Source: an optimization exercise on an open RTL-to-GDS flow (aim: small area, a short achievable clock period and few clock cycles). Production flows keep margins and buffers that such runs may drop.
RTL that was checked went through simulation tests only; none was proved equivalent to the original.
Some runs may be left out. An edit can pass the tests and still lose a function that they never use.
No functional check of the RTL was part of runs 4 to 10.
Power is estimated from default activity; no workload was simulated.

Fig. 1: run 1, PDN straps and rails
Drawn at 1 px/um. Pins as bars on the die edge.
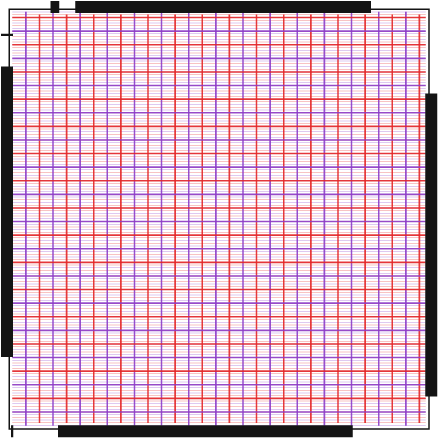
Fig. 2: run 1, placement by cell class
Drawn at 1 px/um. Fill, decap, tap and diode cells in gray.
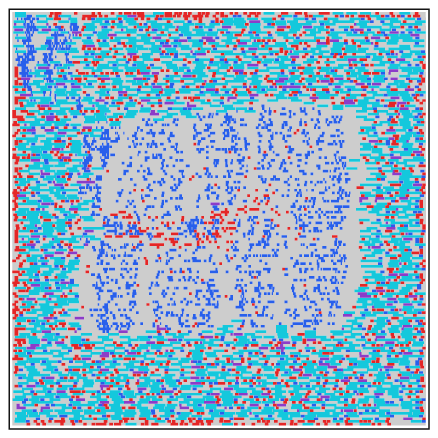
Fig. 3: run 1, clock network drawn from the DEF
Drawn at 1.5 px/um.
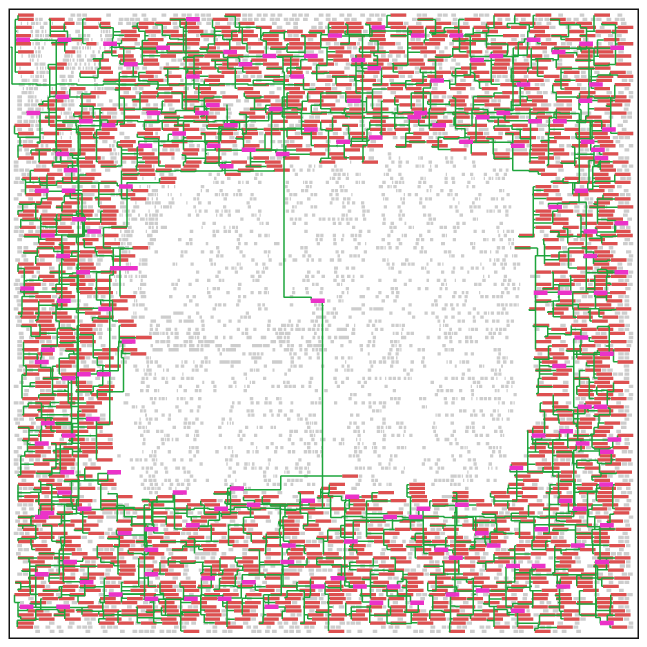
### flow/config.mk
export PLATFORM = sky130hd
export DESIGN_NAME = pred_eval_top
export DESIGN_NICKNAME = pred_eval_top
export VERILOG_FILES = /design/flow/design.v
export SDC_FILE = /design/flow/constraint.sdc
export NUM_CORES = 4
export LEC_CHECK = 0
export CAP_MARGIN = 20
export CORE_MARGIN = 2
export CORE_UTILIZATION = 40
export SETUP_SLACK_MARGIN = 0.3
export SLEW_MARGIN = 20
### flow/constraint.sdc
create_clock -name core_clock -period 7.0 [get_ports {clk}]
set_input_delay 1.4000 -clock core_clock [delete_from_list [all_inputs] [get_ports {clk}]]
set_output_delay 1.4000 -clock core_clock [all_outputs]
set_load 0.01 [all_outputs]
### flow/design.v
module kvs_LatchedRelay #(
    parameter WIDTH = 16
    )
    (
    input  wire             clk,
    input  wire             rst,
    input  wire             in_valid,
    output wire             in_ready,
    input  wire [WIDTH-1:0] in_data,
    output wire             out_valid,
    input  wire             out_ready,
    output wire [WIDTH-1:0] out_data
);
    reg inReady;
    reg [WIDTH-1:0] bufData;
    reg bufValid;
    reg useInputLine;
    wire outValid;
    assign in_ready = inReady;
    assign out_data = (useInputLine==1'b1) ? in_data : bufData;
    assign outValid = (useInputLine==1'b1) ? in_valid : bufValid;
    assign out_valid = outValid;
    always @(posedge clk) begin
        if (rst==1'b1) begin
            inReady <= 1'b0;
            bufValid <= 1'b0;
            useInputLine <= 1'b0;
        end else begin
            inReady <= out_ready | ~outValid;
            useInputLine <= out_ready;
            if ((out_ready==1'b0 && inReady==1'b1) || bufValid==1'b0) begin
                bufData <= in_data;
                bufValid <= in_valid;
                if (in_valid==1'b0) begin
                    useInputLine <= 1'b1;
                end
            end
        end
    end
endmodule
module nukv_Predicate_Eval #(
	parameter MEMORY_WIDTH = 512,
    parameter META_WIDTH = 96,
	parameter GENERATE_COMMANDS = 1,
	parameter SUPPORT_SCANS = 0
	)
    (
	input wire         clk,
	input wire         rst,
	input wire [META_WIDTH+MEMORY_WIDTH-1:0] pred_data,
	input wire pred_valid,
	input wire pred_scan,
	output reg pred_ready,
	input  wire [MEMORY_WIDTH-1:0] value_data,
	input  wire         value_valid,
	input  wire 		value_last,
	input  wire 		value_drop,
	output wire         value_ready,
	output wire [MEMORY_WIDTH-1:0] output_data,
	output wire         output_valid,
	output wire			output_last,
	output wire			output_drop,
	input  wire         output_ready,	
	output reg 	cmd_valid,
	output reg[15:0] cmd_length,
    output reg[META_WIDTH-1:0] cmd_meta,
	input  wire		cmd_ready, 
	input scan_on_outside,
	output reg error_input
);
    localparam[2:0] 
    	ST_IDLE = 0,
    	ST_READING = 1,
    	ST_LAST = 2;
    reg[2:0] state;
    wire[16+31:0] pred_data_config;
    wire[META_WIDTH-1: 0] pred_data_meta;
    assign pred_data_config = pred_data[META_WIDTH +: 48];
    assign pred_data_meta = pred_data[0 +: META_WIDTH];
    reg[11:0] find_offset;
    reg[3:0]  find_function;
    reg[31:0] find_value;
    reg out_valid;
    wire out_ready;
    reg[MEMORY_WIDTH-1:0] out_data;
    reg out_drop;
    reg out_last;
    wire out_b_valid;
    wire out_b_ready;
    wire[MEMORY_WIDTH-1:0] out_b_data;
    wire out_b_drop;
    wire out_b_last;
    reg[META_WIDTH-1: 0] meta_word;
    reg drop;
    reg[15:0] curr_offset;
    reg[15:0] total_length;
    reg[15:0] curr_offset_p128;
    reg scanning;
    reg entered_via_scan;
    wire enter_ifs;
    reg readInValue;
    wire stateBasedReady = (state==ST_IDLE) ? (pred_valid | scanning) : readInValue;
    assign value_ready = (stateBasedReady & out_ready);
    reg[31:0] slice[0:63];
    wire[MEMORY_WIDTH+31:0] value_data_ext = {32'd0, value_data};
    reg[MEMORY_WIDTH-1:0] slice_full;
    reg slice_valid;
    reg slice_drop;
    reg slice_last;
    integer xx;
    always @(posedge clk) begin
    	if (rst) begin
    		state <= ST_IDLE;
    		out_valid <= 0;
    		pred_ready <= 0;
    		scanning <= 0;    	
    		if (GENERATE_COMMANDS==1) begin
    			cmd_valid <= 0;
    		end
    		entered_via_scan <= 0;
    		error_input <= 0;
            readInValue <= 0;
            slice_valid <= 0;
    	end
    	else begin
    	    error_input <= 0;
    		if (GENERATE_COMMANDS==1 && cmd_valid==1 && cmd_ready==1) begin
    			cmd_valid <= 0;
    		end
    		if (out_valid==1 && out_ready==1) begin
    			out_valid <= 0;
                out_last <= 0;
                out_drop <= 0;
    		end
    		pred_ready <= 0;                        
            if (slice_valid==1 && out_ready==1) begin
                slice_valid <= 0;
            end
            if (value_valid==1 && value_ready==1) begin
                for (xx=0; xx<64; xx=xx+1) begin
                    slice[xx][31:0] <= value_data_ext[xx*8 +: 32];
                end
                slice_full <= value_data;
                slice_drop <= value_drop;
                slice_valid <= 1;
                slice_last <= value_last;
            end 
    		case (state)
    			ST_IDLE: begin
    				if (pred_valid==1 && value_valid==1 && out_ready==1 && (SUPPORT_SCANS==0 || scan_on_outside==0 || (SUPPORT_SCANS==1 && pred_scan==1))) begin
    					scanning <= SUPPORT_SCANS==1 ? pred_scan : 0;
    					entered_via_scan <= pred_scan;
    					pred_ready <= 1;
    					find_offset <= pred_data_config[11:0];
    					find_function <= pred_data_config[15:12];
    					find_value <= pred_data_config[16 +: 32];
                        meta_word <= pred_data_meta;
    					curr_offset <= 0;
                        curr_offset_p128 <= 128;
    					total_length <= value_data[15:0];    					
    					state <= ST_READING;
    					drop <= 0;
                        out_drop <= 0;
                        readInValue <= 1;
    					if (value_data[15:0] <= 64) begin
                            state <= ST_LAST;                                
                            if (value_valid==1 && value_ready==1) begin
                               readInValue <= 0;
                            end
    					end
    				end else if (SUPPORT_SCANS==1 && scanning==1 && value_valid==1 && out_ready==1) begin
    					entered_via_scan <= 1;	
    					curr_offset <= 0;
                        curr_offset_p128 <= 128;
    					total_length <= value_data[15:0];    					
    					state <= ST_READING;
    					drop <= 0;
                        out_drop <= 0;
                        readInValue <= 1;
    					if (value_data[15:0] <= 64) begin
    						if (value_data>0) begin
                                state <= ST_LAST;                               
                            end else begin
                                state <= ST_IDLE;
                            end
                            if (value_valid==1 && value_ready==1) begin
                                readInValue <= 0;
                            end
    					end
    				end else if (SUPPORT_SCANS==1 && pred_valid==1 && pred_scan==1 && pred_ready==0) begin
                        scanning <= 1;   
                        pred_ready <= 1;      
                        find_offset <= pred_data_config[11:0];
                        find_function <= pred_data_config[15:12];
                        find_value <= pred_data_config[16 +: 32];
                        meta_word <= pred_data_meta;                          
                    end
    			end
    			ST_READING: begin
    				if (slice_valid==1 && out_ready==1) begin
    					curr_offset <= curr_offset+64;
                        curr_offset_p128 <= curr_offset+64+128;
    					if (curr_offset_p128>=total_length) begin
    						state <= ST_LAST;    						
                            if (value_valid==1 && value_ready==1) begin
                                readInValue <= 0;
                            end
    					end else begin
    						state <= ST_READING;
    					end
    					if (find_offset!=0 && find_offset<curr_offset+64 && find_offset>=curr_offset) begin    					
    						drop <= 0;
    						case (find_function)
    							4'b0000 : 
    								if (slice[find_offset[5:0]]!=find_value) begin
    									drop <= 1;
    								end 
    							4'b0001 : 
    								if (slice[find_offset[5:0]]>find_value) begin
    									drop <= 1;
    								end
    							4'b0010 : 
    								if (slice[find_offset[5:0]]<find_value) begin
    									drop <= 1;
    								end    								
    							4'b0011 : 
    								if (slice[find_offset[5:0]]==find_value) begin
    									drop <= 1;
    								end    								
    						endcase
    					end
    					out_valid <= 1;
    					out_drop <= 0;
    					out_last <= 0;
    					out_data <= slice_full;
    				end
    			end
    			ST_LAST: begin
                    if (value_valid==1 && readInValue==0 && slice_valid==0) begin
                        readInValue <= 1;    
                    end else begin
                        readInValue <= 0;
                    end
                    if (value_valid==1 && value_ready==1) begin
                        readInValue <= 0;
                    end
    				if (slice_valid==1 && out_ready==1) begin
	    				out_valid <= 1;
	    				out_drop <= slice_drop | drop;
	    				out_last <= 1;
	    				out_data <= slice_full;
	    				if (GENERATE_COMMANDS==1 && scanning==1 && entered_via_scan==1) begin
	    					cmd_valid <= 1;
	    					cmd_length <= (total_length+7)/8;
                            cmd_meta <= meta_word;
	    					if (total_length==0 || total_length>1024) begin
	    					  error_input <= 1;
	    					  cmd_length <= 4;
                              out_drop <= 1;
	    					end
	    				end
	    				if (find_offset!=0 && find_offset<curr_offset+64 && find_offset>=curr_offset) begin
	    						case (find_function)
	    							4'b0000 : 
	    								if (slice[find_offset[5:0]]!=find_value) begin
	    									out_drop <= 1;
	    								end
	    							4'b0001 : 
	    								if (slice[find_offset[5:0]]>find_value) begin
	    									out_drop <= 1;
	    								end
	    							4'b0010 : 
	    								if (slice[find_offset[5:0]]<find_value) begin
	    									out_drop <= 1;
	    								end    								
	    							4'b0011 : 
	    								if (slice[find_offset[5:0]]==find_value) begin
	    									out_drop <= 1;
	    								end    								
	    						endcase
	   					end
	   					state <= ST_IDLE;
                        readInValue <= 0;
	   					entered_via_scan <= 0;
    				end
    			end
    		endcase    		
    	end
    end
	kvs_LatchedRelay #(
		.WIDTH(MEMORY_WIDTH+2)
	) relayreg (
	    .clk(clk),
	    .rst(rst),
	    .in_valid(out_valid),
	    .in_ready(out_ready),
	    .in_data({out_drop, out_last, out_data}),
	    .out_valid(output_valid),
	    .out_ready(output_ready),
	    .out_data({output_drop, output_last, output_data})
	);    
endmodule
module pred_eval_top (
    input  wire         clk,
    input  wire         rst,
    input  wire [47:0]  pred_config,
    input  wire         pred_valid,
    output wire         pred_ready,
    input  wire [511:0] value_data,
    input  wire         value_valid,
    input  wire         value_last,
    input  wire         value_drop,
    output wire         value_ready,
    output wire [511:0] output_data,
    output wire         output_valid,
    output wire         output_last,
    output wire         output_drop,
    input  wire         output_ready
);
    wire        cmd_valid_unused;
    wire [15:0] cmd_length_unused;
    wire [95:0] cmd_meta_unused;
    wire        error_input_unused;
    nukv_Predicate_Eval #(
        .MEMORY_WIDTH(512),
        .META_WIDTH(96),
        .GENERATE_COMMANDS(0),
        .SUPPORT_SCANS(0)
    ) pred_eval (
        .clk(clk),
        .rst(rst),
        .pred_data({464'd0, pred_config, 96'd0}),
        .pred_valid(pred_valid),
        .pred_scan(1'b0),
        .pred_ready(pred_ready),
        .value_data(value_data),
        .value_valid(value_valid),
        .value_last(value_last),
        .value_drop(value_drop),
        .value_ready(value_ready),
        .output_data(output_data),
        .output_valid(output_valid),
        .output_last(output_last),
        .output_drop(output_drop),
        .output_ready(output_ready),
        .cmd_valid(cmd_valid_unused),
        .cmd_length(cmd_length_unused),
        .cmd_meta(cmd_meta_unused),
        .cmd_ready(1'b1),
        .scan_on_outside(1'b0),
        .error_input(error_input_unused)
    );
endmodule
### flow/run.sh
#!/bin/bash
# synth_recipe.tcl (not shown) runs the flow's synth.tcl, then flattens the netlist and writes it again
# the make line also repeats each setting of config.mk as NAME=value (left out here)
make -C /OpenROAD-flow-scripts/flow DESIGN_CONFIG=/design/flow/config.mk WORK_HOME=/design/flow/orfs CLKGATE_MAP_FILE= SYNTH_SCRIPT=/design/flow/synth_recipe.tcl finish
==> impl_metrics.py, run 1 <==
metrics = {
    "outcome": {
        "status": "timing/DRC/antenna clean",
    },
    "clock_tree": {
        "cts_resized": 0,
        "cts_buffer_depth": 3,
        "clock_latency_ps": 850,
        "numCtsBuffers": 166,
        "cts_hold_buf": 0,
        "cts.sinks": 1634,
        "root_buffer": "clkbuf_16",
        "post_cts_buffers": 0,
    },
    "timing": {
        "setup_slack_ps": 784.8,
        "worst_pin_slew_ps": 1256,
        "finalSetupViolCount": 0,
        "hold_slack_ps": 413.5,
        "slew_headroom_pct": 16.15,
        "min_period_over_period_pct": 88.79,
        "skew_ps": 43.92,
        "tns_ps": 0,
        "rsz0062_at_grt": "false",
    },
    "synthesis": {
        "ys_seq_area_share_pct": 71.35,
        "synth.distinct_cells": 55,
        "synth_edf_count": 1625,
        "yosysWarnings": 3,
        "async_reset_ff_share_pct": 0,
        "syn_avg_cell_area_um2": 15.86,
    },
    "finish": {
        "finalNonFillerCells": 7998,
        "inv_count": 60,
        "area_growth_pct": 30.07,
        "layout-drive-gt1-share_pct": 19.59,
        "layout_common_cells": "edfxtp_1, clkdlybuf4s50_1, a22oi_1",
        "diodes": 22,
        "ff_latch_area_um2": 48980,
        "sh_seq_area_pct": 54.86,
        "area_share_clock_buf_inv_pct": 5.753,
        "multi_input_comb_cells": 2373,
        "multi_input_area_share_pct": 20.80,
        "dominant-cell-class": "registers",
        "n_fill_cell": 14232,
    },
    "worst_hold_path": {
        "holdPathStages": 0,
        "hold_path_class": "register to register",
        "hold_start": "pred_eval.out_data[412]",
    },
    "power_and_ir_drop": {
        "power.internal_mw": 16.87,
        "swShare_pct": 24.43,
        "power_frac_clock_pct": 38.2,
        "power_mw": 22.33,
        "p_clk_mw": 8.53,
        "power.density_nw_per_um2": 250.1,
        "power_leakage_nw": 30.02,
        "pg_seq_mw": 11.7,
        "combPwrFrac_pct": 9.4,
        "power_frac_seq_pct": 52.4,
        "p_switching_mw": 5.456,
        "p_comb_mw": 2.10,
    },
    "placed_design": {
        "port_buffers": 1082,
        "dp_slack_ps": 1065,
    },
    "critical_path": {
        "cp-end-kind": "register",
        "reg2reg_depth": 20,
        "rr_startpoint": "pred_eval.find_offset[3]",
        "cp_slowest_cell": "and3b_1",
        "cpPeakStageDelay_ps": 950,
        "crit_family": "simple AND/OR/NAND/NOR gates",
        "worstSetupPathDepth": 20,
        "crit_path_frequent_cell": "nand2_1",
        "cp_num_buf_inv": 2,
        "crit_type": "register to register",
        "cp-startpoint": "pred_eval.find_offset[3]",
        "worst_ep_arrival_time_ps": 6920,
        "crit_path_start_kind": "register",
    },
    "route": {
        "wl_met3_mm": 46.37,
        "viasPerCell": 6.624,
        "drc_errors": 0,
        "ant_nets": 0,
        "top_layer": "met5",
        "wl_mm": 365.9,
        "wl_met1_mm": 135.1,
        "wire_per_inst_um": 45.75,
        "first_pass_iters": 7,
    },
    "grt": {
        "grtUsageTotal_pct": 40.71,
        "overflow": 0,
        "antenna_found_initial": 74,
        "grt_first_pass_wirelength_mm": 473.3,
        "grt_pass1_vias": 50862,
        "grt_max_degree": 142,
    },
    "flow_run": {
        "cap_violations": 0,
    },
    "floorplan": {
        "ios": 1084,
        "well_tap_count": 2233,
        "dieWidth_um": 418.3,
        "die_y_um": 418.3,
    },
}
Testbench counts for the RTL of run 1, summed over its fixed seeds: cycles 30,653.
Back to the opening pictures, Fig. 1:
- red: VDD
- purple: VSS
- signal pins: 1084
- rows: 152
- met1 rails: 153
- met4 straps: 30
- met5 straps: 30

Back to the opening pictures, Fig. 2:
- cyan: flip-flops (cells 1634; share of their area 57%)
- blue: all other logic (cells 2433; share of their area 22%)
- purple: clock drivers and dummy loads (cells 296; share of their area 5.9%)
- red: other buffers and delay cells (cells 1380; share of their area 16%)

Back to the opening pictures, Fig. 3:
- green: clock wires (length 19300 um)
- magenta: cells driving clock nets (count 166)
- red: flip-flops (count 1634)
- flops lie: spread over the die
- routed clock nets: 167

-- run 1: path summary, 6_finish.rpt --
| kind | end | slack, ps |
|---|---|---|
| max | pred_eval.out_drop | 780 |
| min reg2reg | pred_eval.relayreg.bufData[412] | 410 |
| min | pred_eval.relayreg.bufData[412] | 410 |
| max reg2reg | pred_eval.out_drop | 780 |
-- run 1: synth_stat cells, drive strengths merged, types with 6 or more instances --
master  count  area share, %
dfxtp       9           0.26
a22oi     948             10
clkbuf    166           0.91
nor4       56           0.51
xnor2       7          0.089
nand2b      6          0.055
nor2      130           0.76
buf        95           0.71
xor2        7          0.089
o21a        6          0.066
o22a        6          0.077
a31oi      16           0.15
nor2b       6          0.055
inv        59           0.32
a22o        6          0.077
a21oi      55           0.40
o21ai      13          0.095
nand2     210            1.1
edfxtp   1625             71
nand3      36           0.26
nor3       37           0.27
mux2      522            8.6
ha         63            1.1
a222oi      8           0.12
a221oi      6          0.077
nand4     160            1.5
-- run 1: per-stage QoR --
stage	instance area, um^2	util, %
floorplan	68700	-
global placement	84080	49.18
detailed placement	84090	49.18
CTS	89220	52.18
global route	89250	52.20
finish	89280	52.22
-- run 1: routing by layer --
layer,vias to the layer above,track usage [%]
met3,1281,16.74
met1,27078,50.14
met2,4161,58.98
met5,-,0
li1,20405,-
met4,56,26.16
-- run 1: flip-flops by register name, summed over array words and instances (netlist names), 2 cells and up --
| signal | cells |
|---|---|
| pred_eval.slice_full | 440 |
| pred_eval.find_function | 4 |
| pred_eval.find_offset | 12 |
| pred_eval.state | 2 |
| pred_eval.find_value | 32 |
| pred_eval.total_length | 16 |
| pred_eval.relayreg.bufData | 514 |
| pred_eval.curr_offset_p128 | 10 |
| pred_eval.slice | 72 |
| pred_eval.curr_offset | 9 |
| pred_eval.out_data | 512 |
-- run 1: cells by family (layout without fill, tap and decap cells) --
kind of cell / count (synthesis) / after routing / synth area share (%)
and+or+nand+nor: 679 / 679 / 5.002
muxes: 526 / 526 / 8.621
DFF: 1634 / 1634 / 71.35
adders and majority gates: 63 / 63 / 1.148
xor gates and xnor gates: 14 / 14 / 0.1786
other: 0 / 22 / 0
buffers and inverters: 321 / 1736 / 1.947
AOI/OAI and AO/OA: 1091 / 1091 / 11.75
==> run 2: changes to the inputs <==
==> flow/design.v (replaced) <==
module kvs_LatchedRelay #(
    parameter WIDTH = 16
    )
    (
    input  wire             clk,
    input  wire             rst,
    input  wire             in_valid,
    output wire             in_ready,
    input  wire [WIDTH-1:0] in_data,
    output wire             out_valid,
    input  wire             out_ready,
    output wire [WIDTH-1:0] out_data
);
    reg inReady;
    reg [WIDTH-1:0] bufData;
    reg bufValid;
    reg useInputLine;
    wire outValid;
    assign in_ready = inReady;
    assign out_data = (useInputLine==1'b1) ? in_data : bufData;
    assign outValid = (useInputLine==1'b1) ? in_valid : bufValid;
    assign out_valid = outValid;
    always @(posedge clk) begin
        if (rst==1'b1) begin
            inReady <= 1'b0;
            bufValid <= 1'b0;
            useInputLine <= 1'b0;
        end else begin
            inReady <= out_ready | ~outValid;
            useInputLine <= out_ready;
            if ((out_ready==1'b0 && inReady==1'b1) || bufValid==1'b0) begin
                bufData <= in_data;
                bufValid <= in_valid;
                if (in_valid==1'b0) begin
                    useInputLine <= 1'b1;
                end
            end
        end
    end
endmodule
module nukv_Predicate_Eval (
    input  wire         clk,
    input  wire         rst,
    input  wire [47:0]  pred_config,
    input  wire         pred_valid,
    output wire         pred_ready,
    input  wire [511:0] value_data,
    input  wire         value_valid,
    input  wire         value_last,
    input  wire         value_drop,
    output wire         value_ready,
    output wire [511:0] output_data,
    output wire         output_valid,
    output wire         output_last,
    output wire         output_drop,
    input  wire         output_ready
);
    wire [11:0] find_offset   = pred_config[11:0];
    wire [3:0]  find_function = pred_config[15:12];
    wire [31:0] find_value    = pred_config[47:16];
    reg  [5:0]  word_idx;    
    reg         drop;        
    reg         evaluated;   
    wire [543:0] value_data_ext = {32'd0, value_data};
    wire [31:0]  field = value_data_ext[find_offset[5:0]*8 +: 32];
    reg fail;
    always @(*) begin
        case (find_function)
            4'd0:    fail = (field != find_value);
            4'd1:    fail = (field >  find_value);
            4'd2:    fail = (field <  find_value);
            4'd3:    fail = (field == find_value);
            default: fail = 1'b0;
        endcase
    end
    wire hit   = (find_offset != 12'd0) && (find_offset[11:6] == word_idx);
    wire hold  = value_last & hit & ~evaluated;
    wire both  = pred_valid & value_valid & ~rst;
    wire go    = output_ready & ~hold & ~rst;
    assign value_ready  = pred_valid & go;
    assign pred_ready   = value_valid & value_last & go;
    assign output_valid = both & go;
    assign output_data  = value_data;
    assign output_last  = value_last;
    assign output_drop  = value_last & (value_drop | drop);
    always @(posedge clk) begin
        if (rst) begin
            word_idx  <= 6'd0;
            drop      <= 1'b0;
            evaluated <= 1'b0;
        end else if (both) begin
            if (hold) begin
                evaluated <= 1'b1;
                drop      <= fail;
            end else if (output_ready) begin
                if (value_last) begin
                    word_idx  <= 6'd0;
                    drop      <= 1'b0;
                    evaluated <= 1'b0;
                end else begin
                    word_idx <= word_idx + 6'd1;
                    if (hit)
                        drop <= fail;
                end
            end
        end
    end
endmodule
module pred_eval_top (
    input  wire         clk,
    input  wire         rst,
    input  wire [47:0]  pred_config,
    input  wire         pred_valid,
    output wire         pred_ready,
    input  wire [511:0] value_data,
    input  wire         value_valid,
    input  wire         value_last,
    input  wire         value_drop,
    output wire         value_ready,
    output wire [511:0] output_data,
    output wire         output_valid,
    output wire         output_last,
    output wire         output_drop,
    input  wire         output_ready
);
    nukv_Predicate_Eval pred_eval (
        .clk(clk),
        .rst(rst),
        .pred_config(pred_config),
        .pred_valid(pred_valid),
        .pred_ready(pred_ready),
        .value_data(value_data),
        .value_valid(value_valid),
        .value_last(value_last),
        .value_drop(value_drop),
        .value_ready(value_ready),
        .output_data(output_data),
        .output_valid(output_valid),
        .output_last(output_last),
        .output_drop(output_drop),
        .output_ready(output_ready)
    );
endmodule
==> run 2 against run 1 <==
Against the previous run:
- the run now fails in 3_2_place_iop
- synthesized cell count decreased by 58%
- area after synthesis decreased by 70%
==> impl_metrics.py, run 2 <==
metrics = {
    "synthesis": {
        "ys_top_cells_by_area": "mux4_2, buf_4, mux2i_1",
        "post-synth-top-count-cell": "buf_4",
        "ys.flop_type": "dfxtp_1",
        "syn_avg_cell_area_um2": 11.45,
        "async_reset_ff_share_pct": 0,
        "ys_seq_area_share_pct": 0.7677,
        "yosysTopAreaCell": "mux4_2",
        "synth.distinct_cells": 56,
        "syn_nets": 2422,
        "postSynthCellCount": 1822,
        "synth_top_cell_area_share_pct": 56.03,
        "yosysWarnings": 1,
        "syn_area_um2": 20860,
        "synth_common_cells": "buf_4, mux4_2, mux2i_1",
        "ys_ff_latch": 8,
        "synth_edf_count": 0,
    },
    "floorplan": {
        "row_count": 83,
        "dieWidth_um": 232.4,
        "die_y_um": 232.4,
        "start_util_pct": 40.58,
    },
    "outcome": {
        "status": "did not finish",
        "failing_step": "3_2_place_iop",
        "toolErrorMsg": "[ERROR PPL-0024] Number of IO pins (1084) exceeds maximum number of available positions (836). Increase the die perimeter from 929.50um to 1474.24um.",
    },
}
Testbench counts for the RTL of run 2, summed over its fixed seeds: cycles 27,904.
-- run 2: logic make-up after synthesis --
group	count (synthesis)	share of synthesized area, %
flops	8	0.7676
compound gates	204	6.171
mux	671	63.45
xor+xnor	10	0.4198
buf+inv	721	23.12
simple gates	175	4.090
fa+ha+maj	33	1.979
==> run 3: changes to the inputs <==
--- a/flow/config.mk
+++ b/flow/config.mk
@@ -7,6 +7,6 @@
 export LEC_CHECK = 0
 export CAP_MARGIN = 20
-export CORE_MARGIN = 2
-export CORE_UTILIZATION = 40
+export CORE_AREA = 5 5 375 375
+export DIE_AREA = 0 0 380 380
 export SETUP_SLACK_MARGIN = 0.3
 export SLEW_MARGIN = 20
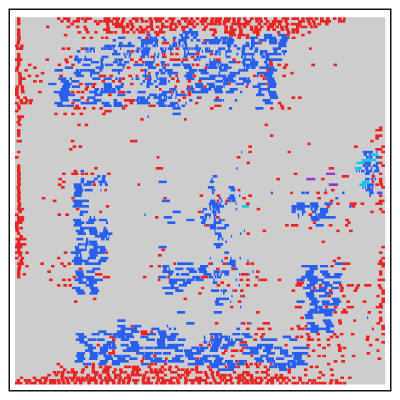
Fig. 4. Placement by cell class (run 3).
Drawn at 1 px/um. Fill, decap, tap and diode cells in gray.
- red: other buffers and delay cells (cells 1158; share of their area 42%)
- cyan: flip-flops (cells 8; share of their area 0.57%)
- blue: all other logic (cells 1130; share of their area 57%)
- purple: cells driving clock nets (cells 3; share of their area 0.27%)

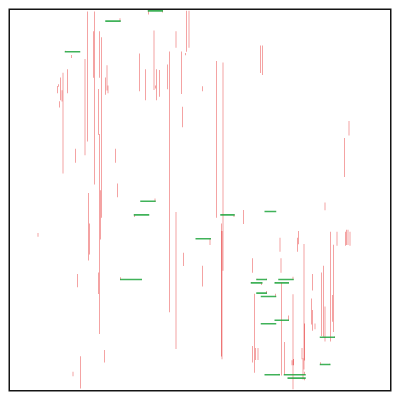
Fig. 5. Routed metal, one color a layer (run 3).
Drawn at 1 px/um. Only two layers are drawn.
- green: met5 (wire length 295 um)
- red: met4 (wire length 4170 um)

==> run 3 against run 2 <==
Against the previous run:
- the run now finishes clean
- synthesized cell count is the same
- area after synthesis is the same
==> impl_metrics.py, run 3 <==
metrics = {
    "placed_design": {
        "dp_hpwl_mm": 146.9,
        "port_buffers": 1083,
        "gp_congestion": 0.9707,
    },
    "power_and_ir_drop": {
        "power.internal_mw": 1.363,
        "max-vdd-ir-drop_mv": 0.05367,
        "power_frac_clock_pct": 4.0,
        "power.density_nw_per_um2": 86.68,
        "combPwrFrac_pct": 94.2,
        "swShare_pct": 47.97,
        "power_frac_seq_pct": 1.8,
        "power_leakage_nw": 10.12,
        "p_switching_mw": 1.256,
    },
    "floorplan": {
        "row_count": 135,
        "start_util_pct": 15.36,
        "core_area_um2": 135800,
        "die_y_um": 380,
        "ios": 1084,
        "dieWidth_um": 380,
        "dieArea_um2": 144400,
    },
    "synthesis": {
        "post-synth-top-count-cell": "buf_4",
        "ys_top_cells_by_area": "mux4_2, buf_4, mux2i_1",
        "syn_area_um2": 20860,
        "postSynthCellCount": 1822,
        "ys_ff_latch": 8,
        "synth_top_cell_area_share_pct": 56.03,
        "yosysTopAreaCell": "mux4_2",
        "synth.distinct_cells": 56,
        "synth_common_cells": "buf_4, mux4_2, mux2i_1",
        "syn_avg_cell_area_um2": 11.45,
        "async_reset_ff_share_pct": 0,
        "syn_nets": 2422,
        "ys.flop_type": "dfxtp_1",
        "yosysWarnings": 1,
        "ys_seq_area_share_pct": 0.7677,
        "synth_edf_count": 0,
    },
    "finish": {
        "post-route-util_pct": 22.25,
        "layout_common_cells": "clkdlybuf4s50_1, mux4_2, mux2i_1",
        "final_common_cell": "clkdlybuf4s50_1",
        "largest_reg_flops": 6,
        "nets": 2901,
        "top_regs": "pred_eval.word_idx: 6 flops, pred_eval.drop: 1 flops, pred_eval.evaluated: 1 flops",
        "layout-drive-gt1-share_pct": 27.58,
        "largest-register": "pred_eval.word_idx",
        "area_growth_pct": 44.81,
    },
    "route": {
        "drt_iter0_drc": 2459,
        "wl_mm": 166.9,
        "drc_errors": 0,
        "ant_nets": 0,
        "viasPerCell": 4.977,
        "wire_per_inst_um": 40.60,
        "vias": 20461,
        "first_pass_iters": 5,
    },
    "timing": {
        "tns_ps": 0,
        "skew_ps": 11.58,
        "maxSlewViolCount": 0,
        "finalSetupViolCount": 0,
        "slew_headroom_pct": 41.54,
        "fmax_mhz": 169.7,
        "min_period_over_period_pct": 84.16,
        "rsz0062_at_grt": "false",
        "worst_pin_slew_ps": 876.9,
        "finalHoldViolCount": 0,
        "min_period_ps": 5891,
    },
    "clock_tree": {
        "post_cts_buffers": 0,
        "cts_buffer_depth": 2,
        "numCtsBuffers": 3,
        "root_buffer": "clkbuf_16",
        "cts_hold_buf": 0,
        "cts_resized": 0,
        "h-tree-depth": 1,
        "cts_tree": "built",
        "cts.clk_slew.worst_paths_ps": 50,
        "cts.sinks": 8,
        "clock_latency_ps": 240,
    },
    "worst_hold_path": {
        "hold_path_class": "register to register",
    },
    "grt": {
        "overflow": 0,
        "grt_first_pass_wirelength_mm": 214.2,
        "grt_max_degree": 86,
        "grt_pass1_vias": 20278,
        "grtUsageTotal_pct": 21.88,
        "antenna_found_initial": 94,
    },
    "critical_path": {
        "cp_max_fo": 53,
        "crit_path_start_kind": "input port",
        "cp-end-kind": "register",
        "worst_ep_arrival_time_ps": 6020,
        "crit_type": "input port to register",
        "crit_required_ps": 7130,
    },
    "flow_run": {
        "cap_violations": 0,
    },
    "outcome": {
        "status": "timing/DRC/antenna clean",
    },
}
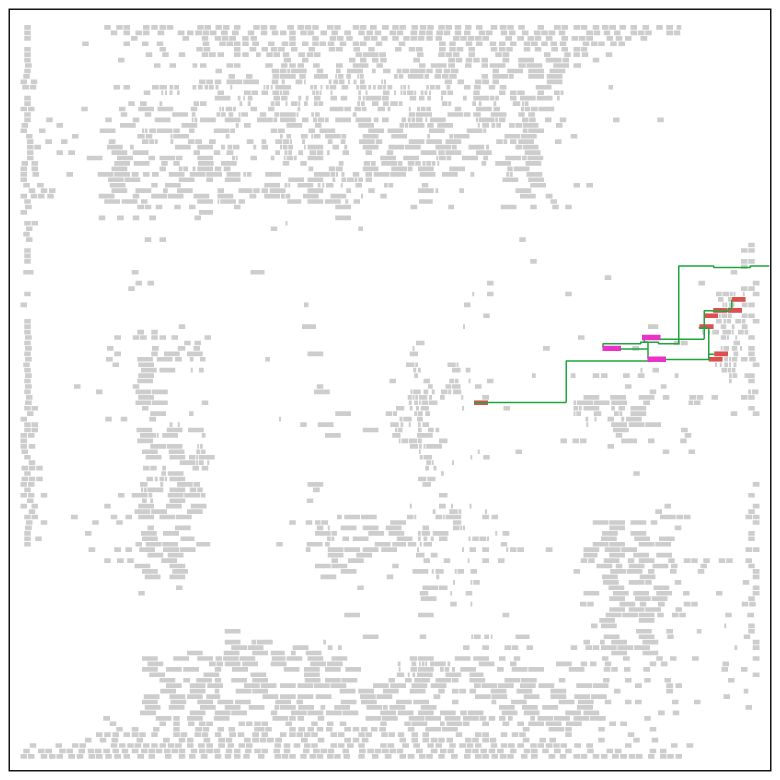
Fig. 6. Clock network drawn from the DEF (run 3).
Drawn at 2 px/um.
- red: flip-flops (count 8)
- green: clock wires (length 371 um)
- magenta: cells driving clock nets (count 3)
- routed clock nets: 4

-- run 3: cell counts after synthesis --
Identical to the previous run, type by type.
-- run 3: power groups by stage --
stage / combinational [mW] / sequential (mW) / clock, mW
after floorplan: 1.28 / 0.0470 / 0
after global placement: 2.47 / 0.0471 / 0
after detailed placement: 2.48 / 0.0471 / 0
after CTS: 2.49 / 0.0462 / 0.109
after global routing: 2.58 / 0.0462 / 0.115
final: 2.47 / 0.0462 / 0.105
-- run 3: path summary, 6_finish.rpt --
kind / slack (ps) / end / depth (start not counted) / start
worst max-delay path: 1110 / pred_eval.drop / 16 / pred_config[0]
worst min register to register: 470 / pred_eval.evaluated / 2 / pred_eval.evaluated
worst min-delay path: 470 / pred_eval.evaluated / 2 / pred_eval.evaluated
worst max register to register: 4390 / pred_eval.drop / 6 / pred_eval.word_idx[4]
-- run 3: logic make-up (layout without fill, tap and decap cells) --
logic type                 after synthesis  after routing  share of synthesized area, %
and+or+nand+nor                        175            175                         4.090
DFF                                      8              8                        0.7676
xor gates and xnor gates                10             10                        0.4198
other                                    0             31                             0
buffers and inverters                  721           1198                         23.12
adders and majority gates               33             33                         1.979
AOI/OAI and AO/OA                      204            204                         6.171
muxes                                  671            671                         63.45
-- run 3: layout make-up --
type	count	area (um^2)
fillers	14590	105600
multi-input cells	1093	15900
repair buffers	1158	11630
well taps	1781	2228
flip-flops and latches	8	160.2
inverters	37	138.9
diodes	31	77.57
clock buffers	3	75.07
-- run 3: layer usage --
metal / wire length [um] / vias up / global-route usage, %
met2: 78210 / 1640 / 35.87
li1: - / 7938 / -
met4: 4167 / 44 / 4.470
met5: 295 / - / 0
met3: 21510 / 225 / 9.995
met1: 62750 / 10614 / 26.50
-- run 3: critical path, cell delays in order --
cell and delay, ps:
buf_8 490, buf_12 380, buf_4 230, mux4_2 500
mux4_2 490, nor2b_1 160, a211oi_1 280, a21oi_1 140
ha_1 360, nand4_1 160, nor4_1 400, buf_4 180
nand3_1 80, mux2_2 260, nand3_1 70, o31ai_1 320
-- run 3: stage by stage --
step                      total power, mW  cell area [um^2]  hold slack, ps  instances  setup WS, ps
after global placement              2.520             30050           459.5       4076         535.8
final                               2.619             30210           474.5       4111          1109
after detailed placement            2.523             30060           466.9       4077         722.4
after global routing                2.744             30170           514.0       4096         867.4
after CTS                           2.641             30130           479.8       4080         986.0
after floorplan                     1.325             20860           441.2       1822          1954
Fig. 7: run 3, cell placement
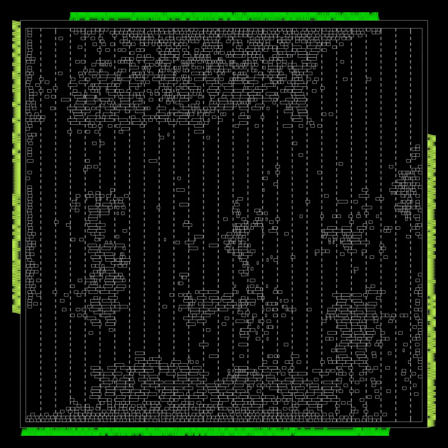

==> run 4: changes to the inputs <==
--- a/flow/design.v
+++ b/flow/design.v
@@ -62,6 +62,36 @@
     reg         drop;        
     reg         evaluated;   
-    wire [543:0] value_data_ext = {32'd0, value_data};
-    wire [31:0]  field = value_data_ext[find_offset[5:0]*8 +: 32];
+    wire [1:0] sh_hi  = find_offset[5:4];
+    wire [1:0] sh_mid = find_offset[3:2];
+    wire [1:0] sh_lo  = find_offset[1:0];
+    wire [1023:0] ext0 = {512'd0, value_data};
+    wire [151:0]  ext1;
+    wire [55:0]   ext2;
+    wire [31:0]   field;
+    genvar k;
+    generate
+        for (k = 0; k < 19; k = k + 1) begin : g_hi
+            assign ext1[k*8 +: 8] = mux4(sh_hi, ext0[k*8 +: 8], ext0[(k+16)*8 +: 8],
+                                         ext0[(k+32)*8 +: 8], ext0[(k+48)*8 +: 8]);
+        end
+        for (k = 0; k < 7; k = k + 1) begin : g_mid
+            assign ext2[k*8 +: 8] = mux4(sh_mid, ext1[k*8 +: 8], ext1[(k+4)*8 +: 8],
+                                         ext1[(k+8)*8 +: 8], ext1[(k+12)*8 +: 8]);
+        end
+        for (k = 0; k < 4; k = k + 1) begin : g_lo
+            assign field[k*8 +: 8] = mux4(sh_lo, ext2[k*8 +: 8], ext2[(k+1)*8 +: 8],
+                                          ext2[(k+2)*8 +: 8], ext2[(k+3)*8 +: 8]);
+        end
+    endgenerate
+    function [7:0] mux4;
+        input [1:0] sel;
+        input [7:0] a, b, c, d;
+        case (sel)
+            2'd0: mux4 = a;
+            2'd1: mux4 = b;
+            2'd2: mux4 = c;
+            default: mux4 = d;
+        endcase
+    endfunction
     reg fail;
     always @(*) begin
==> flow/flow/run.sh (new file) <==
#!/bin/bash
# Standard ORFS layout, except that the port buffers are the smallest
# plain buffer (repair_design still upsizes any that need it).
set -euo pipefail
bash standard.sh BUFFER_PORTS_ARGS="-buffer_cell sky130_fd_sc_hd__buf_1" finish > standard.log 2>&1
==> flow/standard.sh (new file) <==
#!/bin/bash
# synth_recipe.tcl (not shown) runs the flow's synth.tcl, then flattens the netlist and writes it again
# the make line also repeats each setting of config.mk as NAME=value (left out here)
make -C /OpenROAD-flow-scripts/flow DESIGN_CONFIG=/design/flow/config.mk WORK_HOME=/design/flow/orfs CLKGATE_MAP_FILE= SYNTH_SCRIPT=/design/flow/synth_recipe.tcl "${@:-finish}"
removed: flow/run.sh
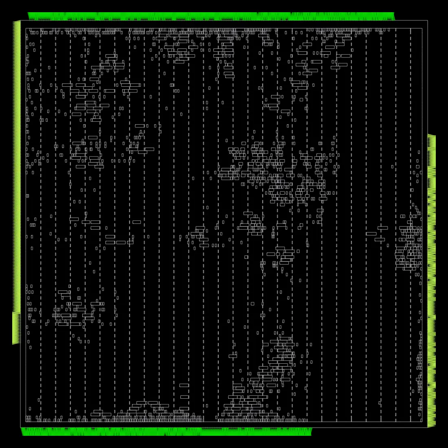
Fig. 8. Cell placement (run 4).
core area: 135800 um^2
fill count: 16095
# rows: 135
fraction of area in registers: 1.192%

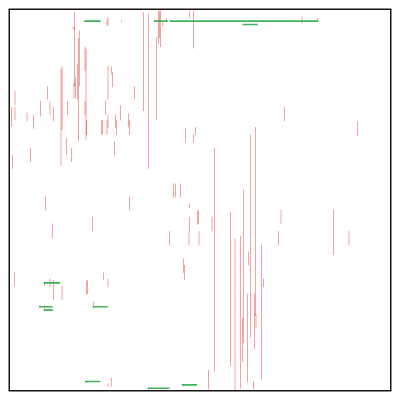
Fig. 9. Routed metal, one color a layer (run 4).
Drawn at 1 px/um. Only two layers are drawn.
- green: met5 (wire length 283 um)
- red: met4 (wire length 3640 um)

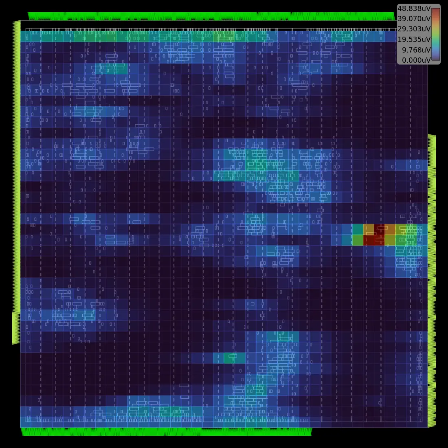
Fig. 10. IR drop over the die (run 4).
Internal Power: 548.1 uW
pwr dens: 105.2 nW/um^2
Final Power: 1.413 mW
sw power: 864.9 uW

==> run 4 against run 3 <==
Against the previous run:
- wire length down 13%
- via count fell by 39%
- clock skew fell by 1.3 ps
- critical path depth shrank 9
- largest power group unchanged
==> impl_metrics.py, run 4 <==
metrics = {
    "clock_tree": {
        "clock_latency_ps": 240,
        "cts_resized": 0,
        "cts_buffer_depth": 2,
        "post_cts_buffers": 0,
        "root_buffer": "clkbuf_16",
        "cts_tree": "built",
        "cts_hold_buf": 0,
        "h-tree-depth": 1,
        "numCtsBuffers": 3,
        "cts.clk_slew.worst_paths_ps": 50,
    },
    "route": {
        "vias": 12513,
        "first_pass_iters": 5,
        "ant_nets": 0,
        "wire_per_inst_um": 41.80,
        "drc_errors": 0,
        "drt_iter0_drc": 1281,
        "viasPerCell": 3.613,
    },
    "critical_path": {
        "cp-end-kind": "output port",
        "crit_path_end": "value_ready",
        "cp-startpoint": "pred_config[3]",
        "reg2reg_depth": 6,
        "crit_required_ps": 5600,
        "crit_family": "simple AND/OR/NAND/NOR gates",
        "crit_path_start_kind": "input port",
        "cp_num_buf_inv": 3,
        "rrSetupSlack_ps": 4880,
        "crit_chain": "clkbuf_4, nor4_1, and3_1, o41ai_1, buf_4, nor3b_1, buf_1",
        "crit_type": "input port to output port",
        "worstSetupPathDepth": 7,
        "cp_slowest_cell": "nor4_1",
        "rr_startpoint": "pred_eval.word_idx[1]",
        "cp_max_fo": 32,
        "worstReg2RegEnd": "pred_eval.drop",
    },
    "floorplan": {
        "dieWidth_um": 380,
        "die_y_um": 380,
        "dieArea_um2": 144400,
        "start_util_pct": 8.021,
        "ios": 1084,
    },
    "finish": {
        "multi_input_area_um2": 6452,
        "ff_latch_area_um2": 160.2,
        "largest-register": "pred_eval.word_idx",
        "layout-drive-gt1-share_pct": 13.83,
        "area_growth_pct": 23.29,
        "top_regs": "pred_eval.word_idx: 6 flops, pred_eval.drop: 1 flops, pred_eval.evaluated: 1 flops",
        "final_common_cell": "buf_1",
        "nets": 2250,
        "layout_common_cells": "buf_1, mux4_2, mux2i_1",
        "largest_reg_flops": 6,
        "finalNonFillerCells": 3463,
    },
    "synthesis": {
        "syn_avg_cell_area_um2": 9.726,
        "ys_ff_latch": 8,
        "synth.distinct_cells": 42,
        "synth_edf_count": 0,
        "ys_top_cells_by_area": "mux4_2, buf_4, mux2i_1",
        "ys_seq_area_share_pct": 1.470,
        "yosysWarnings": 1,
        "postSynthCellCount": 1120,
        "post-synth-top-count-cell": "buf_4",
        "syn_nets": 1720,
        "ys.flop_type": "dfxtp_1",
        "syn_area_um2": 10890,
        "synth_top_cell_area_share_pct": 38.04,
    },
    "timing": {
        "skew_ps": 10.33,
        "finalHoldViolCount": 0,
        "fmax_mhz": 168.9,
        "slew_headroom_pct": 32.77,
        "finalSetupViolCount": 0,
        "min_period_over_period_pct": 84.57,
        "rsz0062_at_grt": "false",
        "min_period_ps": 5920,
        "maxSlewViolCount": 0,
    },
    "power_and_ir_drop": {
        "combPwrFrac_pct": 89.5,
        "swShare_pct": 61.21,
        "power_leakage_nw": 3.865,
    },
    "placed_design": {
        "port_buffers": 1083,
        "place_inst": 3426,
        "dp_hpwl_mm": 136.6,
    },
    "grt": {
        "grtUsageTotal_pct": 18.89,
        "overflow": 0,
        "grt_first_pass_wirelength_mm": 171.6,
        "antenna_found_initial": 139,
    },
    "flow_run": {
        "cap_violations": 0,
    },
    "outcome": {
        "status": "timing/DRC/antenna clean",
    },
    "worst_hold_path": {
        "holdPathStages": 2,
        "hold_path_class": "register to register",
    },
}
==> run 4: layout make-up <==
| class | count | area share, % |
|---|---|---|
| clock buffers | 3 | 0.5590 |
| multi-input cells | 502 | 48.04 |
| inverters | 35 | 0.9782 |
| repair buffers | 1100 | 32.00 |
| flip-flops and latches | 8 | 1.192 |
| diodes | 34 | 0.6335 |
| well taps | 1781 | 16.59 |
==> run 4: per-stage QoR <==
step | power [mW] | setup slack, ps | hold slack, ps | instance area, um^2 | utilization, %
detailed placement | 1.332 | 846.8 | 469.3 | 13270 | 9.772
global placement | 1.342 | 716.7 | 459.6 | 13270 | 9.772
CTS | 1.442 | 1098 | 477.4 | 13350 | 9.827
finish | 1.413 | 1080 | 480.1 | 13430 | 9.889
global route | 1.506 | 809.6 | 520.3 | 13380 | 9.853
floorplan | 0.7880 | 2139 | 445.8 | 10890 | -
==> run 4: per-layer routing <==
metal	track usage, %	share of wire, %	up-vias
met5	0	0.20	-
met4	3.916	2.5	22
met3	12.61	16	238
met2	29.73	45	1105
met1	21.34	37	6437
li1	-	-	4711
==> run 4: how the worst min path moves through the flow <==
stage                             start             endpoint  slack [ps]
global placement    pred_eval.evaluated  pred_eval.evaluated         460
finish              pred_eval.evaluated  pred_eval.evaluated         480
detailed placement  pred_eval.evaluated  pred_eval.evaluated         470
floorplan           pred_eval.evaluated  pred_eval.evaluated         450
global route        pred_eval.evaluated  pred_eval.evaluated         520
CTS                 pred_eval.evaluated  pred_eval.evaluated         480
==> run 4: kinds of logic after synthesis <==
family	Yosys count	share of synthesized area, %
adders and majority gates	33	3.791
and+or+nand+nor	105	4.411
buffers and inverters	610	39.36
muxes	257	44.97
AOI/OAI and AO/OA	98	5.272
xor gates and xnor gates	9	0.7237
DFF	8	1.470
==> run 4: worst reg2reg max path, stage by stage, from the launching register on <==
cell and delay (ps):
dfxtp_1 390, xnor2_1 140, nand4_1 190, nor3_1 380
nand3_1 260, a311o_1 390, o31ai_1 260
==> run 4: power by group through the flow <==
stage                     clock network, mW  logic [mW]  registers, mW
after floorplan                           0       0.741         0.0472
after global placement                    0        1.29         0.0472
after detailed placement                  0        1.29         0.0472
after CTS                             0.106        1.29         0.0464
after global routing                  0.109        1.35         0.0464
final                                 0.102        1.26         0.0464
Fig. 11: run 4, PDN straps and rails
Drawn at 1 px/um. Pins as bars on the die edge.
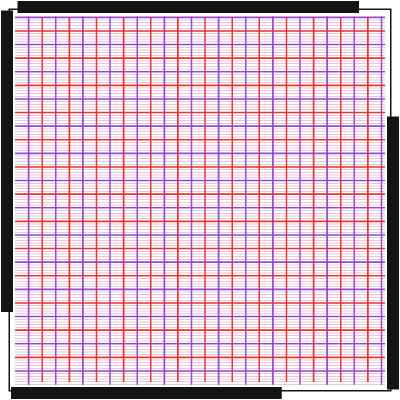

==> run 5: changes to the inputs <==
--- a/flow/design.v
+++ b/flow/design.v
@@ -60,9 +60,11 @@
     wire [31:0] find_value    = pred_config[47:16];
     reg  [5:0]  word_idx;    
+    reg         word_nz;     
     reg         drop;        
     reg         evaluated;   
-    wire [1:0] sh_hi  = find_offset[5:4];
-    wire [1:0] sh_mid = find_offset[3:2];
-    wire [1:0] sh_lo  = find_offset[1:0];
+    reg  [5:0]  sel;         
+    wire [1:0] sh_hi  = sel[5:4];
+    wire [1:0] sh_mid = sel[3:2];
+    wire [1:0] sh_lo  = sel[1:0];
     wire [1023:0] ext0 = {512'd0, value_data};
     wire [151:0]  ext1;
@@ -94,16 +96,44 @@
         endcase
     endfunction
+    wire [31:0] cmp_gt0 = field & ~find_value;
+    wire [31:0] cmp_eq0 = ~(field ^ find_value);
+    wire [15:0] cmp_gt1, cmp_eq1;
+    wire [7:0]  cmp_gt2, cmp_eq2;
+    wire [3:0]  cmp_gt3, cmp_eq3;
+    wire [1:0]  cmp_gt4, cmp_eq4;
+    generate
+        for (k = 0; k < 16; k = k + 1) begin : g_c1
+            assign cmp_gt1[k] = cmp_gt0[2*k+1] | (cmp_eq0[2*k+1] & cmp_gt0[2*k]);
+            assign cmp_eq1[k] = cmp_eq0[2*k+1] & cmp_eq0[2*k];
+        end
+        for (k = 0; k < 8; k = k + 1) begin : g_c2
+            assign cmp_gt2[k] = cmp_gt1[2*k+1] | (cmp_eq1[2*k+1] & cmp_gt1[2*k]);
+            assign cmp_eq2[k] = cmp_eq1[2*k+1] & cmp_eq1[2*k];
+        end
+        for (k = 0; k < 4; k = k + 1) begin : g_c3
+            assign cmp_gt3[k] = cmp_gt2[2*k+1] | (cmp_eq2[2*k+1] & cmp_gt2[2*k]);
+            assign cmp_eq3[k] = cmp_eq2[2*k+1] & cmp_eq2[2*k];
+        end
+        for (k = 0; k < 2; k = k + 1) begin : g_c4
+            assign cmp_gt4[k] = cmp_gt3[2*k+1] | (cmp_eq3[2*k+1] & cmp_gt3[2*k]);
+            assign cmp_eq4[k] = cmp_eq3[2*k+1] & cmp_eq3[2*k];
+        end
+    endgenerate
+    wire field_gt = cmp_gt4[1] | (cmp_eq4[1] & cmp_gt4[0]);
+    wire field_eq = cmp_eq4[1] & cmp_eq4[0];
     reg fail;
     always @(*) begin
         case (find_function)
-            4'd0:    fail = (field != find_value);
-            4'd1:    fail = (field >  find_value);
-            4'd2:    fail = (field <  find_value);
-            4'd3:    fail = (field == find_value);
+            4'd0:    fail = ~field_eq;
+            4'd1:    fail = field_gt;
+            4'd2:    fail = ~field_gt & ~field_eq;
+            4'd3:    fail = field_eq;
             default: fail = 1'b0;
         endcase
     end
-    wire hit   = (find_offset != 12'd0) && (find_offset[11:6] == word_idx);
-    wire hold  = value_last & hit & ~evaluated;
+    wire hit   = (find_offset[11:6] == word_idx) &
+                 (word_nz | (find_offset[5:0] != 6'd0));
+    wire fresh = (sel == find_offset[5:0]);
+    wire hold  = hit & (~fresh | (value_last & ~evaluated));
     wire both  = pred_valid & value_valid & ~rst;
     wire go    = output_ready & ~hold & ~rst;
@@ -114,20 +144,27 @@
     assign output_last  = value_last;
     assign output_drop  = value_last & (value_drop | drop);
+    always @(posedge clk)
+        sel <= find_offset[5:0];
     always @(posedge clk) begin
         if (rst) begin
             word_idx  <= 6'd0;
+            word_nz   <= 1'b0;
             drop      <= 1'b0;
             evaluated <= 1'b0;
         end else if (both) begin
             if (hold) begin
-                evaluated <= 1'b1;
-                drop      <= fail;
+                if (fresh) begin
+                    evaluated <= 1'b1;
+                    drop      <= fail;
+                end
             end else if (output_ready) begin
                 if (value_last) begin
                     word_idx  <= 6'd0;
+                    word_nz   <= 1'b0;
                     drop      <= 1'b0;
                     evaluated <= 1'b0;
                 end else begin
                     word_idx <= word_idx + 6'd1;
+                    word_nz  <= 1'b1;
                     if (hit)
                         drop <= fail;
--- a/flow/config.mk
+++ b/flow/config.mk
@@ -9,4 +9,4 @@
 export CORE_AREA = 5 5 375 375
 export DIE_AREA = 0 0 380 380
-export SETUP_SLACK_MARGIN = 0.3
+export SETUP_SLACK_MARGIN = 2.0
 export SLEW_MARGIN = 20
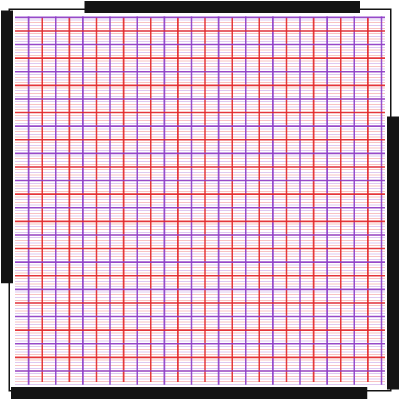
Fig. 12. PDN straps and rails (run 5).
Drawn at 1 px/um. Pins as bars on the die edge.
- red: VDD
- purple: VSS
- met4 straps: 27
- met5 straps: 27
- rows: 135
- signal pins: 1084

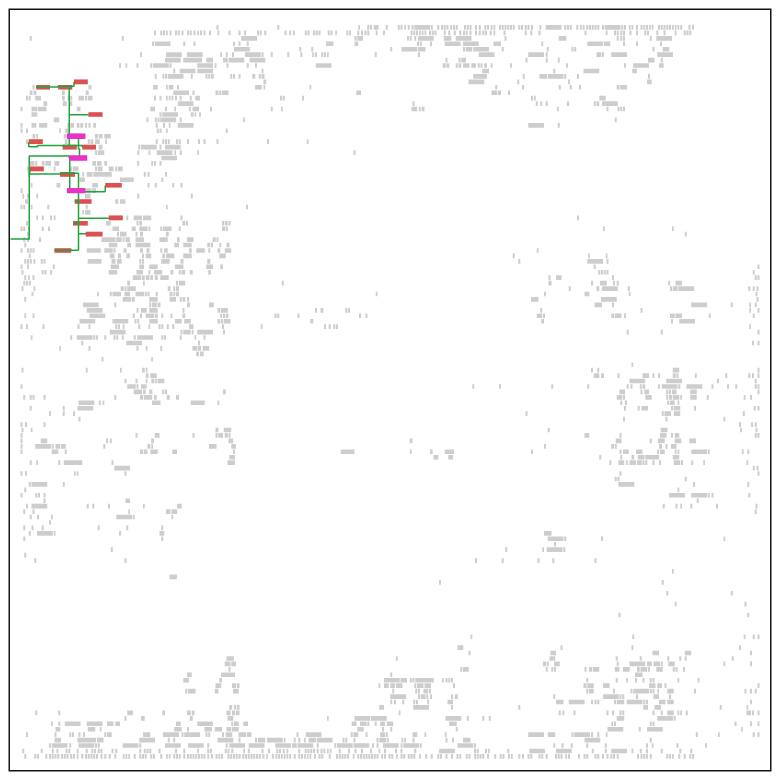
Fig. 13. Clock network drawn from the DEF (run 5).
Drawn at 2 px/um.
- red: flip-flops (count 15)
- magenta: cells driving clock nets (count 3)
- green: clock wires (length 326 um)
- routed clock nets: 4
- flops lie: top left

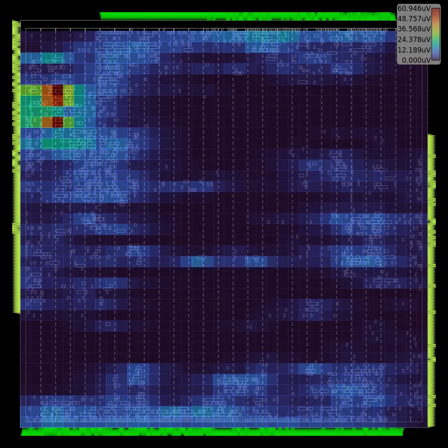
Fig. 14. IR drop over the die (run 5).
sw power: 875.3 uW
Final Power: 1.443 mW
pwr dens: 103.8 nW/um^2
Internal Power: 567.9 uW

==> run 5 against run 4 <==
Against the previous run:
- clock-buffer cell count increased by 1
- die area unchanged
- sequential share of layout area increased by 1.1 points
- combinational power shrank 3%
- core utilization increased by 0.35 points
- clock skew decreased by 8.0 ps
- largest cell class unchanged
==> impl_metrics.py, run 5 <==
metrics = {
    "outcome": {
        "status": "timing/DRC/antenna clean",
    },
    "synthesis": {
        "async_reset_ff_share_pct": 0,
        "synth_edf_count": 0,
        "postSynthCellCount": 1290,
        "ys.flop_type": "dfxtp_1",
        "syn_area_um2": 11190,
        "ys_seq_area_share_pct": 2.685,
        "syn_nets": 1890,
        "synth.distinct_cells": 46,
        "synth_common_cells": "buf_4, mux4_2, mux2i_1",
        "syn_avg_cell_area_um2": 8.671,
        "yosysWarnings": 1,
        "post-synth-top-count-cell": "buf_4",
        "yosysTopAreaCell": "buf_4",
        "ys_top_cells_by_area": "buf_4, mux4_2, mux2i_1",
        "ys_ff_latch": 15,
        "synth_top_cell_area_share_pct": 34.97,
    },
    "clock_tree": {
        "cts.sinks": 15,
        "cts_buffer_depth": 2,
        "h-tree-depth": 1,
        "clock_latency_ps": 250,
        "cts.clk_slew.worst_paths_ps": 50,
        "root_buffer": "clkbuf_16",
        "cts_tree": "built",
        "numCtsBuffers": 3,
    },
    "placed_design": {
        "dp_hpwl_mm": 129.6,
        "port_buffers": 1083,
        "place_inst": 3598,
        "dp_slack_ps": 1241,
        "gp_congestion": 1.026,
    },
    "finish": {
        "inv_count": 37,
        "diodes": 26,
        "dominant-cell-class": "multi-input gates",
        "multi_input_comb_cells": 649,
        "nClkBuffers": 4,
        "area_growth_pct": 24.32,
        "multi_input_area_um2": 6621,
        "layout-drive-gt1-share_pct": 12.93,
        "finalNonFillerCells": 3632,
        "buffers": 1120,
        "n_fill_cell": 16129,
        "layout_common_cells": "buf_1, mux4_2, mux2i_1",
        "top_regs": "pred_eval.sel: 6 flops, pred_eval.word_idx: 6 flops",
        "nets": 2426,
        "final_common_cell": "buf_1",
        "sh_seq_area_pct": 2.285,
        "ff_latch_area_um2": 317.8,
        "multi_input_area_share_pct": 47.62,
        "seq_cells": 15,
        "buffer_area_share_pct": 32.04,
        "area_share_clock_buf_inv_pct": 0.5669,
    },
    "critical_path": {
        "cp-startpoint": "value_data[356]",
        "cp_max_fo": 3,
        "worstReg2RegEnd": "pred_eval.drop",
        "crit_path_start_kind": "input port",
        "worst_ep_arrival_time_ps": 4900,
        "crit_path_end": "pred_eval.drop",
        "rrSetupSlack_ps": 2320,
        "crit_required_ps": 7120,
        "crit_type": "input port to register",
        "reg2reg_depth": 18,
        "cp-end-kind": "register",
        "rr_startpoint": "pred_eval.sel[4]",
    },
    "route": {
        "drc_errors": 0,
        "vias": 13200,
        "wire_per_inst_um": 38.28,
        "wl_mm": 139.0,
        "ant_nets": 0,
        "first_pass_iters": 7,
        "viasPerCell": 3.634,
        "drt_iter0_drc": 1065,
    },
    "power_and_ir_drop": {
        "power_leakage_nw": 4.213,
        "max-vdd-ir-drop_mv": 0.04993,
    },
    "floorplan": {
        "core_area_um2": 135800,
        "die_y_um": 380,
        "well_tap_count": 1781,
        "start_util_pct": 8.237,
        "row_count": 135,
        "dieArea_um2": 144400,
        "ios": 1084,
        "dieWidth_um": 380,
    },
    "timing": {
        "maxSlewViolCount": 0,
        "fmax_mhz": 209.4,
        "slew_headroom_pct": 30.31,
        "min_period_ps": 4776,
        "tns_ps": 0,
        "hold_slack_ps": 497.7,
        "rsz0062_at_grt": "false",
        "finalSetupViolCount": 0,
        "skew_ps": 2.353,
        "finalHoldViolCount": 0,
        "setup_slack_ps": 2224,
        "worst_pin_slew_ps": 1050,
        "min_period_over_period_pct": 68.23,
    },
    "flow_run": {
        "cap_violations": 0,
    },
    "grt": {
        "grtUsageTotal_pct": 18.01,
        "grt_max_degree": 57,
        "grt_pass1_vias": 12698,
        "antenna_found_initial": 138,
        "grt_first_pass_wirelength_mm": 166.8,
        "overflow": 0,
    },
    "worst_hold_path": {
        "hold_path_class": "register to register",
    },
}
==> run 5: changes by cell type after synthesis, moves of 17 or more <==
cell      delta
nor2_1      +41
mux4_2      -60
o211ai_1    +38
mux2i_1     +24
a21oi_1     +46
mux2_2      +17
==> run 5: worst max-delay path: stages <==
cell	delay (ps)
buf_1	130
mux4_2	490
mux2_2	350
nor2_1	140
a21oi_2	110
a21oi_1	440
a21oi_1	170
ha_1	330
nand4_1	210
nor4_4	390
a22oi_1	140
o2111ai_1	150
and2_1	170
o211a_1	160
o21ai_0	90
==> run 5: cells by family after synthesis <==
logic type	Yosys count	share of synthesized area (%)
XOR/XNOR	12	0.9396
adder cells (fa/ha/maj)	33	3.691
AND/OR/NAND/NOR	174	7.047
flip-flops	15	2.685
multiplexers	241	36.38
buffers and inverters	626	39.38
AO/OA/AOI/OAI	189	9.877
==> run 5: through the flow <==
step | util (%) | cell area [um^2]
global placement | 9.985 | 13560
finish | 10.24 | 13910
global route | 10.22 | 13890
floorplan | - | 11190
CTS | 10.12 | 13740
detailed placement | 9.985 | 13560
==> run 5: layer usage <==
| layer | share of wire [%] | track usage [%] |
|---|---|---|
| met4 | 2.9 | 3.223 |
| met1 | 37 | 20.90 |
| met3 | 14 | 9.205 |
| met5 | 0.096 | 0 |
| met2 | 46 | 30.06 |
==> run 5: timing repair <==
| item | 4_1_cts | 5_1_grt |
|---|---|---|
| setup buffers | 3 | 1 |
| hold buffers | 0 | 0 |
| pin swaps | 1 | 0 |
| endpoints found under the setup margin | 1 | 2 |
| resized for setup | 17 | 20 |
==> run 5: worst min-delay path by stage <==
| stage | startpoint | end | slack, ps | cells past startpoint |
|---|---|---|---|---|
| 6_report | pred_eval.word_nz | pred_eval.word_nz | 500 | 2 |
| 5_1_grt | pred_eval.word_idx[1] | pred_eval.word_idx[1] | 530 | 2 |
| 4_1_cts | pred_eval.word_nz | pred_eval.word_nz | 500 | 2 |
| 3_5_place_dp | pred_eval.word_nz | pred_eval.word_nz | 490 | 2 |
| 3_3_place_gp | pred_eval.word_nz | pred_eval.word_nz | 500 | 2 |
| 2_1_floorplan | pred_eval.word_idx[1] | pred_eval.word_idx[1] | 470 | 2 |
==> run 5: power breakdown <==
group / switching [mW] / internal (mW)
registers: 0.0178 / 0.0872
logic: 0.818 / 0.403
clock network: 0.0393 / 0.0774
Fig. 15: run 5, routed metal, one color a layer
Drawn at 1 px/um. Only two layers are drawn.
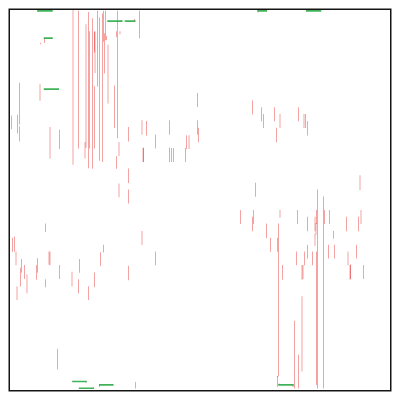

==> run 6: changes to the inputs <==
--- a/flow/config.mk
+++ b/flow/config.mk
@@ -9,4 +9,4 @@
 export CORE_AREA = 5 5 375 375
 export DIE_AREA = 0 0 380 380
-export SETUP_SLACK_MARGIN = 2.0
+export SETUP_SLACK_MARGIN = 0.3
 export SLEW_MARGIN = 20
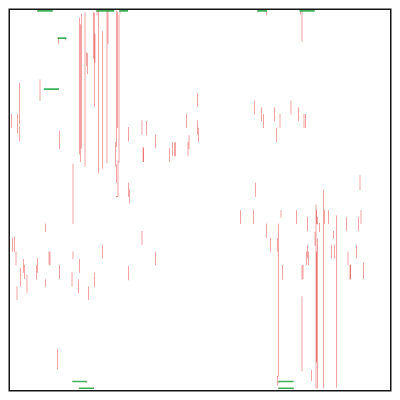
Fig. 16. Routed metal, one color a layer (run 6).
Drawn at 1 px/um. Only two layers are drawn.
- red: met4 (wire length 4220 um)
- green: met5 (wire length 135 um)

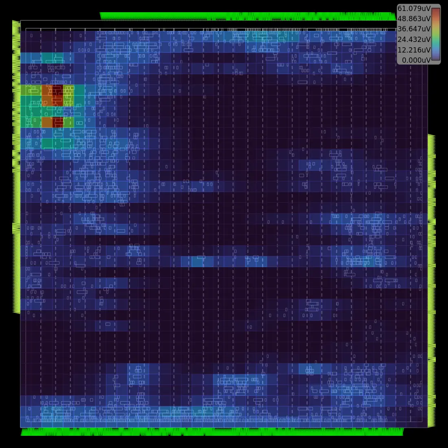
Fig. 17. IR drop over the die (run 6).
Internal Power: 558.5 uW
sw power: 855.8 uW

==> run 6 against run 5 <==
Against the previous run:
- area after synthesis is the same
- sequential share of layout area is essentially flat
- clock skew down 0.68 ps
- first-iteration DRC count down 1.3%
- final area down 1.3%
- register-to-register slack lost 710 ps
- total power is 2.0% lower
- largest power group unchanged
==> impl_metrics.py, run 6 <==
metrics = {
    "critical_path": {
        "crit_required_ps": 7170,
        "crit_chain": "buf_1, mux4_2, o21ai_0, a21oi_1, a21oi_1, a21oi_1, ha_1, nand4_1, nor4_1, a22oi_1, o2111ai_1, o21a_1, o311ai_0, o21ai_0",
        "crit_path_start_kind": "input port",
        "cpPeakStageDelay_ps": 640,
        "cp_slowest_cell": "a21oi_1",
        "crit_path_frequent_cell": "a21oi_1",
        "cp_max_fo": 3,
        "crit_type": "input port to register",
        "crit_family": "compound AO/OA/AOI/OAI gates",
        "cp-end-kind": "register",
        "worst_ep_arrival_time_ps": 5720,
        "cp_num_buf_inv": 1,
    },
    "route": {
        "ant_nets": 0,
        "vias": 13124,
        "viasPerCell": 3.608,
        "wire_per_inst_um": 37.90,
        "drc_errors": 0,
        "first_pass_iters": 8,
        "drt_iter0_drc": 1051,
        "wl_mm": 137.9,
    },
    "synthesis": {
        "syn_nets": 1890,
        "syn_area_um2": 11190,
        "synth_edf_count": 0,
        "syn_avg_cell_area_um2": 8.671,
        "post-synth-top-count-cell": "buf_4",
        "synth.distinct_cells": 46,
        "synth_common_cells": "buf_4, mux4_2, mux2i_1",
        "yosysWarnings": 1,
        "async_reset_ff_share_pct": 0,
        "ys_seq_area_share_pct": 2.685,
        "synth_top_cell_area_share_pct": 34.97,
        "yosysTopAreaCell": "buf_4",
        "postSynthCellCount": 1290,
        "ys_ff_latch": 15,
        "ys.flop_type": "dfxtp_1",
    },
    "power_and_ir_drop": {
        "power_frac_clock_pct": 8.2,
        "power_frac_seq_pct": 7.7,
        "swShare_pct": 60.51,
        "power_leakage_nw": 4.156,
        "combPwrFrac_pct": 84.1,
        "max-vdd-ir-drop_mv": 0.05083,
    },
    "floorplan": {
        "ios": 1084,
        "dieWidth_um": 380,
        "die_y_um": 380,
        "core_area_um2": 135800,
    },
    "clock_tree": {
        "cts.sinks": 15,
        "clock_latency_ps": 250,
        "cts_resized": 0,
        "cts.clk_slew.worst_paths_ps": 50,
        "cts_tree": "built",
        "numCtsBuffers": 3,
        "h-tree-depth": 1,
        "cts_hold_buf": 0,
        "root_buffer": "clkbuf_16",
        "cts_buffer_depth": 2,
    },
    "timing": {
        "tns_ps": 0,
        "finalHoldViolCount": 0,
        "min_period_over_period_pct": 79.30,
        "maxSlewViolCount": 0,
        "skew_ps": 1.674,
        "finalSetupViolCount": 0,
        "slew_headroom_pct": 20.94,
        "fmax_mhz": 180.1,
        "worst_pin_slew_ps": 1186,
    },
    "finish": {
        "layout-drive-gt1-share_pct": 11.15,
        "layout_common_cells": "buf_1, mux4_2, mux2i_1",
        "nets": 2422,
        "final_common_cell": "buf_1",
        "fin_area_um2": 13730,
        "top_regs": "pred_eval.sel: 6 flops, pred_eval.word_idx: 6 flops",
    },
    "worst_hold_path": {
        "hold_path_class": "register to register",
    },
    "grt": {
        "overflow": 0,
        "grt_first_pass_wirelength_mm": 166.4,
        "grt_pass1_vias": 12669,
        "grt_max_degree": 57,
        "grtUsageTotal_pct": 17.97,
        "antenna_found_initial": 139,
    },
    "placed_design": {
        "dp_hpwl_mm": 129.6,
        "port_buffers": 1083,
        "gp_congestion": 1.026,
    },
    "flow_run": {
        "cap_violations": 0,
    },
    "outcome": {
        "status": "timing/DRC/antenna clean",
    },
}
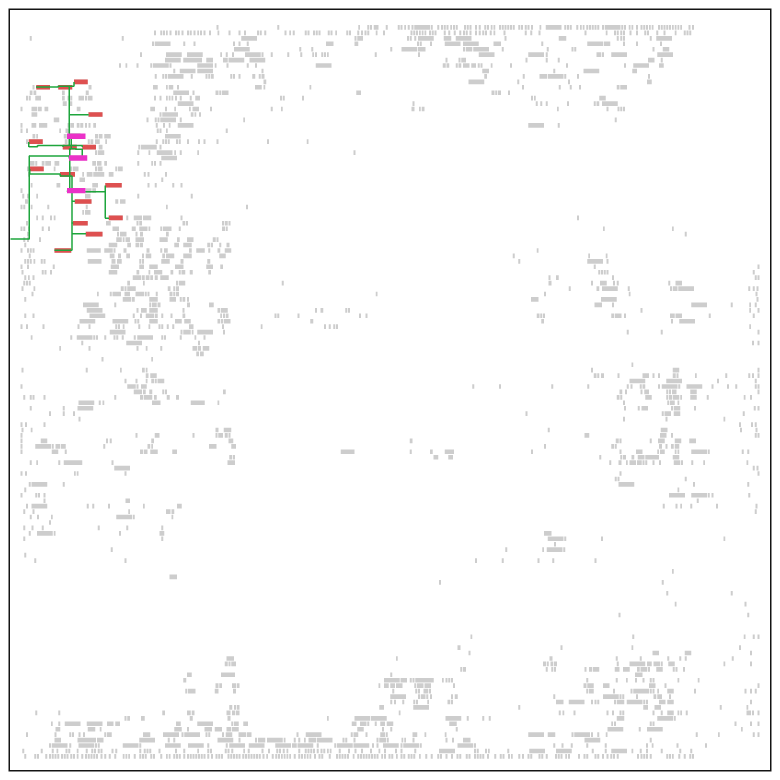
Fig. 18. Clock network drawn from the DEF (run 6).
Drawn at 2 px/um.
- magenta: cells driving clock nets (count 3)
- green: clock wires (length 321 um)
- red: flip-flops (count 15)
- routed clock nets: 4
- flops lie: top left

-- run 6: cell counts after synthesis --
No cell type changed its count.
-- run 6: cell type report --
type | count | area, um^2
Clock buffer | 4 | 78.83
Inverter | 37 | 138.9
Fill cell | 16134 | 122100
Timing Repair Buffer | 1116 | 4388
Multi-Input combinational cell | 649 | 6487
Tap cell | 1781 | 2228
Sequential cell | 15 | 317.8
Antenna cell | 35 | 87.58
-- run 6: kinds of logic (layout without fill, tap and decap cells) --
family	count (synthesis)	after routing	share of synthesized area [%]
AOI/OAI and AO/OA	189	189	9.877
DFF	15	15	2.685
other	0	35	0
xor gates and xnor gates	12	12	0.9396
muxes	241	241	36.38
and+or+nand+nor	174	174	7.047
adders and majority gates	33	33	3.691
buffers and inverters	626	1157	39.38
-- run 6: path summary, 6_finish.rpt --
kind	cells after the start	start	endpoint	slack (ps)
worst min register to register	2	pred_eval.word_nz	pred_eval.word_nz	500
worst min-delay path	2	pred_eval.word_nz	pred_eval.word_nz	500
worst max register to register	14	pred_eval.sel[4]	pred_eval.drop	1610
worst max-delay path	14	value_data[320]	pred_eval.drop	1450
-- run 6: metal layers --
metal | global-route usage (%) | wire, um
met5 | 0 | 135
met4 | 3.286 | 4222
met3 | 9.289 | 18580
met2 | 29.91 | 63250
met1 | 20.80 | 51670
-- run 6: stage by stage --
stage	total power [mW]	setup WS [ps]	util, %	instances	hold WS, ps
2_1_floorplan	0.8135	2830	-	1290	468.1
6_report	1.414	1449	10.11	3637	498.0
3_5_place_dp	1.319	1241	9.985	3598	493.2
4_1_cts	1.440	1499	10.04	3602	501.2
5_1_grt	1.511	1357	10.08	3623	527.3
3_3_place_gp	1.321	1076	9.985	3598	500.2
-- run 6: power groups by stage --
stage | registers [mW] | clock network (mW) | logic (mW)
3_5_place_dp | 0.113 | 0 | 1.21
6_report | 0.109 | 0.116 | 1.19
2_1_floorplan | 0.0903 | 0 | 0.723
5_1_grt | 0.111 | 0.122 | 1.28
4_1_cts | 0.111 | 0.119 | 1.21
3_3_place_gp | 0.113 | 0 | 1.21
-- run 6: tightest hold or removal path, cell delays in order, from the launching register on --
cell,delay [ps]
dfxtp_1,310
nor2_1,90
a211oi_1,50
Fig. 19: run 6, placement by cell class
Drawn at 1 px/um. Fill, decap, tap and diode cells in gray.
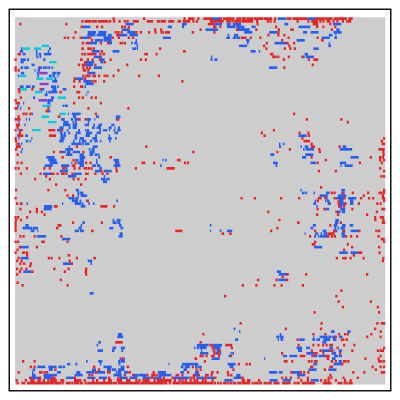

==> run 7: changes to the inputs <==
--- a/flow/design.v
+++ b/flow/design.v
@@ -56,15 +56,15 @@
     input  wire         output_ready
 );
-    wire [11:0] find_offset   = pred_config[11:0];
-    wire [3:0]  find_function = pred_config[15:12];
-    wire [31:0] find_value    = pred_config[47:16];
+    reg  [11:0] find_offset;
+    reg  [3:0]  find_function;
+    reg  [31:0] find_value;
+    reg         have_pred;   
     reg  [5:0]  word_idx;    
     reg         word_nz;     
     reg         drop;        
     reg         evaluated;   
-    reg  [5:0]  sel;         
-    wire [1:0] sh_hi  = sel[5:4];
-    wire [1:0] sh_mid = sel[3:2];
-    wire [1:0] sh_lo  = sel[1:0];
+    wire [1:0] sh_hi  = find_offset[5:4];
+    wire [1:0] sh_mid = find_offset[3:2];
+    wire [1:0] sh_lo  = find_offset[1:0];
     wire [1023:0] ext0 = {512'd0, value_data};
     wire [151:0]  ext1;
@@ -134,16 +134,27 @@
     wire hit   = (find_offset[11:6] == word_idx) &
                  (word_nz | (find_offset[5:0] != 6'd0));
-    wire fresh = (sel == find_offset[5:0]);
-    wire hold  = hit & (~fresh | (value_last & ~evaluated));
-    wire both  = pred_valid & value_valid & ~rst;
+    wire hold  = hit & value_last & ~evaluated;
+    wire both  = have_pred & value_valid & ~rst;
     wire go    = output_ready & ~hold & ~rst;
-    assign value_ready  = pred_valid & go;
-    assign pred_ready   = value_valid & value_last & go;
+    wire done  = both & go & value_last;     
+    assign value_ready  = have_pred & go;
+    assign pred_ready   = ~rst & (~have_pred | (value_valid & value_last & go));
     assign output_valid = both & go;
     assign output_data  = value_data;
     assign output_last  = value_last;
     assign output_drop  = value_last & (value_drop | drop);
-    always @(posedge clk)
-        sel <= find_offset[5:0];
+    always @(posedge clk) begin
+        if (rst)
+            have_pred <= 1'b0;
+        else if (pred_valid & pred_ready)
+            have_pred <= 1'b1;
+        else if (done)
+            have_pred <= 1'b0;
+        if (pred_valid & pred_ready) begin
+            find_offset   <= pred_config[11:0];
+            find_function <= pred_config[15:12];
+            find_value    <= pred_config[47:16];
+        end
+    end
     always @(posedge clk) begin
         if (rst) begin
@@ -154,8 +165,6 @@
         end else if (both) begin
             if (hold) begin
-                if (fresh) begin
-                    evaluated <= 1'b1;
-                    drop      <= fail;
-                end
+                evaluated <= 1'b1;
+                drop      <= fail;
             end else if (output_ready) begin
                 if (value_last) begin
--- a/flow/config.mk
+++ b/flow/config.mk
@@ -9,4 +9,4 @@
 export CORE_AREA = 5 5 375 375
 export DIE_AREA = 0 0 380 380
-export SETUP_SLACK_MARGIN = 0.3
+export SETUP_SLACK_MARGIN = 2.0
 export SLEW_MARGIN = 20
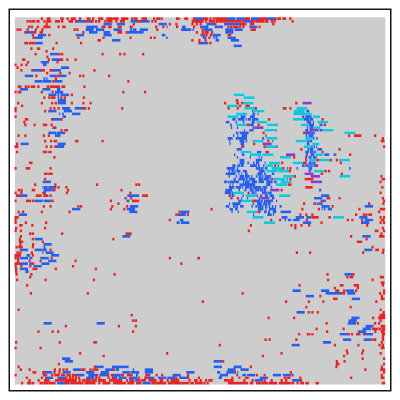
Fig. 20. Placement by cell class (run 7).
Drawn at 1 px/um. Fill, decap, tap and diode cells in gray.
- blue: all other logic (cells 596; share of their area 52%)
- cyan: flip-flops (cells 58; share of their area 13%)
- red: other buffers and delay cells (cells 1096; share of their area 33%)
- purple: clock drivers and dummy loads (cells 16; share of their area 2.2%)

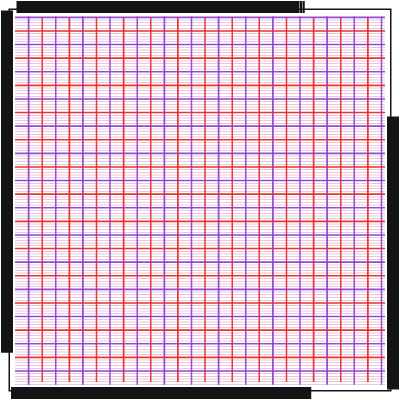
Fig. 21. PDN straps and rails (run 7).
Drawn at 1 px/um. Pins as bars on the die edge.
- red: VDD
- purple: VSS
- met4 straps: 27
- signal pins: 1084
- met1 rails: 136

==> run 7 against run 6 <==
Against the previous run:
- clock skew grew 11 ps
- worst setup slack better by 720 ps
- largest power group unchanged
- global-route usage is 0.28 points higher
- critical path depth stayed put
- non-clock buffer count fell by 20
- highest routed layer unchanged
- total power up 34%
- wire length is 1.3% higher
- fmax rose by 15%
- clock power grew to 3.8 times the previous value
==> impl_metrics.py, run 7 <==
metrics = {
    "critical_path": {
        "worst_ep_arrival_time_ps": 5070,
        "cp_max_fo": 86,
        "crit_required_ps": 7240,
        "crit_path_start_kind": "register",
        "reg2reg_depth": 14,
        "crit_type": "register to register",
        "cp-end-kind": "register",
    },
    "route": {
        "first_pass_iters": 7,
        "ant_nets": 0,
        "wl_mm": 139.7,
        "vias": 13599,
        "wire_per_inst_um": 38.99,
        "drc_errors": 0,
        "viasPerCell": 3.795,
        "drt_iter0_drc": 1393,
    },
    "power_and_ir_drop": {
        "power_frac_seq_pct": 20.8,
        "power_leakage_nw": 4.504,
        "swShare_pct": 46.03,
        "power_frac_clock_pct": 23.0,
        "max-vdd-ir-drop_mv": 0.09380,
        "combPwrFrac_pct": 56.2,
    },
    "synthesis": {
        "postSynthCellCount": 1234,
        "synth_compound_area_share_pct": 5.064,
        "syn_nets": 1834,
        "synth_edf_count": 48,
        "ys_seq_area_share_pct": 13.18,
        "ys_top_cells_by_area": "mux4_2, buf_4, edfxtp_1",
        "ys.flop_type": "edfxtp_1",
        "synth_top_cell_area_share_pct": 32.92,
        "yosysWarnings": 1,
        "synthMuxAreaShare_pct": 37.26,
        "syn_area_um2": 12450,
        "ys_ff_latch": 58,
        "synth.distinct_cells": 41,
        "yosysTopAreaCell": "mux4_2",
        "synth-simple-area-share_pct": 5.637,
        "synth_top_family_by_area": "multiplexers",
        "post-synth-top-count-cell": "buf_4",
        "synth_common_cells": "buf_4, mux4_2, nand2_1",
        "synth-xor-area-share_pct": 0.6330,
        "yosys.area_share.adder_pct": 3.316,
        "async_reset_ff_share_pct": 0,
        "syn_avg_cell_area_um2": 10.09,
    },
    "finish": {
        "final_common_cell": "buf_1",
        "finalNonFillerCells": 3583,
        "ff_latch_area_um2": 1642,
        "layout_common_cells": "buf_1, mux4_2, nand2_1",
        "post-route-util_pct": 11.12,
        "largest-register": "pred_eval.find_value",
        "nets": 2361,
        "n_fill_cell": 15914,
        "largest_reg_flops": 32,
        "area_growth_pct": 21.27,
        "fin_area_um2": 15100,
        "layout-drive-gt1-share_pct": 12.51,
        "multi_input_area_um2": 6480,
        "top_regs": "pred_eval.find_value: 32 flops, pred_eval.find_offset: 12 flops, pred_eval.word_idx: 6 flops",
    },
    "timing": {
        "worst_pin_slew_ps": 1131,
        "finalHoldViolCount": 0,
        "min_period_over_period_pct": 68.98,
        "min_period_ps": 4829,
        "slew_headroom_pct": 24.63,
        "tns_ps": 0,
        "finalSetupViolCount": 0,
        "setup_slack_ps": 2171,
        "hold_slack_ps": 469.0,
        "rsz0062_at_grt": "false",
        "skew_ps": 12.95,
        "fmax_mhz": 207.1,
        "maxSlewViolCount": 0,
    },
    "placed_design": {
        "port_buffers": 1083,
        "gp_congestion": 1.069,
        "dp_hpwl_mm": 129.3,
        "placed_cell_area_um2": 14710,
        "place_inst": 3531,
        "dp_slack_ps": 1949,
    },
    "grt": {
        "grt_first_pass_wirelength_mm": 169.0,
        "grt_pass1_vias": 13092,
        "grtUsageTotal_pct": 18.25,
        "grt_max_degree": 87,
        "overflow": 0,
        "antenna_found_initial": 155,
    },
    "clock_tree": {
        "cts.sinks": 58,
        "numCtsBuffers": 9,
        "root_buffer": "clkbuf_16",
        "cts.clk_slew.worst_paths_ps": 50,
        "cts_buffer_depth": 2,
        "h-tree-depth": 3,
        "clock_latency_ps": 340,
        "cts_hold_buf": 0,
        "cts_tree": "built",
    },
    "outcome": {
        "status": "timing/DRC/antenna clean",
    },
    "floorplan": {
        "core_area_um2": 135800,
        "dieWidth_um": 380,
        "dieArea_um2": 144400,
        "ios": 1084,
        "die_y_um": 380,
        "row_count": 135,
        "start_util_pct": 9.169,
    },
    "worst_hold_path": {
        "hold_path_class": "register to register",
        "holdPathStages": 2,
    },
    "flow_run": {
        "cap_violations": 0,
    },
}
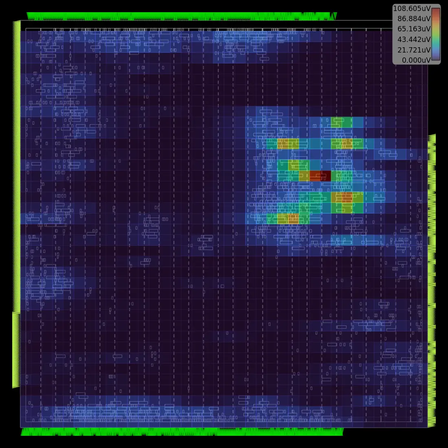
Fig. 22. IR drop over the die (run 7).
pwr dens: 125.5 nW/um^2
sw power: 872.1 uW
Internal Power: 1.023 mW
Final Power: 1.895 mW

## run 7: cell types whose count changed in the layout (fill, tap and decap cells not counted), sizes merged, moves of 6 or more
| cell | change |
|---|---|
| nand3 | -7 |
| edfxtp | +48 |
| nand2b | -6 |
| mux2i | -36 |
| mux4 | +54 |
| buf | -21 |
| clkbuf | +6 |
| a31oi | +9 |
| o211ai | -41 |
| nor2 | -32 |
| mux2 | -24 |
| nand2 | +40 |
| clkinv | +6 |
| a21oi | -51 |
## run 7: power groups by stage
stage               logic, mW  registers [mW]  clock network, mW
floorplan               0.653           0.399                  0
global placement         1.06           0.401                  0
detailed placement       1.07           0.401                  0
CTS                      1.08           0.394              0.446
global route             1.14           0.395              0.460
finish                   1.07           0.394              0.435
## run 7: cell type report
class	count	area share [%]
clock buffers	9	1.491
repair buffers	1096	27.96
flip-flops and latches	58	10.87
inverters	41	1.019
well taps	1781	14.76
diodes	36	0.5966
clock inverters	7	0.3977
multi-input cells	555	42.91
## run 7: logic make-up (layout without fill, tap and decap cells)
logic type	Yosys count	after routing
compound gates	112	112
xor+xnor	9	9
fa+ha+maj	33	33
buf+inv	621	1153
flops	58	58
mux	235	235
other cells	0	36
simple gates	166	166
## run 7: metal layers
metal / GRT usage [%] / vias to the layer above / routed length (um)
met3: 11.26 / 331 / 20220
met5: 0 / - / 396
met2: 30.08 / 1256 / 64420
met1: 20.32 / 6891 / 51150
met4: 3.230 / 58 / 3490
li1: - / 5063 / -
## run 7: critical path, cell delays in order (launching register included)
cell and delay (ps):
edfxtp_1 460, clkbuf_16 390, mux4_2 710, mux4_2 580, mux2_2 320, nor2_1 90
a31oi_1 60, ha_1 340, a21oi_1 170, nor2_1 70, a211oi_1 210, o21ai_0 150
a221oi_1 430, a21oi_1 120, o31ai_1 230
## run 7: what timing repair did
action | in CTS | in global routing
resized for setup | 0 | 4
setup buffers | 0 | 0
endpoints found under the setup margin | 0 | 1
## run 7: path summary, 6_finish.rpt
| kind | startpoint | to | slack (ps) |
|---|---|---|---|
| worst min register to register | pred_eval.word_nz | pred_eval.word_nz | 470 |
| worst max register to register | pred_eval.find_offset[4] | pred_eval.drop | 2170 |
| worst max-delay path | pred_eval.find_offset[4] | pred_eval.drop | 2170 |
| worst min-delay path | pred_eval.word_nz | pred_eval.word_nz | 470 |
Fig. 23: run 7, routed metal, one color a layer
Drawn at 1 px/um. Only two layers are drawn.
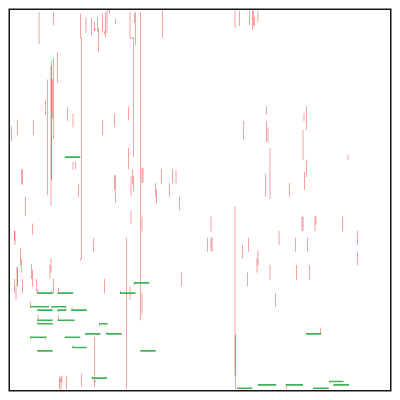

==> run 8: changes to the inputs <==
--- a/flow/design.v
+++ b/flow/design.v
@@ -97,39 +97,35 @@
     endfunction
     wire [31:0] cmp_gt0 = field & ~find_value;
-    wire [31:0] cmp_eq0 = ~(field ^ find_value);
-    wire [15:0] cmp_gt1, cmp_eq1;
-    wire [7:0]  cmp_gt2, cmp_eq2;
-    wire [3:0]  cmp_gt3, cmp_eq3;
-    wire [1:0]  cmp_gt4, cmp_eq4;
+    wire [31:0] cmp_lt0 = ~field & find_value;
+    wire [15:0] cmp_gt1, cmp_lt1;
+    wire [7:0]  cmp_gt2, cmp_lt2;
+    wire [3:0]  cmp_gt3, cmp_lt3;
+    wire [1:0]  cmp_gt4, cmp_lt4;
     generate
         for (k = 0; k < 16; k = k + 1) begin : g_c1
-            assign cmp_gt1[k] = cmp_gt0[2*k+1] | (cmp_eq0[2*k+1] & cmp_gt0[2*k]);
-            assign cmp_eq1[k] = cmp_eq0[2*k+1] & cmp_eq0[2*k];
+            assign cmp_gt1[k] = cmp_gt0[2*k+1] | (~cmp_lt0[2*k+1] & cmp_gt0[2*k]);
+            assign cmp_lt1[k] = cmp_lt0[2*k+1] | (~cmp_gt0[2*k+1] & cmp_lt0[2*k]);
         end
         for (k = 0; k < 8; k = k + 1) begin : g_c2
-            assign cmp_gt2[k] = cmp_gt1[2*k+1] | (cmp_eq1[2*k+1] & cmp_gt1[2*k]);
-            assign cmp_eq2[k] = cmp_eq1[2*k+1] & cmp_eq1[2*k];
+            assign cmp_gt2[k] = cmp_gt1[2*k+1] | (~cmp_lt1[2*k+1] & cmp_gt1[2*k]);
+            assign cmp_lt2[k] = cmp_lt1[2*k+1] | (~cmp_gt1[2*k+1] & cmp_lt1[2*k]);
         end
         for (k = 0; k < 4; k = k + 1) begin : g_c3
-            assign cmp_gt3[k] = cmp_gt2[2*k+1] | (cmp_eq2[2*k+1] & cmp_gt2[2*k]);
-            assign cmp_eq3[k] = cmp_eq2[2*k+1] & cmp_eq2[2*k];
+            assign cmp_gt3[k] = cmp_gt2[2*k+1] | (~cmp_lt2[2*k+1] & cmp_gt2[2*k]);
+            assign cmp_lt3[k] = cmp_lt2[2*k+1] | (~cmp_gt2[2*k+1] & cmp_lt2[2*k]);
         end
         for (k = 0; k < 2; k = k + 1) begin : g_c4
-            assign cmp_gt4[k] = cmp_gt3[2*k+1] | (cmp_eq3[2*k+1] & cmp_gt3[2*k]);
-            assign cmp_eq4[k] = cmp_eq3[2*k+1] & cmp_eq3[2*k];
+            assign cmp_gt4[k] = cmp_gt3[2*k+1] | (~cmp_lt3[2*k+1] & cmp_gt3[2*k]);
+            assign cmp_lt4[k] = cmp_lt3[2*k+1] | (~cmp_gt3[2*k+1] & cmp_lt3[2*k]);
         end
     endgenerate
-    wire field_gt = cmp_gt4[1] | (cmp_eq4[1] & cmp_gt4[0]);
-    wire field_eq = cmp_eq4[1] & cmp_eq4[0];
-    reg fail;
-    always @(*) begin
-        case (find_function)
-            4'd0:    fail = ~field_eq;
-            4'd1:    fail = field_gt;
-            4'd2:    fail = ~field_gt & ~field_eq;
-            4'd3:    fail = field_eq;
-            default: fail = 1'b0;
-        endcase
-    end
+    wire field_gt = cmp_gt4[1] | (~cmp_lt4[1] & cmp_gt4[0]);
+    wire field_lt = cmp_lt4[1] | (~cmp_gt4[1] & cmp_lt4[0]);
+    wire fn_ne = (find_function == 4'd0);
+    wire fn_gt = (find_function == 4'd1);
+    wire fn_lt = (find_function == 4'd2);
+    wire fn_eq = (find_function == 4'd3);
+    wire fail  = field_gt ? (fn_ne | fn_gt) :
+                 field_lt ? (fn_ne | fn_lt) : fn_eq;
     wire hit   = (find_offset[11:6] == word_idx) &
                  (word_nz | (find_offset[5:0] != 6'd0));
@@ -157,25 +153,29 @@
         end
     end
+    wire upd = both & hit & (value_last ? ~evaluated : go);
+    always @(posedge clk) begin
+        if (rst)
+            drop <= 1'b0;
+        else if (upd)
+            drop <= fail;
+        else if (done)
+            drop <= 1'b0;
+    end
     always @(posedge clk) begin
         if (rst) begin
             word_idx  <= 6'd0;
             word_nz   <= 1'b0;
-            drop      <= 1'b0;
             evaluated <= 1'b0;
         end else if (both) begin
             if (hold) begin
                 evaluated <= 1'b1;
-                drop      <= fail;
             end else if (output_ready) begin
                 if (value_last) begin
                     word_idx  <= 6'd0;
                     word_nz   <= 1'b0;
-                    drop      <= 1'b0;
                     evaluated <= 1'b0;
                 end else begin
                     word_idx <= word_idx + 6'd1;
                     word_nz  <= 1'b1;
-                    if (hit)
-                        drop <= fail;
                 end
             end
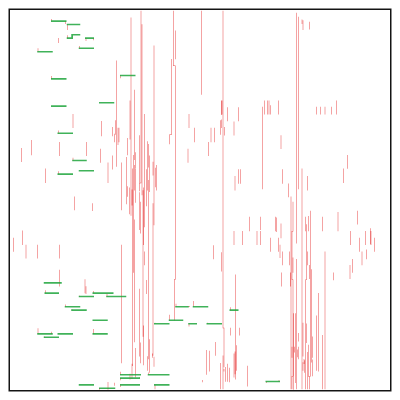
Fig. 24. Routed metal, one color a layer (run 8).
Drawn at 1 px/um. Only two layers are drawn.
- green: met5 (wire length 576 um)
- red: met4 (wire length 7970 um)

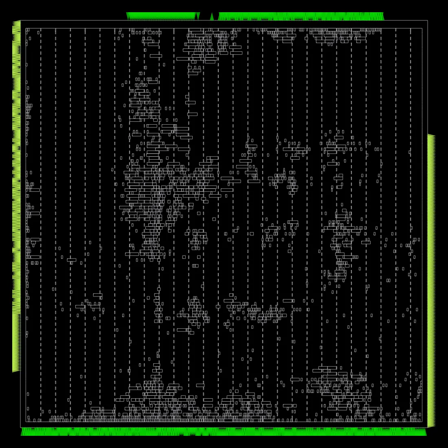
Fig. 25. Cell placement (run 8).
fraction of area in registers: 10.12%
Post-Layout Cell Count: 3764

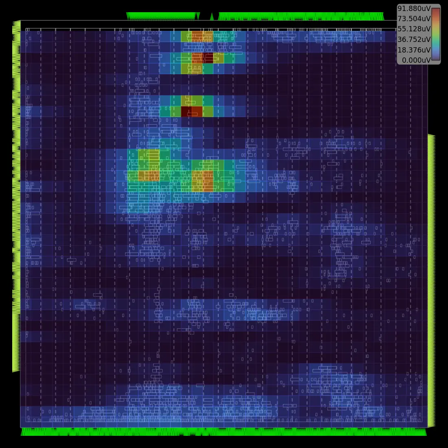
Fig. 26. IR drop over the die (run 8).
sw power: 982.1 uW
pwr dens: 130.0 nW/um^2

==> run 8 against run 7 <==
Against the previous run:
- still clean
- flip-flop and latch count stayed put
- clock-buffer cell count stayed put
- total power rose by 11%
- via count is 12% higher
- worst hold slack improved by 2.8 ps
- sequential power increased by 2%
- first-iteration DRC count rose by 7.2%
- critical path depth rose by 2
- final area up 7.4%
- critical path type unchanged
- largest cell class unchanged
==> impl_metrics.py, run 8 <==
metrics = {
    "timing": {
        "fmax_mhz": 205.2,
        "finalSetupViolCount": 0,
        "setup_slack_ps": 2128,
        "hold_slack_ps": 471.8,
        "maxSlewViolCount": 0,
        "skew_ps": 15.24,
        "worst_pin_slew_ps": 906.5,
        "tns_ps": 0,
        "finalHoldViolCount": 0,
        "min_period_over_period_pct": 69.60,
        "rsz0062_at_grt": "false",
        "min_period_ps": 4872,
        "slew_headroom_pct": 39.81,
    },
    "route": {
        "vias": 15251,
        "first_pass_iters": 5,
        "wl_mm": 168.1,
        "wire_per_inst_um": 44.67,
        "ant_nets": 0,
        "drt_iter0_drc": 1493,
        "drc_errors": 0,
        "viasPerCell": 4.052,
    },
    "synthesis": {
        "ys.flop_type": "edfxtp_1",
        "ys_top_cells_by_area": "buf_4, mux4_2, edfxtp_1",
        "synth.distinct_cells": 79,
        "ys_ff_latch": 58,
        "syn_avg_cell_area_um2": 9.733,
        "synth_common_cells": "buf_4, mux4_2, mux2i_1",
        "postSynthCellCount": 1366,
        "syn_nets": 1934,
        "syn_area_um2": 13300,
        "yosysWarnings": 1,
        "synth_edf_count": 48,
        "post-synth-top-count-cell": "buf_4",
        "ys_seq_area_share_pct": 12.35,
        "async_reset_ff_share_pct": 0,
        "synth_top_cell_area_share_pct": 29.59,
        "yosysTopAreaCell": "buf_4",
    },
    "finish": {
        "n_fill_cell": 15888,
        "largest_reg_flops": 32,
        "multi_input_area_um2": 7269,
        "area_growth_pct": 21.97,
        "fin_area_um2": 16220,
        "nets": 2492,
        "final_common_cell": "buf_1",
        "post-route-util_pct": 11.94,
        "largest-register": "pred_eval.find_value",
        "ff_latch_area_um2": 1642,
        "top_regs": "pred_eval.find_value: 32 flops, pred_eval.find_offset: 12 flops, pred_eval.word_idx: 6 flops",
        "layout_common_cells": "buf_1, mux4_2, mux2i_1",
        "layout-drive-gt1-share_pct": 14.20,
    },
    "floorplan": {
        "dieArea_um2": 144400,
        "core_area_um2": 135800,
        "ios": 1084,
        "die_y_um": 380,
        "start_util_pct": 9.790,
        "row_count": 135,
        "dieWidth_um": 380,
    },
    "clock_tree": {
        "clock_latency_ps": 340,
        "root_buffer": "clkbuf_16",
        "numCtsBuffers": 9,
        "cts.clk_slew.worst_paths_ps": 60,
        "cts_buffer_depth": 2,
        "h-tree-depth": 3,
        "cts_tree": "built",
        "cts.sinks": 58,
        "cts_hold_buf": 0,
    },
    "flow_run": {
        "cap_violations": 0,
    },
    "critical_path": {
        "crit_type": "register to register",
        "cp-end-kind": "register",
        "crit_path_start_kind": "register",
        "rrSetupSlack_ps": 2130,
        "crit_required_ps": 7270,
        "worst_ep_arrival_time_ps": 5150,
        "cp_max_fo": 57,
    },
    "outcome": {
        "status": "timing/DRC/antenna clean",
    },
    "grt": {
        "grt_pass1_vias": 14141,
        "overflow": 0,
        "grt_max_degree": 58,
        "grtUsageTotal_pct": 22.00,
        "antenna_found_initial": 202,
        "grt_first_pass_wirelength_mm": 199.1,
    },
    "power_and_ir_drop": {
        "max-vdd-ir-drop_mv": 0.09238,
        "power_leakage_nw": 4.846,
        "power_mw": 2.108,
    },
    "placed_design": {
        "dp_slack_ps": 1325,
        "dp_hpwl_mm": 155.2,
        "port_buffers": 1083,
        "placed_cell_area_um2": 15510,
        "place_inst": 3679,
        "gp_congestion": 1.059,
    },
    "worst_hold_path": {
        "hold_path_class": "register to register",
    },
}
[run 8: cell types whose count changed after synthesis, sizes merged, moves of 28 or more]
| cell | previous run | this run |
|---|---|---|
| ha | 33 | 1 |
| inv | 41 | 8 |
| maj3 | 0 | 29 |
| mux2 | 8 | 39 |
| mux2i | 45 | 85 |
| mux4 | 182 | 129 |
| nand2 | 97 | 69 |
[run 8: repair_timing]
action	CTS	global route
setup endpoints to repair	2	2
setup buffers	11	4
gates resized for setup	11	10
[run 8: worst paths after layout]
| path | cells after the start | from | to |
|---|---|---|---|
| hold / removal | 2 | pred_eval.evaluated | pred_eval.evaluated |
| hold reg to reg | 2 | pred_eval.evaluated | pred_eval.evaluated |
| setup reg to reg | 16 | pred_eval.find_offset[5] | pred_eval.drop |
| setup / recovery | 16 | pred_eval.find_offset[5] | pred_eval.drop |
[run 8: kinds of logic (layout without fill, tap and decap cells)]
logic type               Yosys count  in the layout  share of synthesized area, %
AO/OA/AOI/OAI                    221            221                         12.02
buffers and inverters            603           1166                         33.94
AND/OR/NAND/NOR                  193            193                         6.917
flip-flops                        58             58                         12.35
XOR/XNOR                           8              8                        0.5270
multiplexers                     253            253                         31.87
other                              0             54                             0
adder cells (fa/ha/maj)           30             30                         2.390
[run 8: power breakdown]
part | internal, mW | total (mW) | leakage, nW | switching (mW)
registers | 0.389 | 0.401 | 0.526 | 0.0119
clock network | 0.351 | 0.530 | 0.171 | 0.179
logic | 0.386 | 1.18 | 4.15 | 0.791
[run 8: layout make-up]
class	instances	area share [%]
well taps	1781	13.74
diodes	54	0.8333
multi-input cells	705	44.83
repair buffers	1139	28.06
inverters	11	0.2546
flip-flops and latches	58	10.12
clock buffers	9	1.389
clock inverters	7	0.7716
[run 8: layer usage]
metal / part of all wire [%] / track usage (%) / vias to the layer above
met2: 46 / 36.63 / 1432
met4: 4.7 / 7.678 / 82
li1: - / - / 5762
met3: 17 / 15.94 / 489
met5: 0.34 / 0 / -
met1: 32 / 21.30 / 7486
[run 8: critical path: stages, from the launching register on]
cell and delay, ps:
edfxtp_1 490, buf_12 230, and2b_2 650, buf_4 310, a221o_1 340, a31oi_1 610, nor2b_1 230, a221o_1 220
nand2_1 100, a21o_1 170, maj3_2 300, o21ai_1 120, a32oi_1 140, o311ai_2 130, mux2_1 370, mux2i_1 120
o2bb2ai_1 120
Fig. 27: run 8, clock network drawn from the DEF
Drawn at 2 px/um.
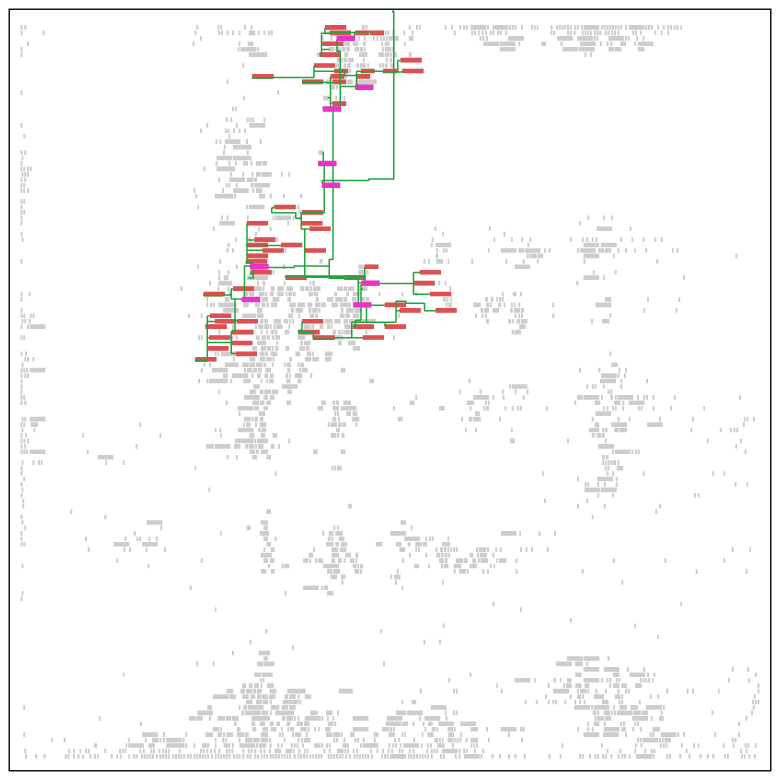

==> run 9: changes to the inputs <==
==> flow/flow/run.sh (replaced) <==
#!/bin/bash
# Standard ORFS layout, except that the port buffers are the smallest
# plain buffer (repair_design still upsizes any that need it) and pins may
# sit on adjacent routing tracks, so the die need not be pin-limited.
set -euo pipefail
bash standard.sh \
  BUFFER_PORTS_ARGS="-buffer_cell sky130_fd_sc_hd__buf_1" \
  PLACE_PINS_ARGS="-min_distance 1 -min_distance_in_tracks" \
  finish > standard.log 2>&1
--- a/flow/config.mk
+++ b/flow/config.mk
@@ -7,6 +7,6 @@
 export LEC_CHECK = 0
 export CAP_MARGIN = 20
-export CORE_AREA = 5 5 375 375
-export DIE_AREA = 0 0 380 380
+export CORE_AREA = 5 5 175 175
+export DIE_AREA = 0 0 180 180
 export SETUP_SLACK_MARGIN = 2.0
 export SLEW_MARGIN = 20
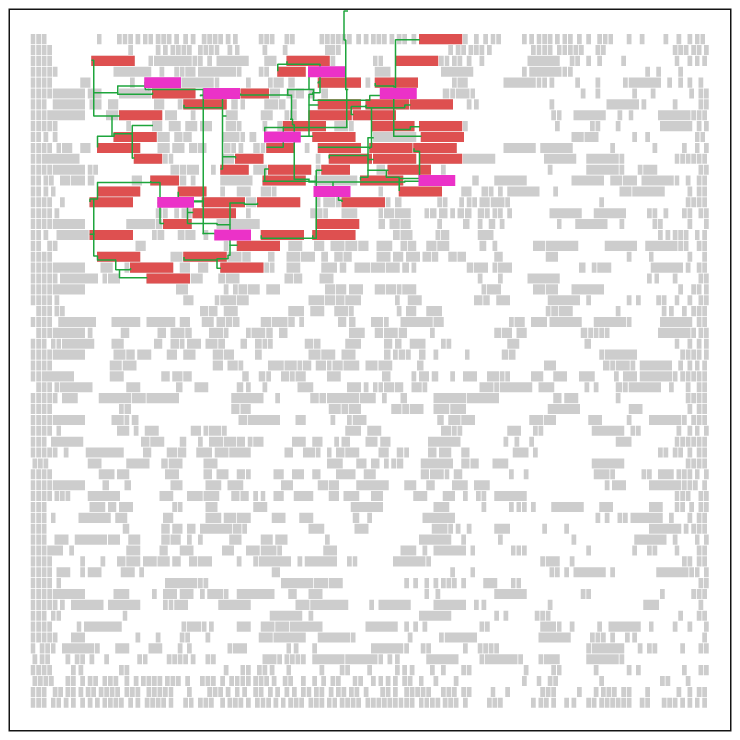
Fig. 28. Clock network drawn from the DEF (run 9).
Drawn at 4 px/um.
- magenta: cells driving clock nets (count 9)
- red: flip-flops (count 58)
- green: clock wires (length 775 um)
- routed clock nets: 10

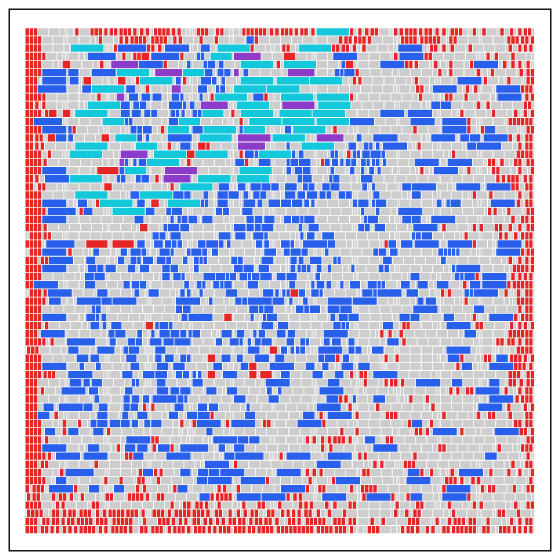
Fig. 29. Placement by cell class (run 9).
Drawn at 3 px/um. Fill, decap, tap and diode cells in gray.
- cyan: flip-flops (cells 58; share of their area 12%)
- blue: all other logic (cells 716; share of their area 53%)
- red: other buffers and delay cells (cells 1110; share of their area 32%)
- purple: clock drivers and dummy loads (cells 16; share of their area 2.5%)

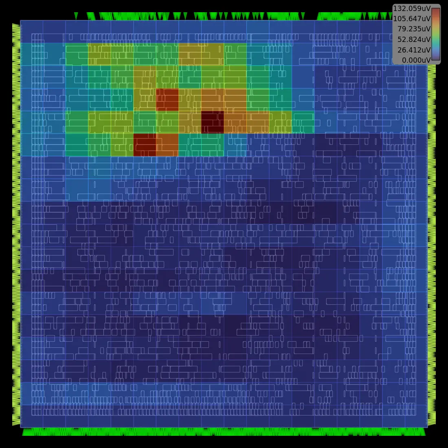
Fig. 30. IR drop over the die (run 9).
sw power: 724.2 uW
pwr dens: 130.5 nW/um^2
Final Power: 1.834 mW
Internal Power: 1.109 mW

==> run 9 against run 8 <==
Against the previous run:
- still clean
- die area down 78%
- first-iteration DRC count decreased by 8.1%
- wire length is 60% lower
- area after synthesis unchanged
- sequential share of layout area is 1.6 points higher
- core utilization is 37 points higher
- non-clock buffer count fell by 29
- fmax up 2.3%
- register-to-register slack better by 210 ps
- clock power shrank 4.7%
- worst hold slack better by 14 ps
- clock-buffer cell count stayed put
- critical endpoint unchanged
==> impl_metrics.py, run 9 <==
metrics = {
    "floorplan": {
        "die_y_um": 180,
        "dieWidth_um": 180,
        "core_area_um2": 28630,
        "dieArea_um2": 32400,
        "row_count": 62,
        "ios": 1084,
        "start_util_pct": 46.45,
    },
    "critical_path": {
        "cp-end-kind": "register",
        "crit_type": "input port to register",
        "crit_required_ps": 7250,
        "worst_ep_arrival_time_ps": 5020,
        "cp_max_fo": 3,
        "crit_path_start_kind": "input port",
    },
    "placed_design": {
        "gp_congestion": 1.093,
        "dp_hpwl_mm": 58.68,
        "dp_slack_ps": 1977,
        "port_buffers": 1083,
    },
    "synthesis": {
        "syn_avg_cell_area_um2": 9.733,
        "yosysWarnings": 1,
        "ys.flop_type": "edfxtp_1",
        "yosysTopAreaCell": "buf_4",
        "synth_common_cells": "buf_4, mux4_2, mux2i_1",
        "syn_nets": 1934,
        "synth_edf_count": 48,
        "async_reset_ff_share_pct": 0,
        "synth_top_cell_area_share_pct": 29.59,
        "postSynthCellCount": 1366,
        "ys_top_cells_by_area": "buf_4, mux4_2, edfxtp_1",
        "post-synth-top-count-cell": "buf_4",
        "synth.distinct_cells": 79,
        "ys_seq_area_share_pct": 12.35,
        "syn_area_um2": 13300,
        "ys_ff_latch": 58,
    },
    "flow_run": {
        "cap_violations": 0,
    },
    "route": {
        "drt_iter0_drc": 1372,
        "ant_nets": 0,
        "wl_mm": 68.07,
        "first_pass_iters": 23,
        "wire_per_inst_um": 29.52,
        "viasPerCell": 6.112,
        "drc_errors": 0,
        "vias": 14095,
    },
    "clock_tree": {
        "numCtsBuffers": 9,
        "cts_hold_buf": 0,
        "cts.clk_slew.worst_paths_ps": 50,
        "root_buffer": "clkbuf_16",
        "clock_latency_ps": 330,
        "cts_tree": "built",
        "h-tree-depth": 3,
        "cts_buffer_depth": 2,
        "cts.sinks": 58,
    },
    "grt": {
        "grtUsageTotal_pct": 38.45,
        "grt_max_degree": 87,
        "grt_pass1_vias": 13766,
        "antenna_found_initial": 25,
        "grt_first_pass_wirelength_mm": 93.96,
        "overflow": 0,
    },
    "finish": {
        "largest_reg_flops": 32,
        "top_regs": "pred_eval.find_value: 32 flops, pred_eval.find_offset: 12 flops, pred_eval.word_idx: 6 flops",
        "final_common_cell": "buf_1",
        "layout_common_cells": "buf_1, mux4_2, mux2i_1",
        "area_growth_pct": 5.647,
        "nets": 2463,
        "layout-drive-gt1-share_pct": 12.05,
        "largest-register": "pred_eval.find_value",
        "post-route-util_pct": 49.07,
        "n_fill_cell": 2840,
    },
    "timing": {
        "tns_ps": 0,
        "min_period_over_period_pct": 68.05,
        "rsz0062_at_grt": "false",
        "slew_headroom_pct": 36.04,
        "skew_ps": 6.381,
        "fmax_mhz": 209.9,
        "finalHoldViolCount": 0,
        "hold_slack_ps": 485.7,
        "min_period_ps": 4764,
        "setup_slack_ps": 2236,
        "maxSlewViolCount": 0,
        "worst_pin_slew_ps": 958.1,
        "finalSetupViolCount": 0,
    },
    "worst_hold_path": {
        "hold_path_class": "register to register",
    },
    "power_and_ir_drop": {
        "max-vdd-ir-drop_mv": 0.1183,
        "power_leakage_nw": 4.670,
    },
    "outcome": {
        "status": "timing/DRC/antenna clean",
    },
}
run 9: cell counts after synthesis:
No cell type changed its count.
run 9: timing repair:
action / CTS / global route
gates resized for setup: 0 / 8
setup buffers: 3 / 12
endpoints found under the setup margin: 1 / 1
hold endpoints to repair: 0 / 0
run 9: final cells by class:
| type | instances | area (um^2) | area share (%) |
|---|---|---|---|
| antenna | 22 | 55.05 | 0.3919 |
| tap | 384 | 480.5 | 3.421 |
| timing repair buffer | 1110 | 4313 | 30.71 |
| sequential | 58 | 1642 | 11.69 |
| inverter | 11 | 45.04 | 0.3207 |
| multi-input combinational | 705 | 7169 | 51.04 |
| clock buffer | 9 | 225.2 | 1.603 |
| clock inverter | 7 | 116.4 | 0.8284 |
run 9: power by group:
part | internal, mW | total [mW] | switching [mW]
registers | 0.389 | 0.400 | 0.0110
logic | 0.373 | 0.929 | 0.556
clock network | 0.347 | 0.505 | 0.157
run 9: logic make-up after synthesis:
family | count (synthesis) | synth area share (%)
buffers and inverters | 603 | 33.94
muxes | 253 | 31.87
AOI/OAI and AO/OA | 221 | 12.02
and+or+nand+nor | 193 | 6.917
DFF | 58 | 12.35
adders and majority gates | 30 | 2.390
xor gates and xnor gates | 8 | 0.5270
run 9: metal layers:
metal,part of all wire [%],routed length [um],vias to the layer above,track usage (%)
met5,0.032,22,-,0
met2,48,32700,1289,65.93
met4,6.3,4265,4,20.36
met1,35,23960,6836,43.90
met3,10,7119,297,10.29
li1,-,-,5669,-
run 9: per-stage QoR:
| step | area, um^2 | instances |
|---|---|---|
| after floorplan | 13300 | 1366 |
| after global placement | 13510 | 2253 |
| after detailed placement | 13510 | 2253 |
| after CTS | 13870 | 2272 |
| after global routing | 14040 | 2305 |
| final | 14050 | 2306 |
run 9: path summary, 6_finish.rpt:
check	endpoint	slack [ps]	depth (start not counted)	start
max reg2reg	pred_eval.drop	2340	14	pred_eval.find_offset[5]
min reg2reg	pred_eval.word_nz	490	2	pred_eval.word_nz
max	pred_eval.drop	2240	15	value_data[217]
min	pred_eval.word_nz	490	2	pred_eval.word_nz
run 9: worst max-delay path, cell delays in order:
cell	delay, ps
buf_1	80
mux4_1	490
a22o_1	240
a221oi_1	500
o22ai_1	150
nor2_1	220
maj3_2	250
maj3_2	180
maj3_2	190
a21o_1	120
a21oi_1	60
o311ai_1	420
mux2_1	390
mux2i_1	190
o2bb2ai_1	150
Fig. 31: run 9, PDN straps and rails
Drawn at 3 px/um. Pins as bars on the die edge.
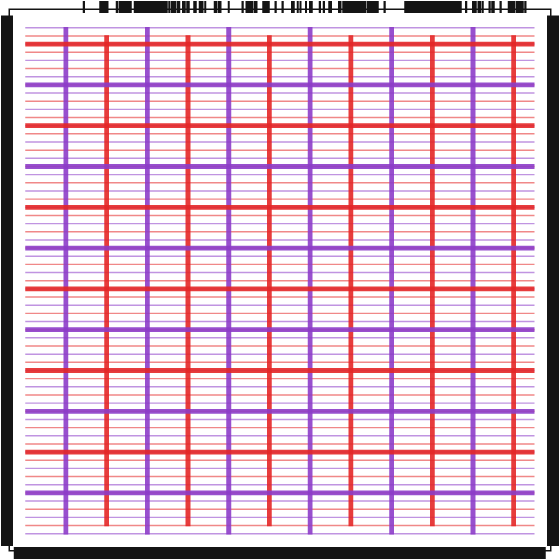

## Run 10: large edit since run 9, in outline
flow/design.v: 219 -> 211 lines; modules unchanged: 2
  nukv_Predicate_Eval: edited, 144 -> 136 lines
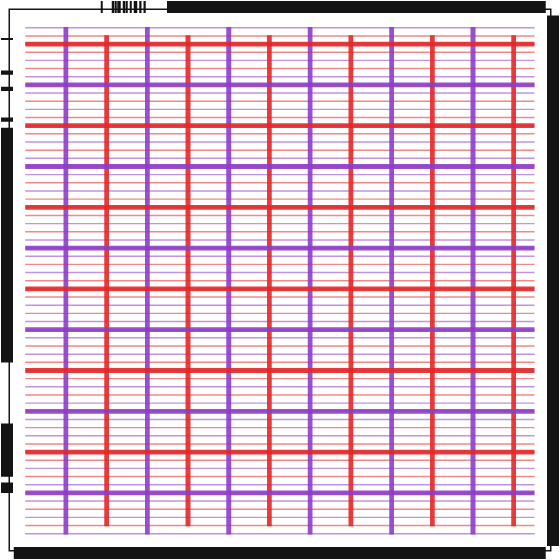
Fig. 32. PDN straps and rails (run 10).
Drawn at 3 px/um. Pins as bars on the die edge.
- red: VDD
- purple: VSS
- met5 straps: 12
- met1 rails: 63
- signal pins: 1084
- met4 straps: 12

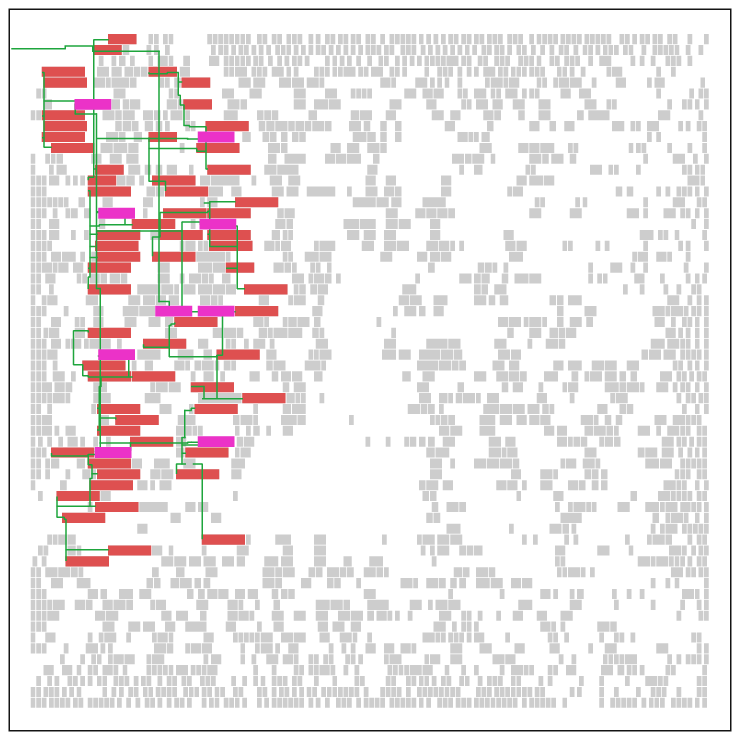
Fig. 33. Clock network drawn from the DEF (run 10).
Drawn at 4 px/um.
- magenta: cells driving clock nets (count 9)
- red: flip-flops (count 62)
- green: clock wires (length 829 um)
- routed clock nets: 10

==> run 10 against run 9 <==
Against the previous run:
- non-clock buffer count decreased by 7
- wire length decreased by 0.19%
- via count increased by 11%
- clock power decreased by 16%
- final area decreased by 6.2%
- total power decreased by 8.1%
- critical endpoint is now pred_eval.drop
- highest routed layer unchanged
==> impl_metrics.py, run 10 <==
metrics = {
    "outcome": {
        "status": "timing/DRC/antenna clean",
    },
    "finish": {
        "nets": 2618,
        "largest-register": "pred_eval.find_value",
        "top_regs": "pred_eval.find_value: 32 flops, pred_eval.find_word: 6 flops, pred_eval.word_idx: 6 flops",
        "area_growth_pct": 4.031,
        "final_common_cell": "buf_1",
        "layout_common_cells": "buf_1, a22o_1, o21ai_0",
        "layout-drive-gt1-share_pct": 2.725,
    },
    "synthesis": {
        "synth_edf_count": 53,
        "synth-simple-area-share_pct": 5.771,
        "post-synth-top-count-cell": "buf_4",
        "ys_top_cells_by_area": "buf_4, edfxtp_1, a22o_1",
        "synth_top_cell_area_share_pct": 31.30,
        "yosysTopAreaCell": "buf_4",
        "synth_common_cells": "buf_4, a22o_1, o21ai_0",
        "async_reset_ff_share_pct": 0,
        "postSynthCellCount": 1553,
        "synth.distinct_cells": 68,
        "ys_seq_area_share_pct": 13.99,
        "syn_area_um2": 12660,
        "ys.flop_type": "edfxtp_1",
        "synth-xor-area-share_pct": 0.6225,
        "yosysWarnings": 1,
        "synth_top_family_by_area": "compound AO/OA/AOI/OAI gates",
    },
    "timing": {
        "fmax_mhz": 209.9,
        "slew_headroom_pct": 31.77,
        "tns_ps": 0,
        "hold_slack_ps": 528.2,
        "min_period_ps": 4764,
        "worst_pin_slew_ps": 1021,
        "rsz0062_at_grt": "false",
        "min_period_over_period_pct": 68.05,
    },
    "clock_tree": {
        "root_buffer": "clkbuf_16",
        "numCtsBuffers": 9,
        "post_cts_buffers": 0,
        "cts_buffer_depth": 2,
        "cts.clk_slew.worst_paths_ps": 50,
        "h-tree-depth": 3,
        "cts_hold_buf": 0,
        "cts_tree": "built",
    },
    "route": {
        "vias": 15605,
        "first_pass_iters": 6,
        "wire_per_inst_um": 27.64,
        "drt_iter0_drc": 1653,
        "drc_errors": 0,
        "ant_nets": 0,
        "viasPerCell": 6.349,
    },
    "placed_design": {
        "dp_hpwl_mm": 56.85,
        "port_buffers": 1083,
    },
    "critical_path": {
        "crit_path_start_kind": "input port",
        "cp-end-kind": "register",
    },
    "floorplan": {
        "core_area_um2": 28630,
        "row_count": 62,
        "ios": 1084,
        "dieWidth_um": 180,
    },
    "worst_hold_path": {
        "hold_path_class": "register to register",
    },
    "power_and_ir_drop": {
        "power_leakage_nw": 4.140,
        "power_frac_seq_pct": 25.5,
        "pg_seq_uw": 429,
        "max-vdd-ir-drop_mv": 0.1380,
        "power_frac_clock_pct": 25.2,
        "swShare_pct": 41.85,
        "p_comb_uw": 830,
    },
    "grt": {
        "grtUsageTotal_pct": 37.73,
        "grt_pass1_vias": 14939,
        "grt_first_pass_wirelength_mm": 94.51,
        "antenna_found_initial": 28,
    },
}
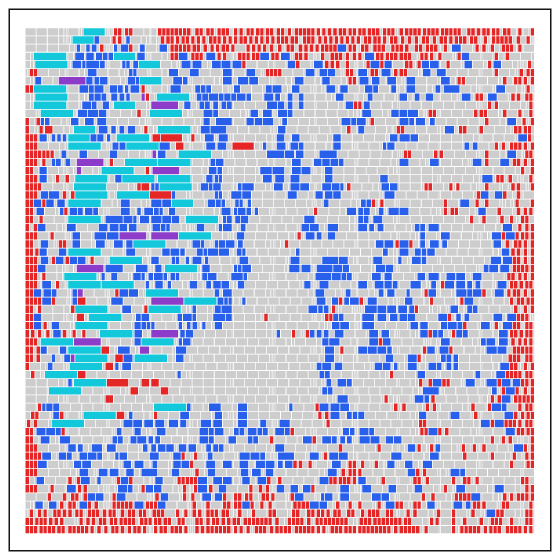
Fig. 34. Placement by cell class (run 10).
Drawn at 3 px/um. Fill, decap, tap and diode cells in gray.
- blue: all other logic (cells 874; share of their area 50%)
- cyan: flip-flops (cells 62; share of their area 14%)
- red: other buffers and delay cells (cells 1103; share of their area 34%)
- purple: clock drivers and dummy loads (cells 16; share of their area 2.3%)

run 10: cell count changes after synthesis, sizes merged, moves of 17 or more:
cell / previous run / this run
a22o: 16 / 162
mux4: 129 / 0
o21ai: 35 / 141
a22oi: 15 / 105
mux2i: 85 / 0
a21boi: 0 / 62
a41oi: 0 / 48
nand2: 69 / 28
mux2: 39 / 0
o41ai: 0 / 37
a222oi: 1 / 24
maj3: 29 / 9
o22ai: 18 / 1
run 10: through the flow:
stage	area [um^2]	util [%]	setup slack (ps)	instances
2_1_floorplan	12660	-	2848	1553
3_5_place_dp	12840	44.86	1994	2423
3_3_place_gp	12840	44.86	2060	2423
6_report	13170	46.02	2236	2458
4_1_cts	13130	45.85	2336	2439
5_1_grt	13170	46.01	2056	2457
run 10: cells by family (layout without fill, tap and decap cells):
kind of cell | Yosys count | in the layout
simple gates | 141 | 141
xor+xnor | 9 | 9
buf+inv | 639 | 1141
other cells | 0 | 19
compound gates | 692 | 692
fa+ha+maj | 10 | 10
flops | 62 | 62
run 10: routing by layer:
| metal | up-vias | GRT usage [%] | wire (um) |
|---|---|---|---|
| li1 | 6569 | - | - |
| met1 | 7342 | 43.72 | 25270 |
| met2 | 1316 | 59.68 | 30210 |
| met3 | 360 | 13.82 | 8037 |
| met4 | 18 | 22.49 | 4324 |
| met5 | - | 0 | 105 |
run 10: worst max-delay path: stages:
cell and delay [ps]:
buf_1 80, a22o_1 230, a221oi_1 430, o2111ai_1 300, a2111oi_1 1000, o21ai_1 220
a2bb2oi_1 190, nor2_1 50, a21oi_1 130, o21bai_1 90, or4_1 520, a31oi_1 190
a2bb2oi_1 170
run 10: cell type report:
class | instances | area, um^2
Clock buffer | 12 | 236.5
Inverter | 22 | 82.58
Tap cell | 384 | 480.5
Multi-Input combinational cell | 852 | 6240
Clock inverter | 4 | 48.80
Sequential cell | 62 | 1772
Fill cell | 3071 | 15450
Timing Repair Buffer | 1103 | 4265
Antenna cell | 19 | 47.55
run 10: final timing paths:
| check | startpoint | end | slack [ps] | cells after the start |
|---|---|---|---|---|
| setup / recovery | value_data[122] | pred_eval.drop | 2240 | 13 |
| hold / removal | pred_eval.word_idx[4] | pred_eval.word_idx[4] | 530 | 2 |
| setup reg to reg | pred_eval.sh_hi[1] | pred_eval.drop | 2460 | 13 |
| hold reg to reg | pred_eval.word_idx[4] | pred_eval.word_idx[4] | 530 | 2 |

## Gallery

Routed metal, one color a layer.
image #1
Drawn at 2 px/um. Only two layers are drawn.
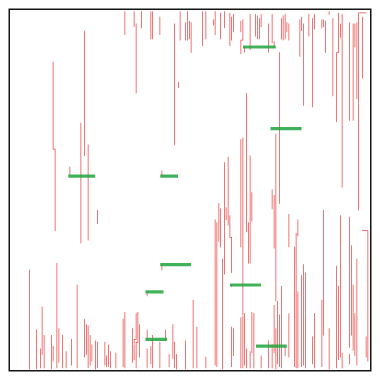
image #2
Drawn at 2 px/um. Only two layers are drawn.
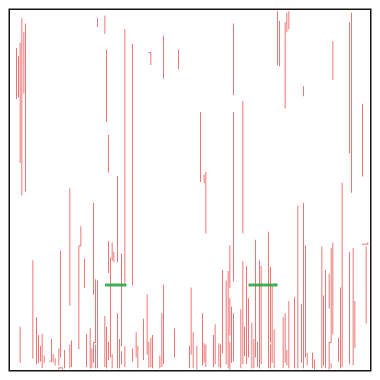
image #3
Drawn at 1 px/um. Only two layers are drawn.
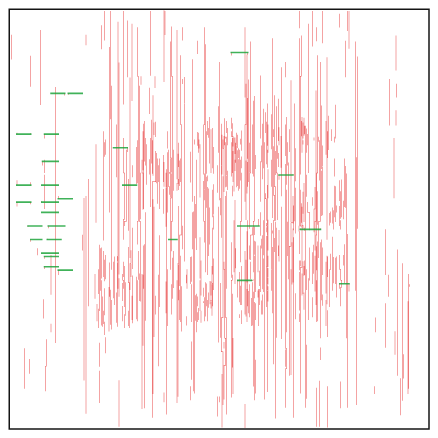
For run 10, see image #1.
For run 9, see image #2.
For run 1, see image #3.
Of these, largest die: image #3

Key to image #3:
- red: met4 (wire length 28.0 mm)
- green: met5 (wire length 406 um)


==> gallery <==
Placement by cell class.
Drawn at 1 px/um. Fill, decap, tap and diode cells in gray.
Plate I
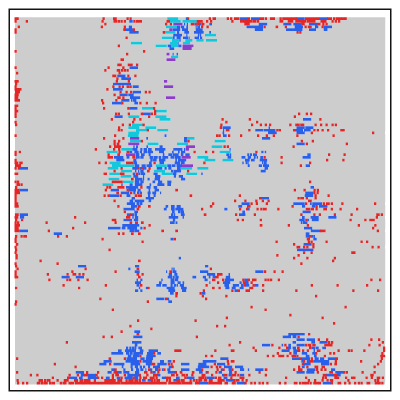
Plate II
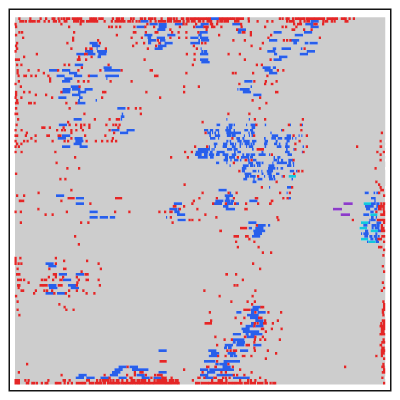
Plate III
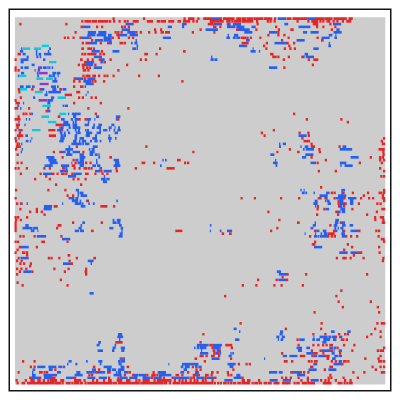
Plate II is run 4.
Plate I is run 8.
Plate III is run 5.
The one with the highest utilization is Plate I.
The one with the most sequential cells is Plate I.

re-timing with driven ports:
In the flow no input, the clock included, has a driving cell. The finished layouts below were timed again as built, in two steps.
Step 1 assumes that a clkbuf_16 drives the clock port and a buf_2 every other input.
Step 2 also shifts input and output timing later by t, the mid clock arrival at the registers, as if the neighbouring blocks saw the same clock.
a / b / c = no drivers / after step 1 / after step 2; a / b = the first two.
run	shift t [ns]	setup WS [ns]	worst setup path at the end	latest minus earliest clock arrival (ns)
run 1	0.924	0.785 / 0.785 / 0.785	register to register	0.052 / 0.051
run 3	0.281	1.109 / 1.086 / 0.805	input to register	0.011 / 0.012
run 4	0.270	1.080 / 1.055 / 0.840	input to register	0.011 / 0.010
run 5	0.283	2.224 / 2.211 / 1.928	input to register	0.002 / 0.003
run 6	0.283	1.449 / 1.451 / 1.168	input to register	0.002 / 0.002
run 7	0.373	2.171 / 2.171 / 1.898	input to register	0.013 / 0.013
run 8	0.372	2.128 / 2.118 / 1.745	input to register	0.015 / 0.015
run 9	0.356	2.236 / 2.197 / 1.841	input to register	0.007 / 0.006
run 10	0.365	2.236 / 2.254 / 1.888	input to register	0.008 / 0.007
After both steps setup and hold are still met in every run listed. For run 9, which loses most, drivers alone change the setup slack by -0.039 ns; drivers and shift together by -0.395 ns.
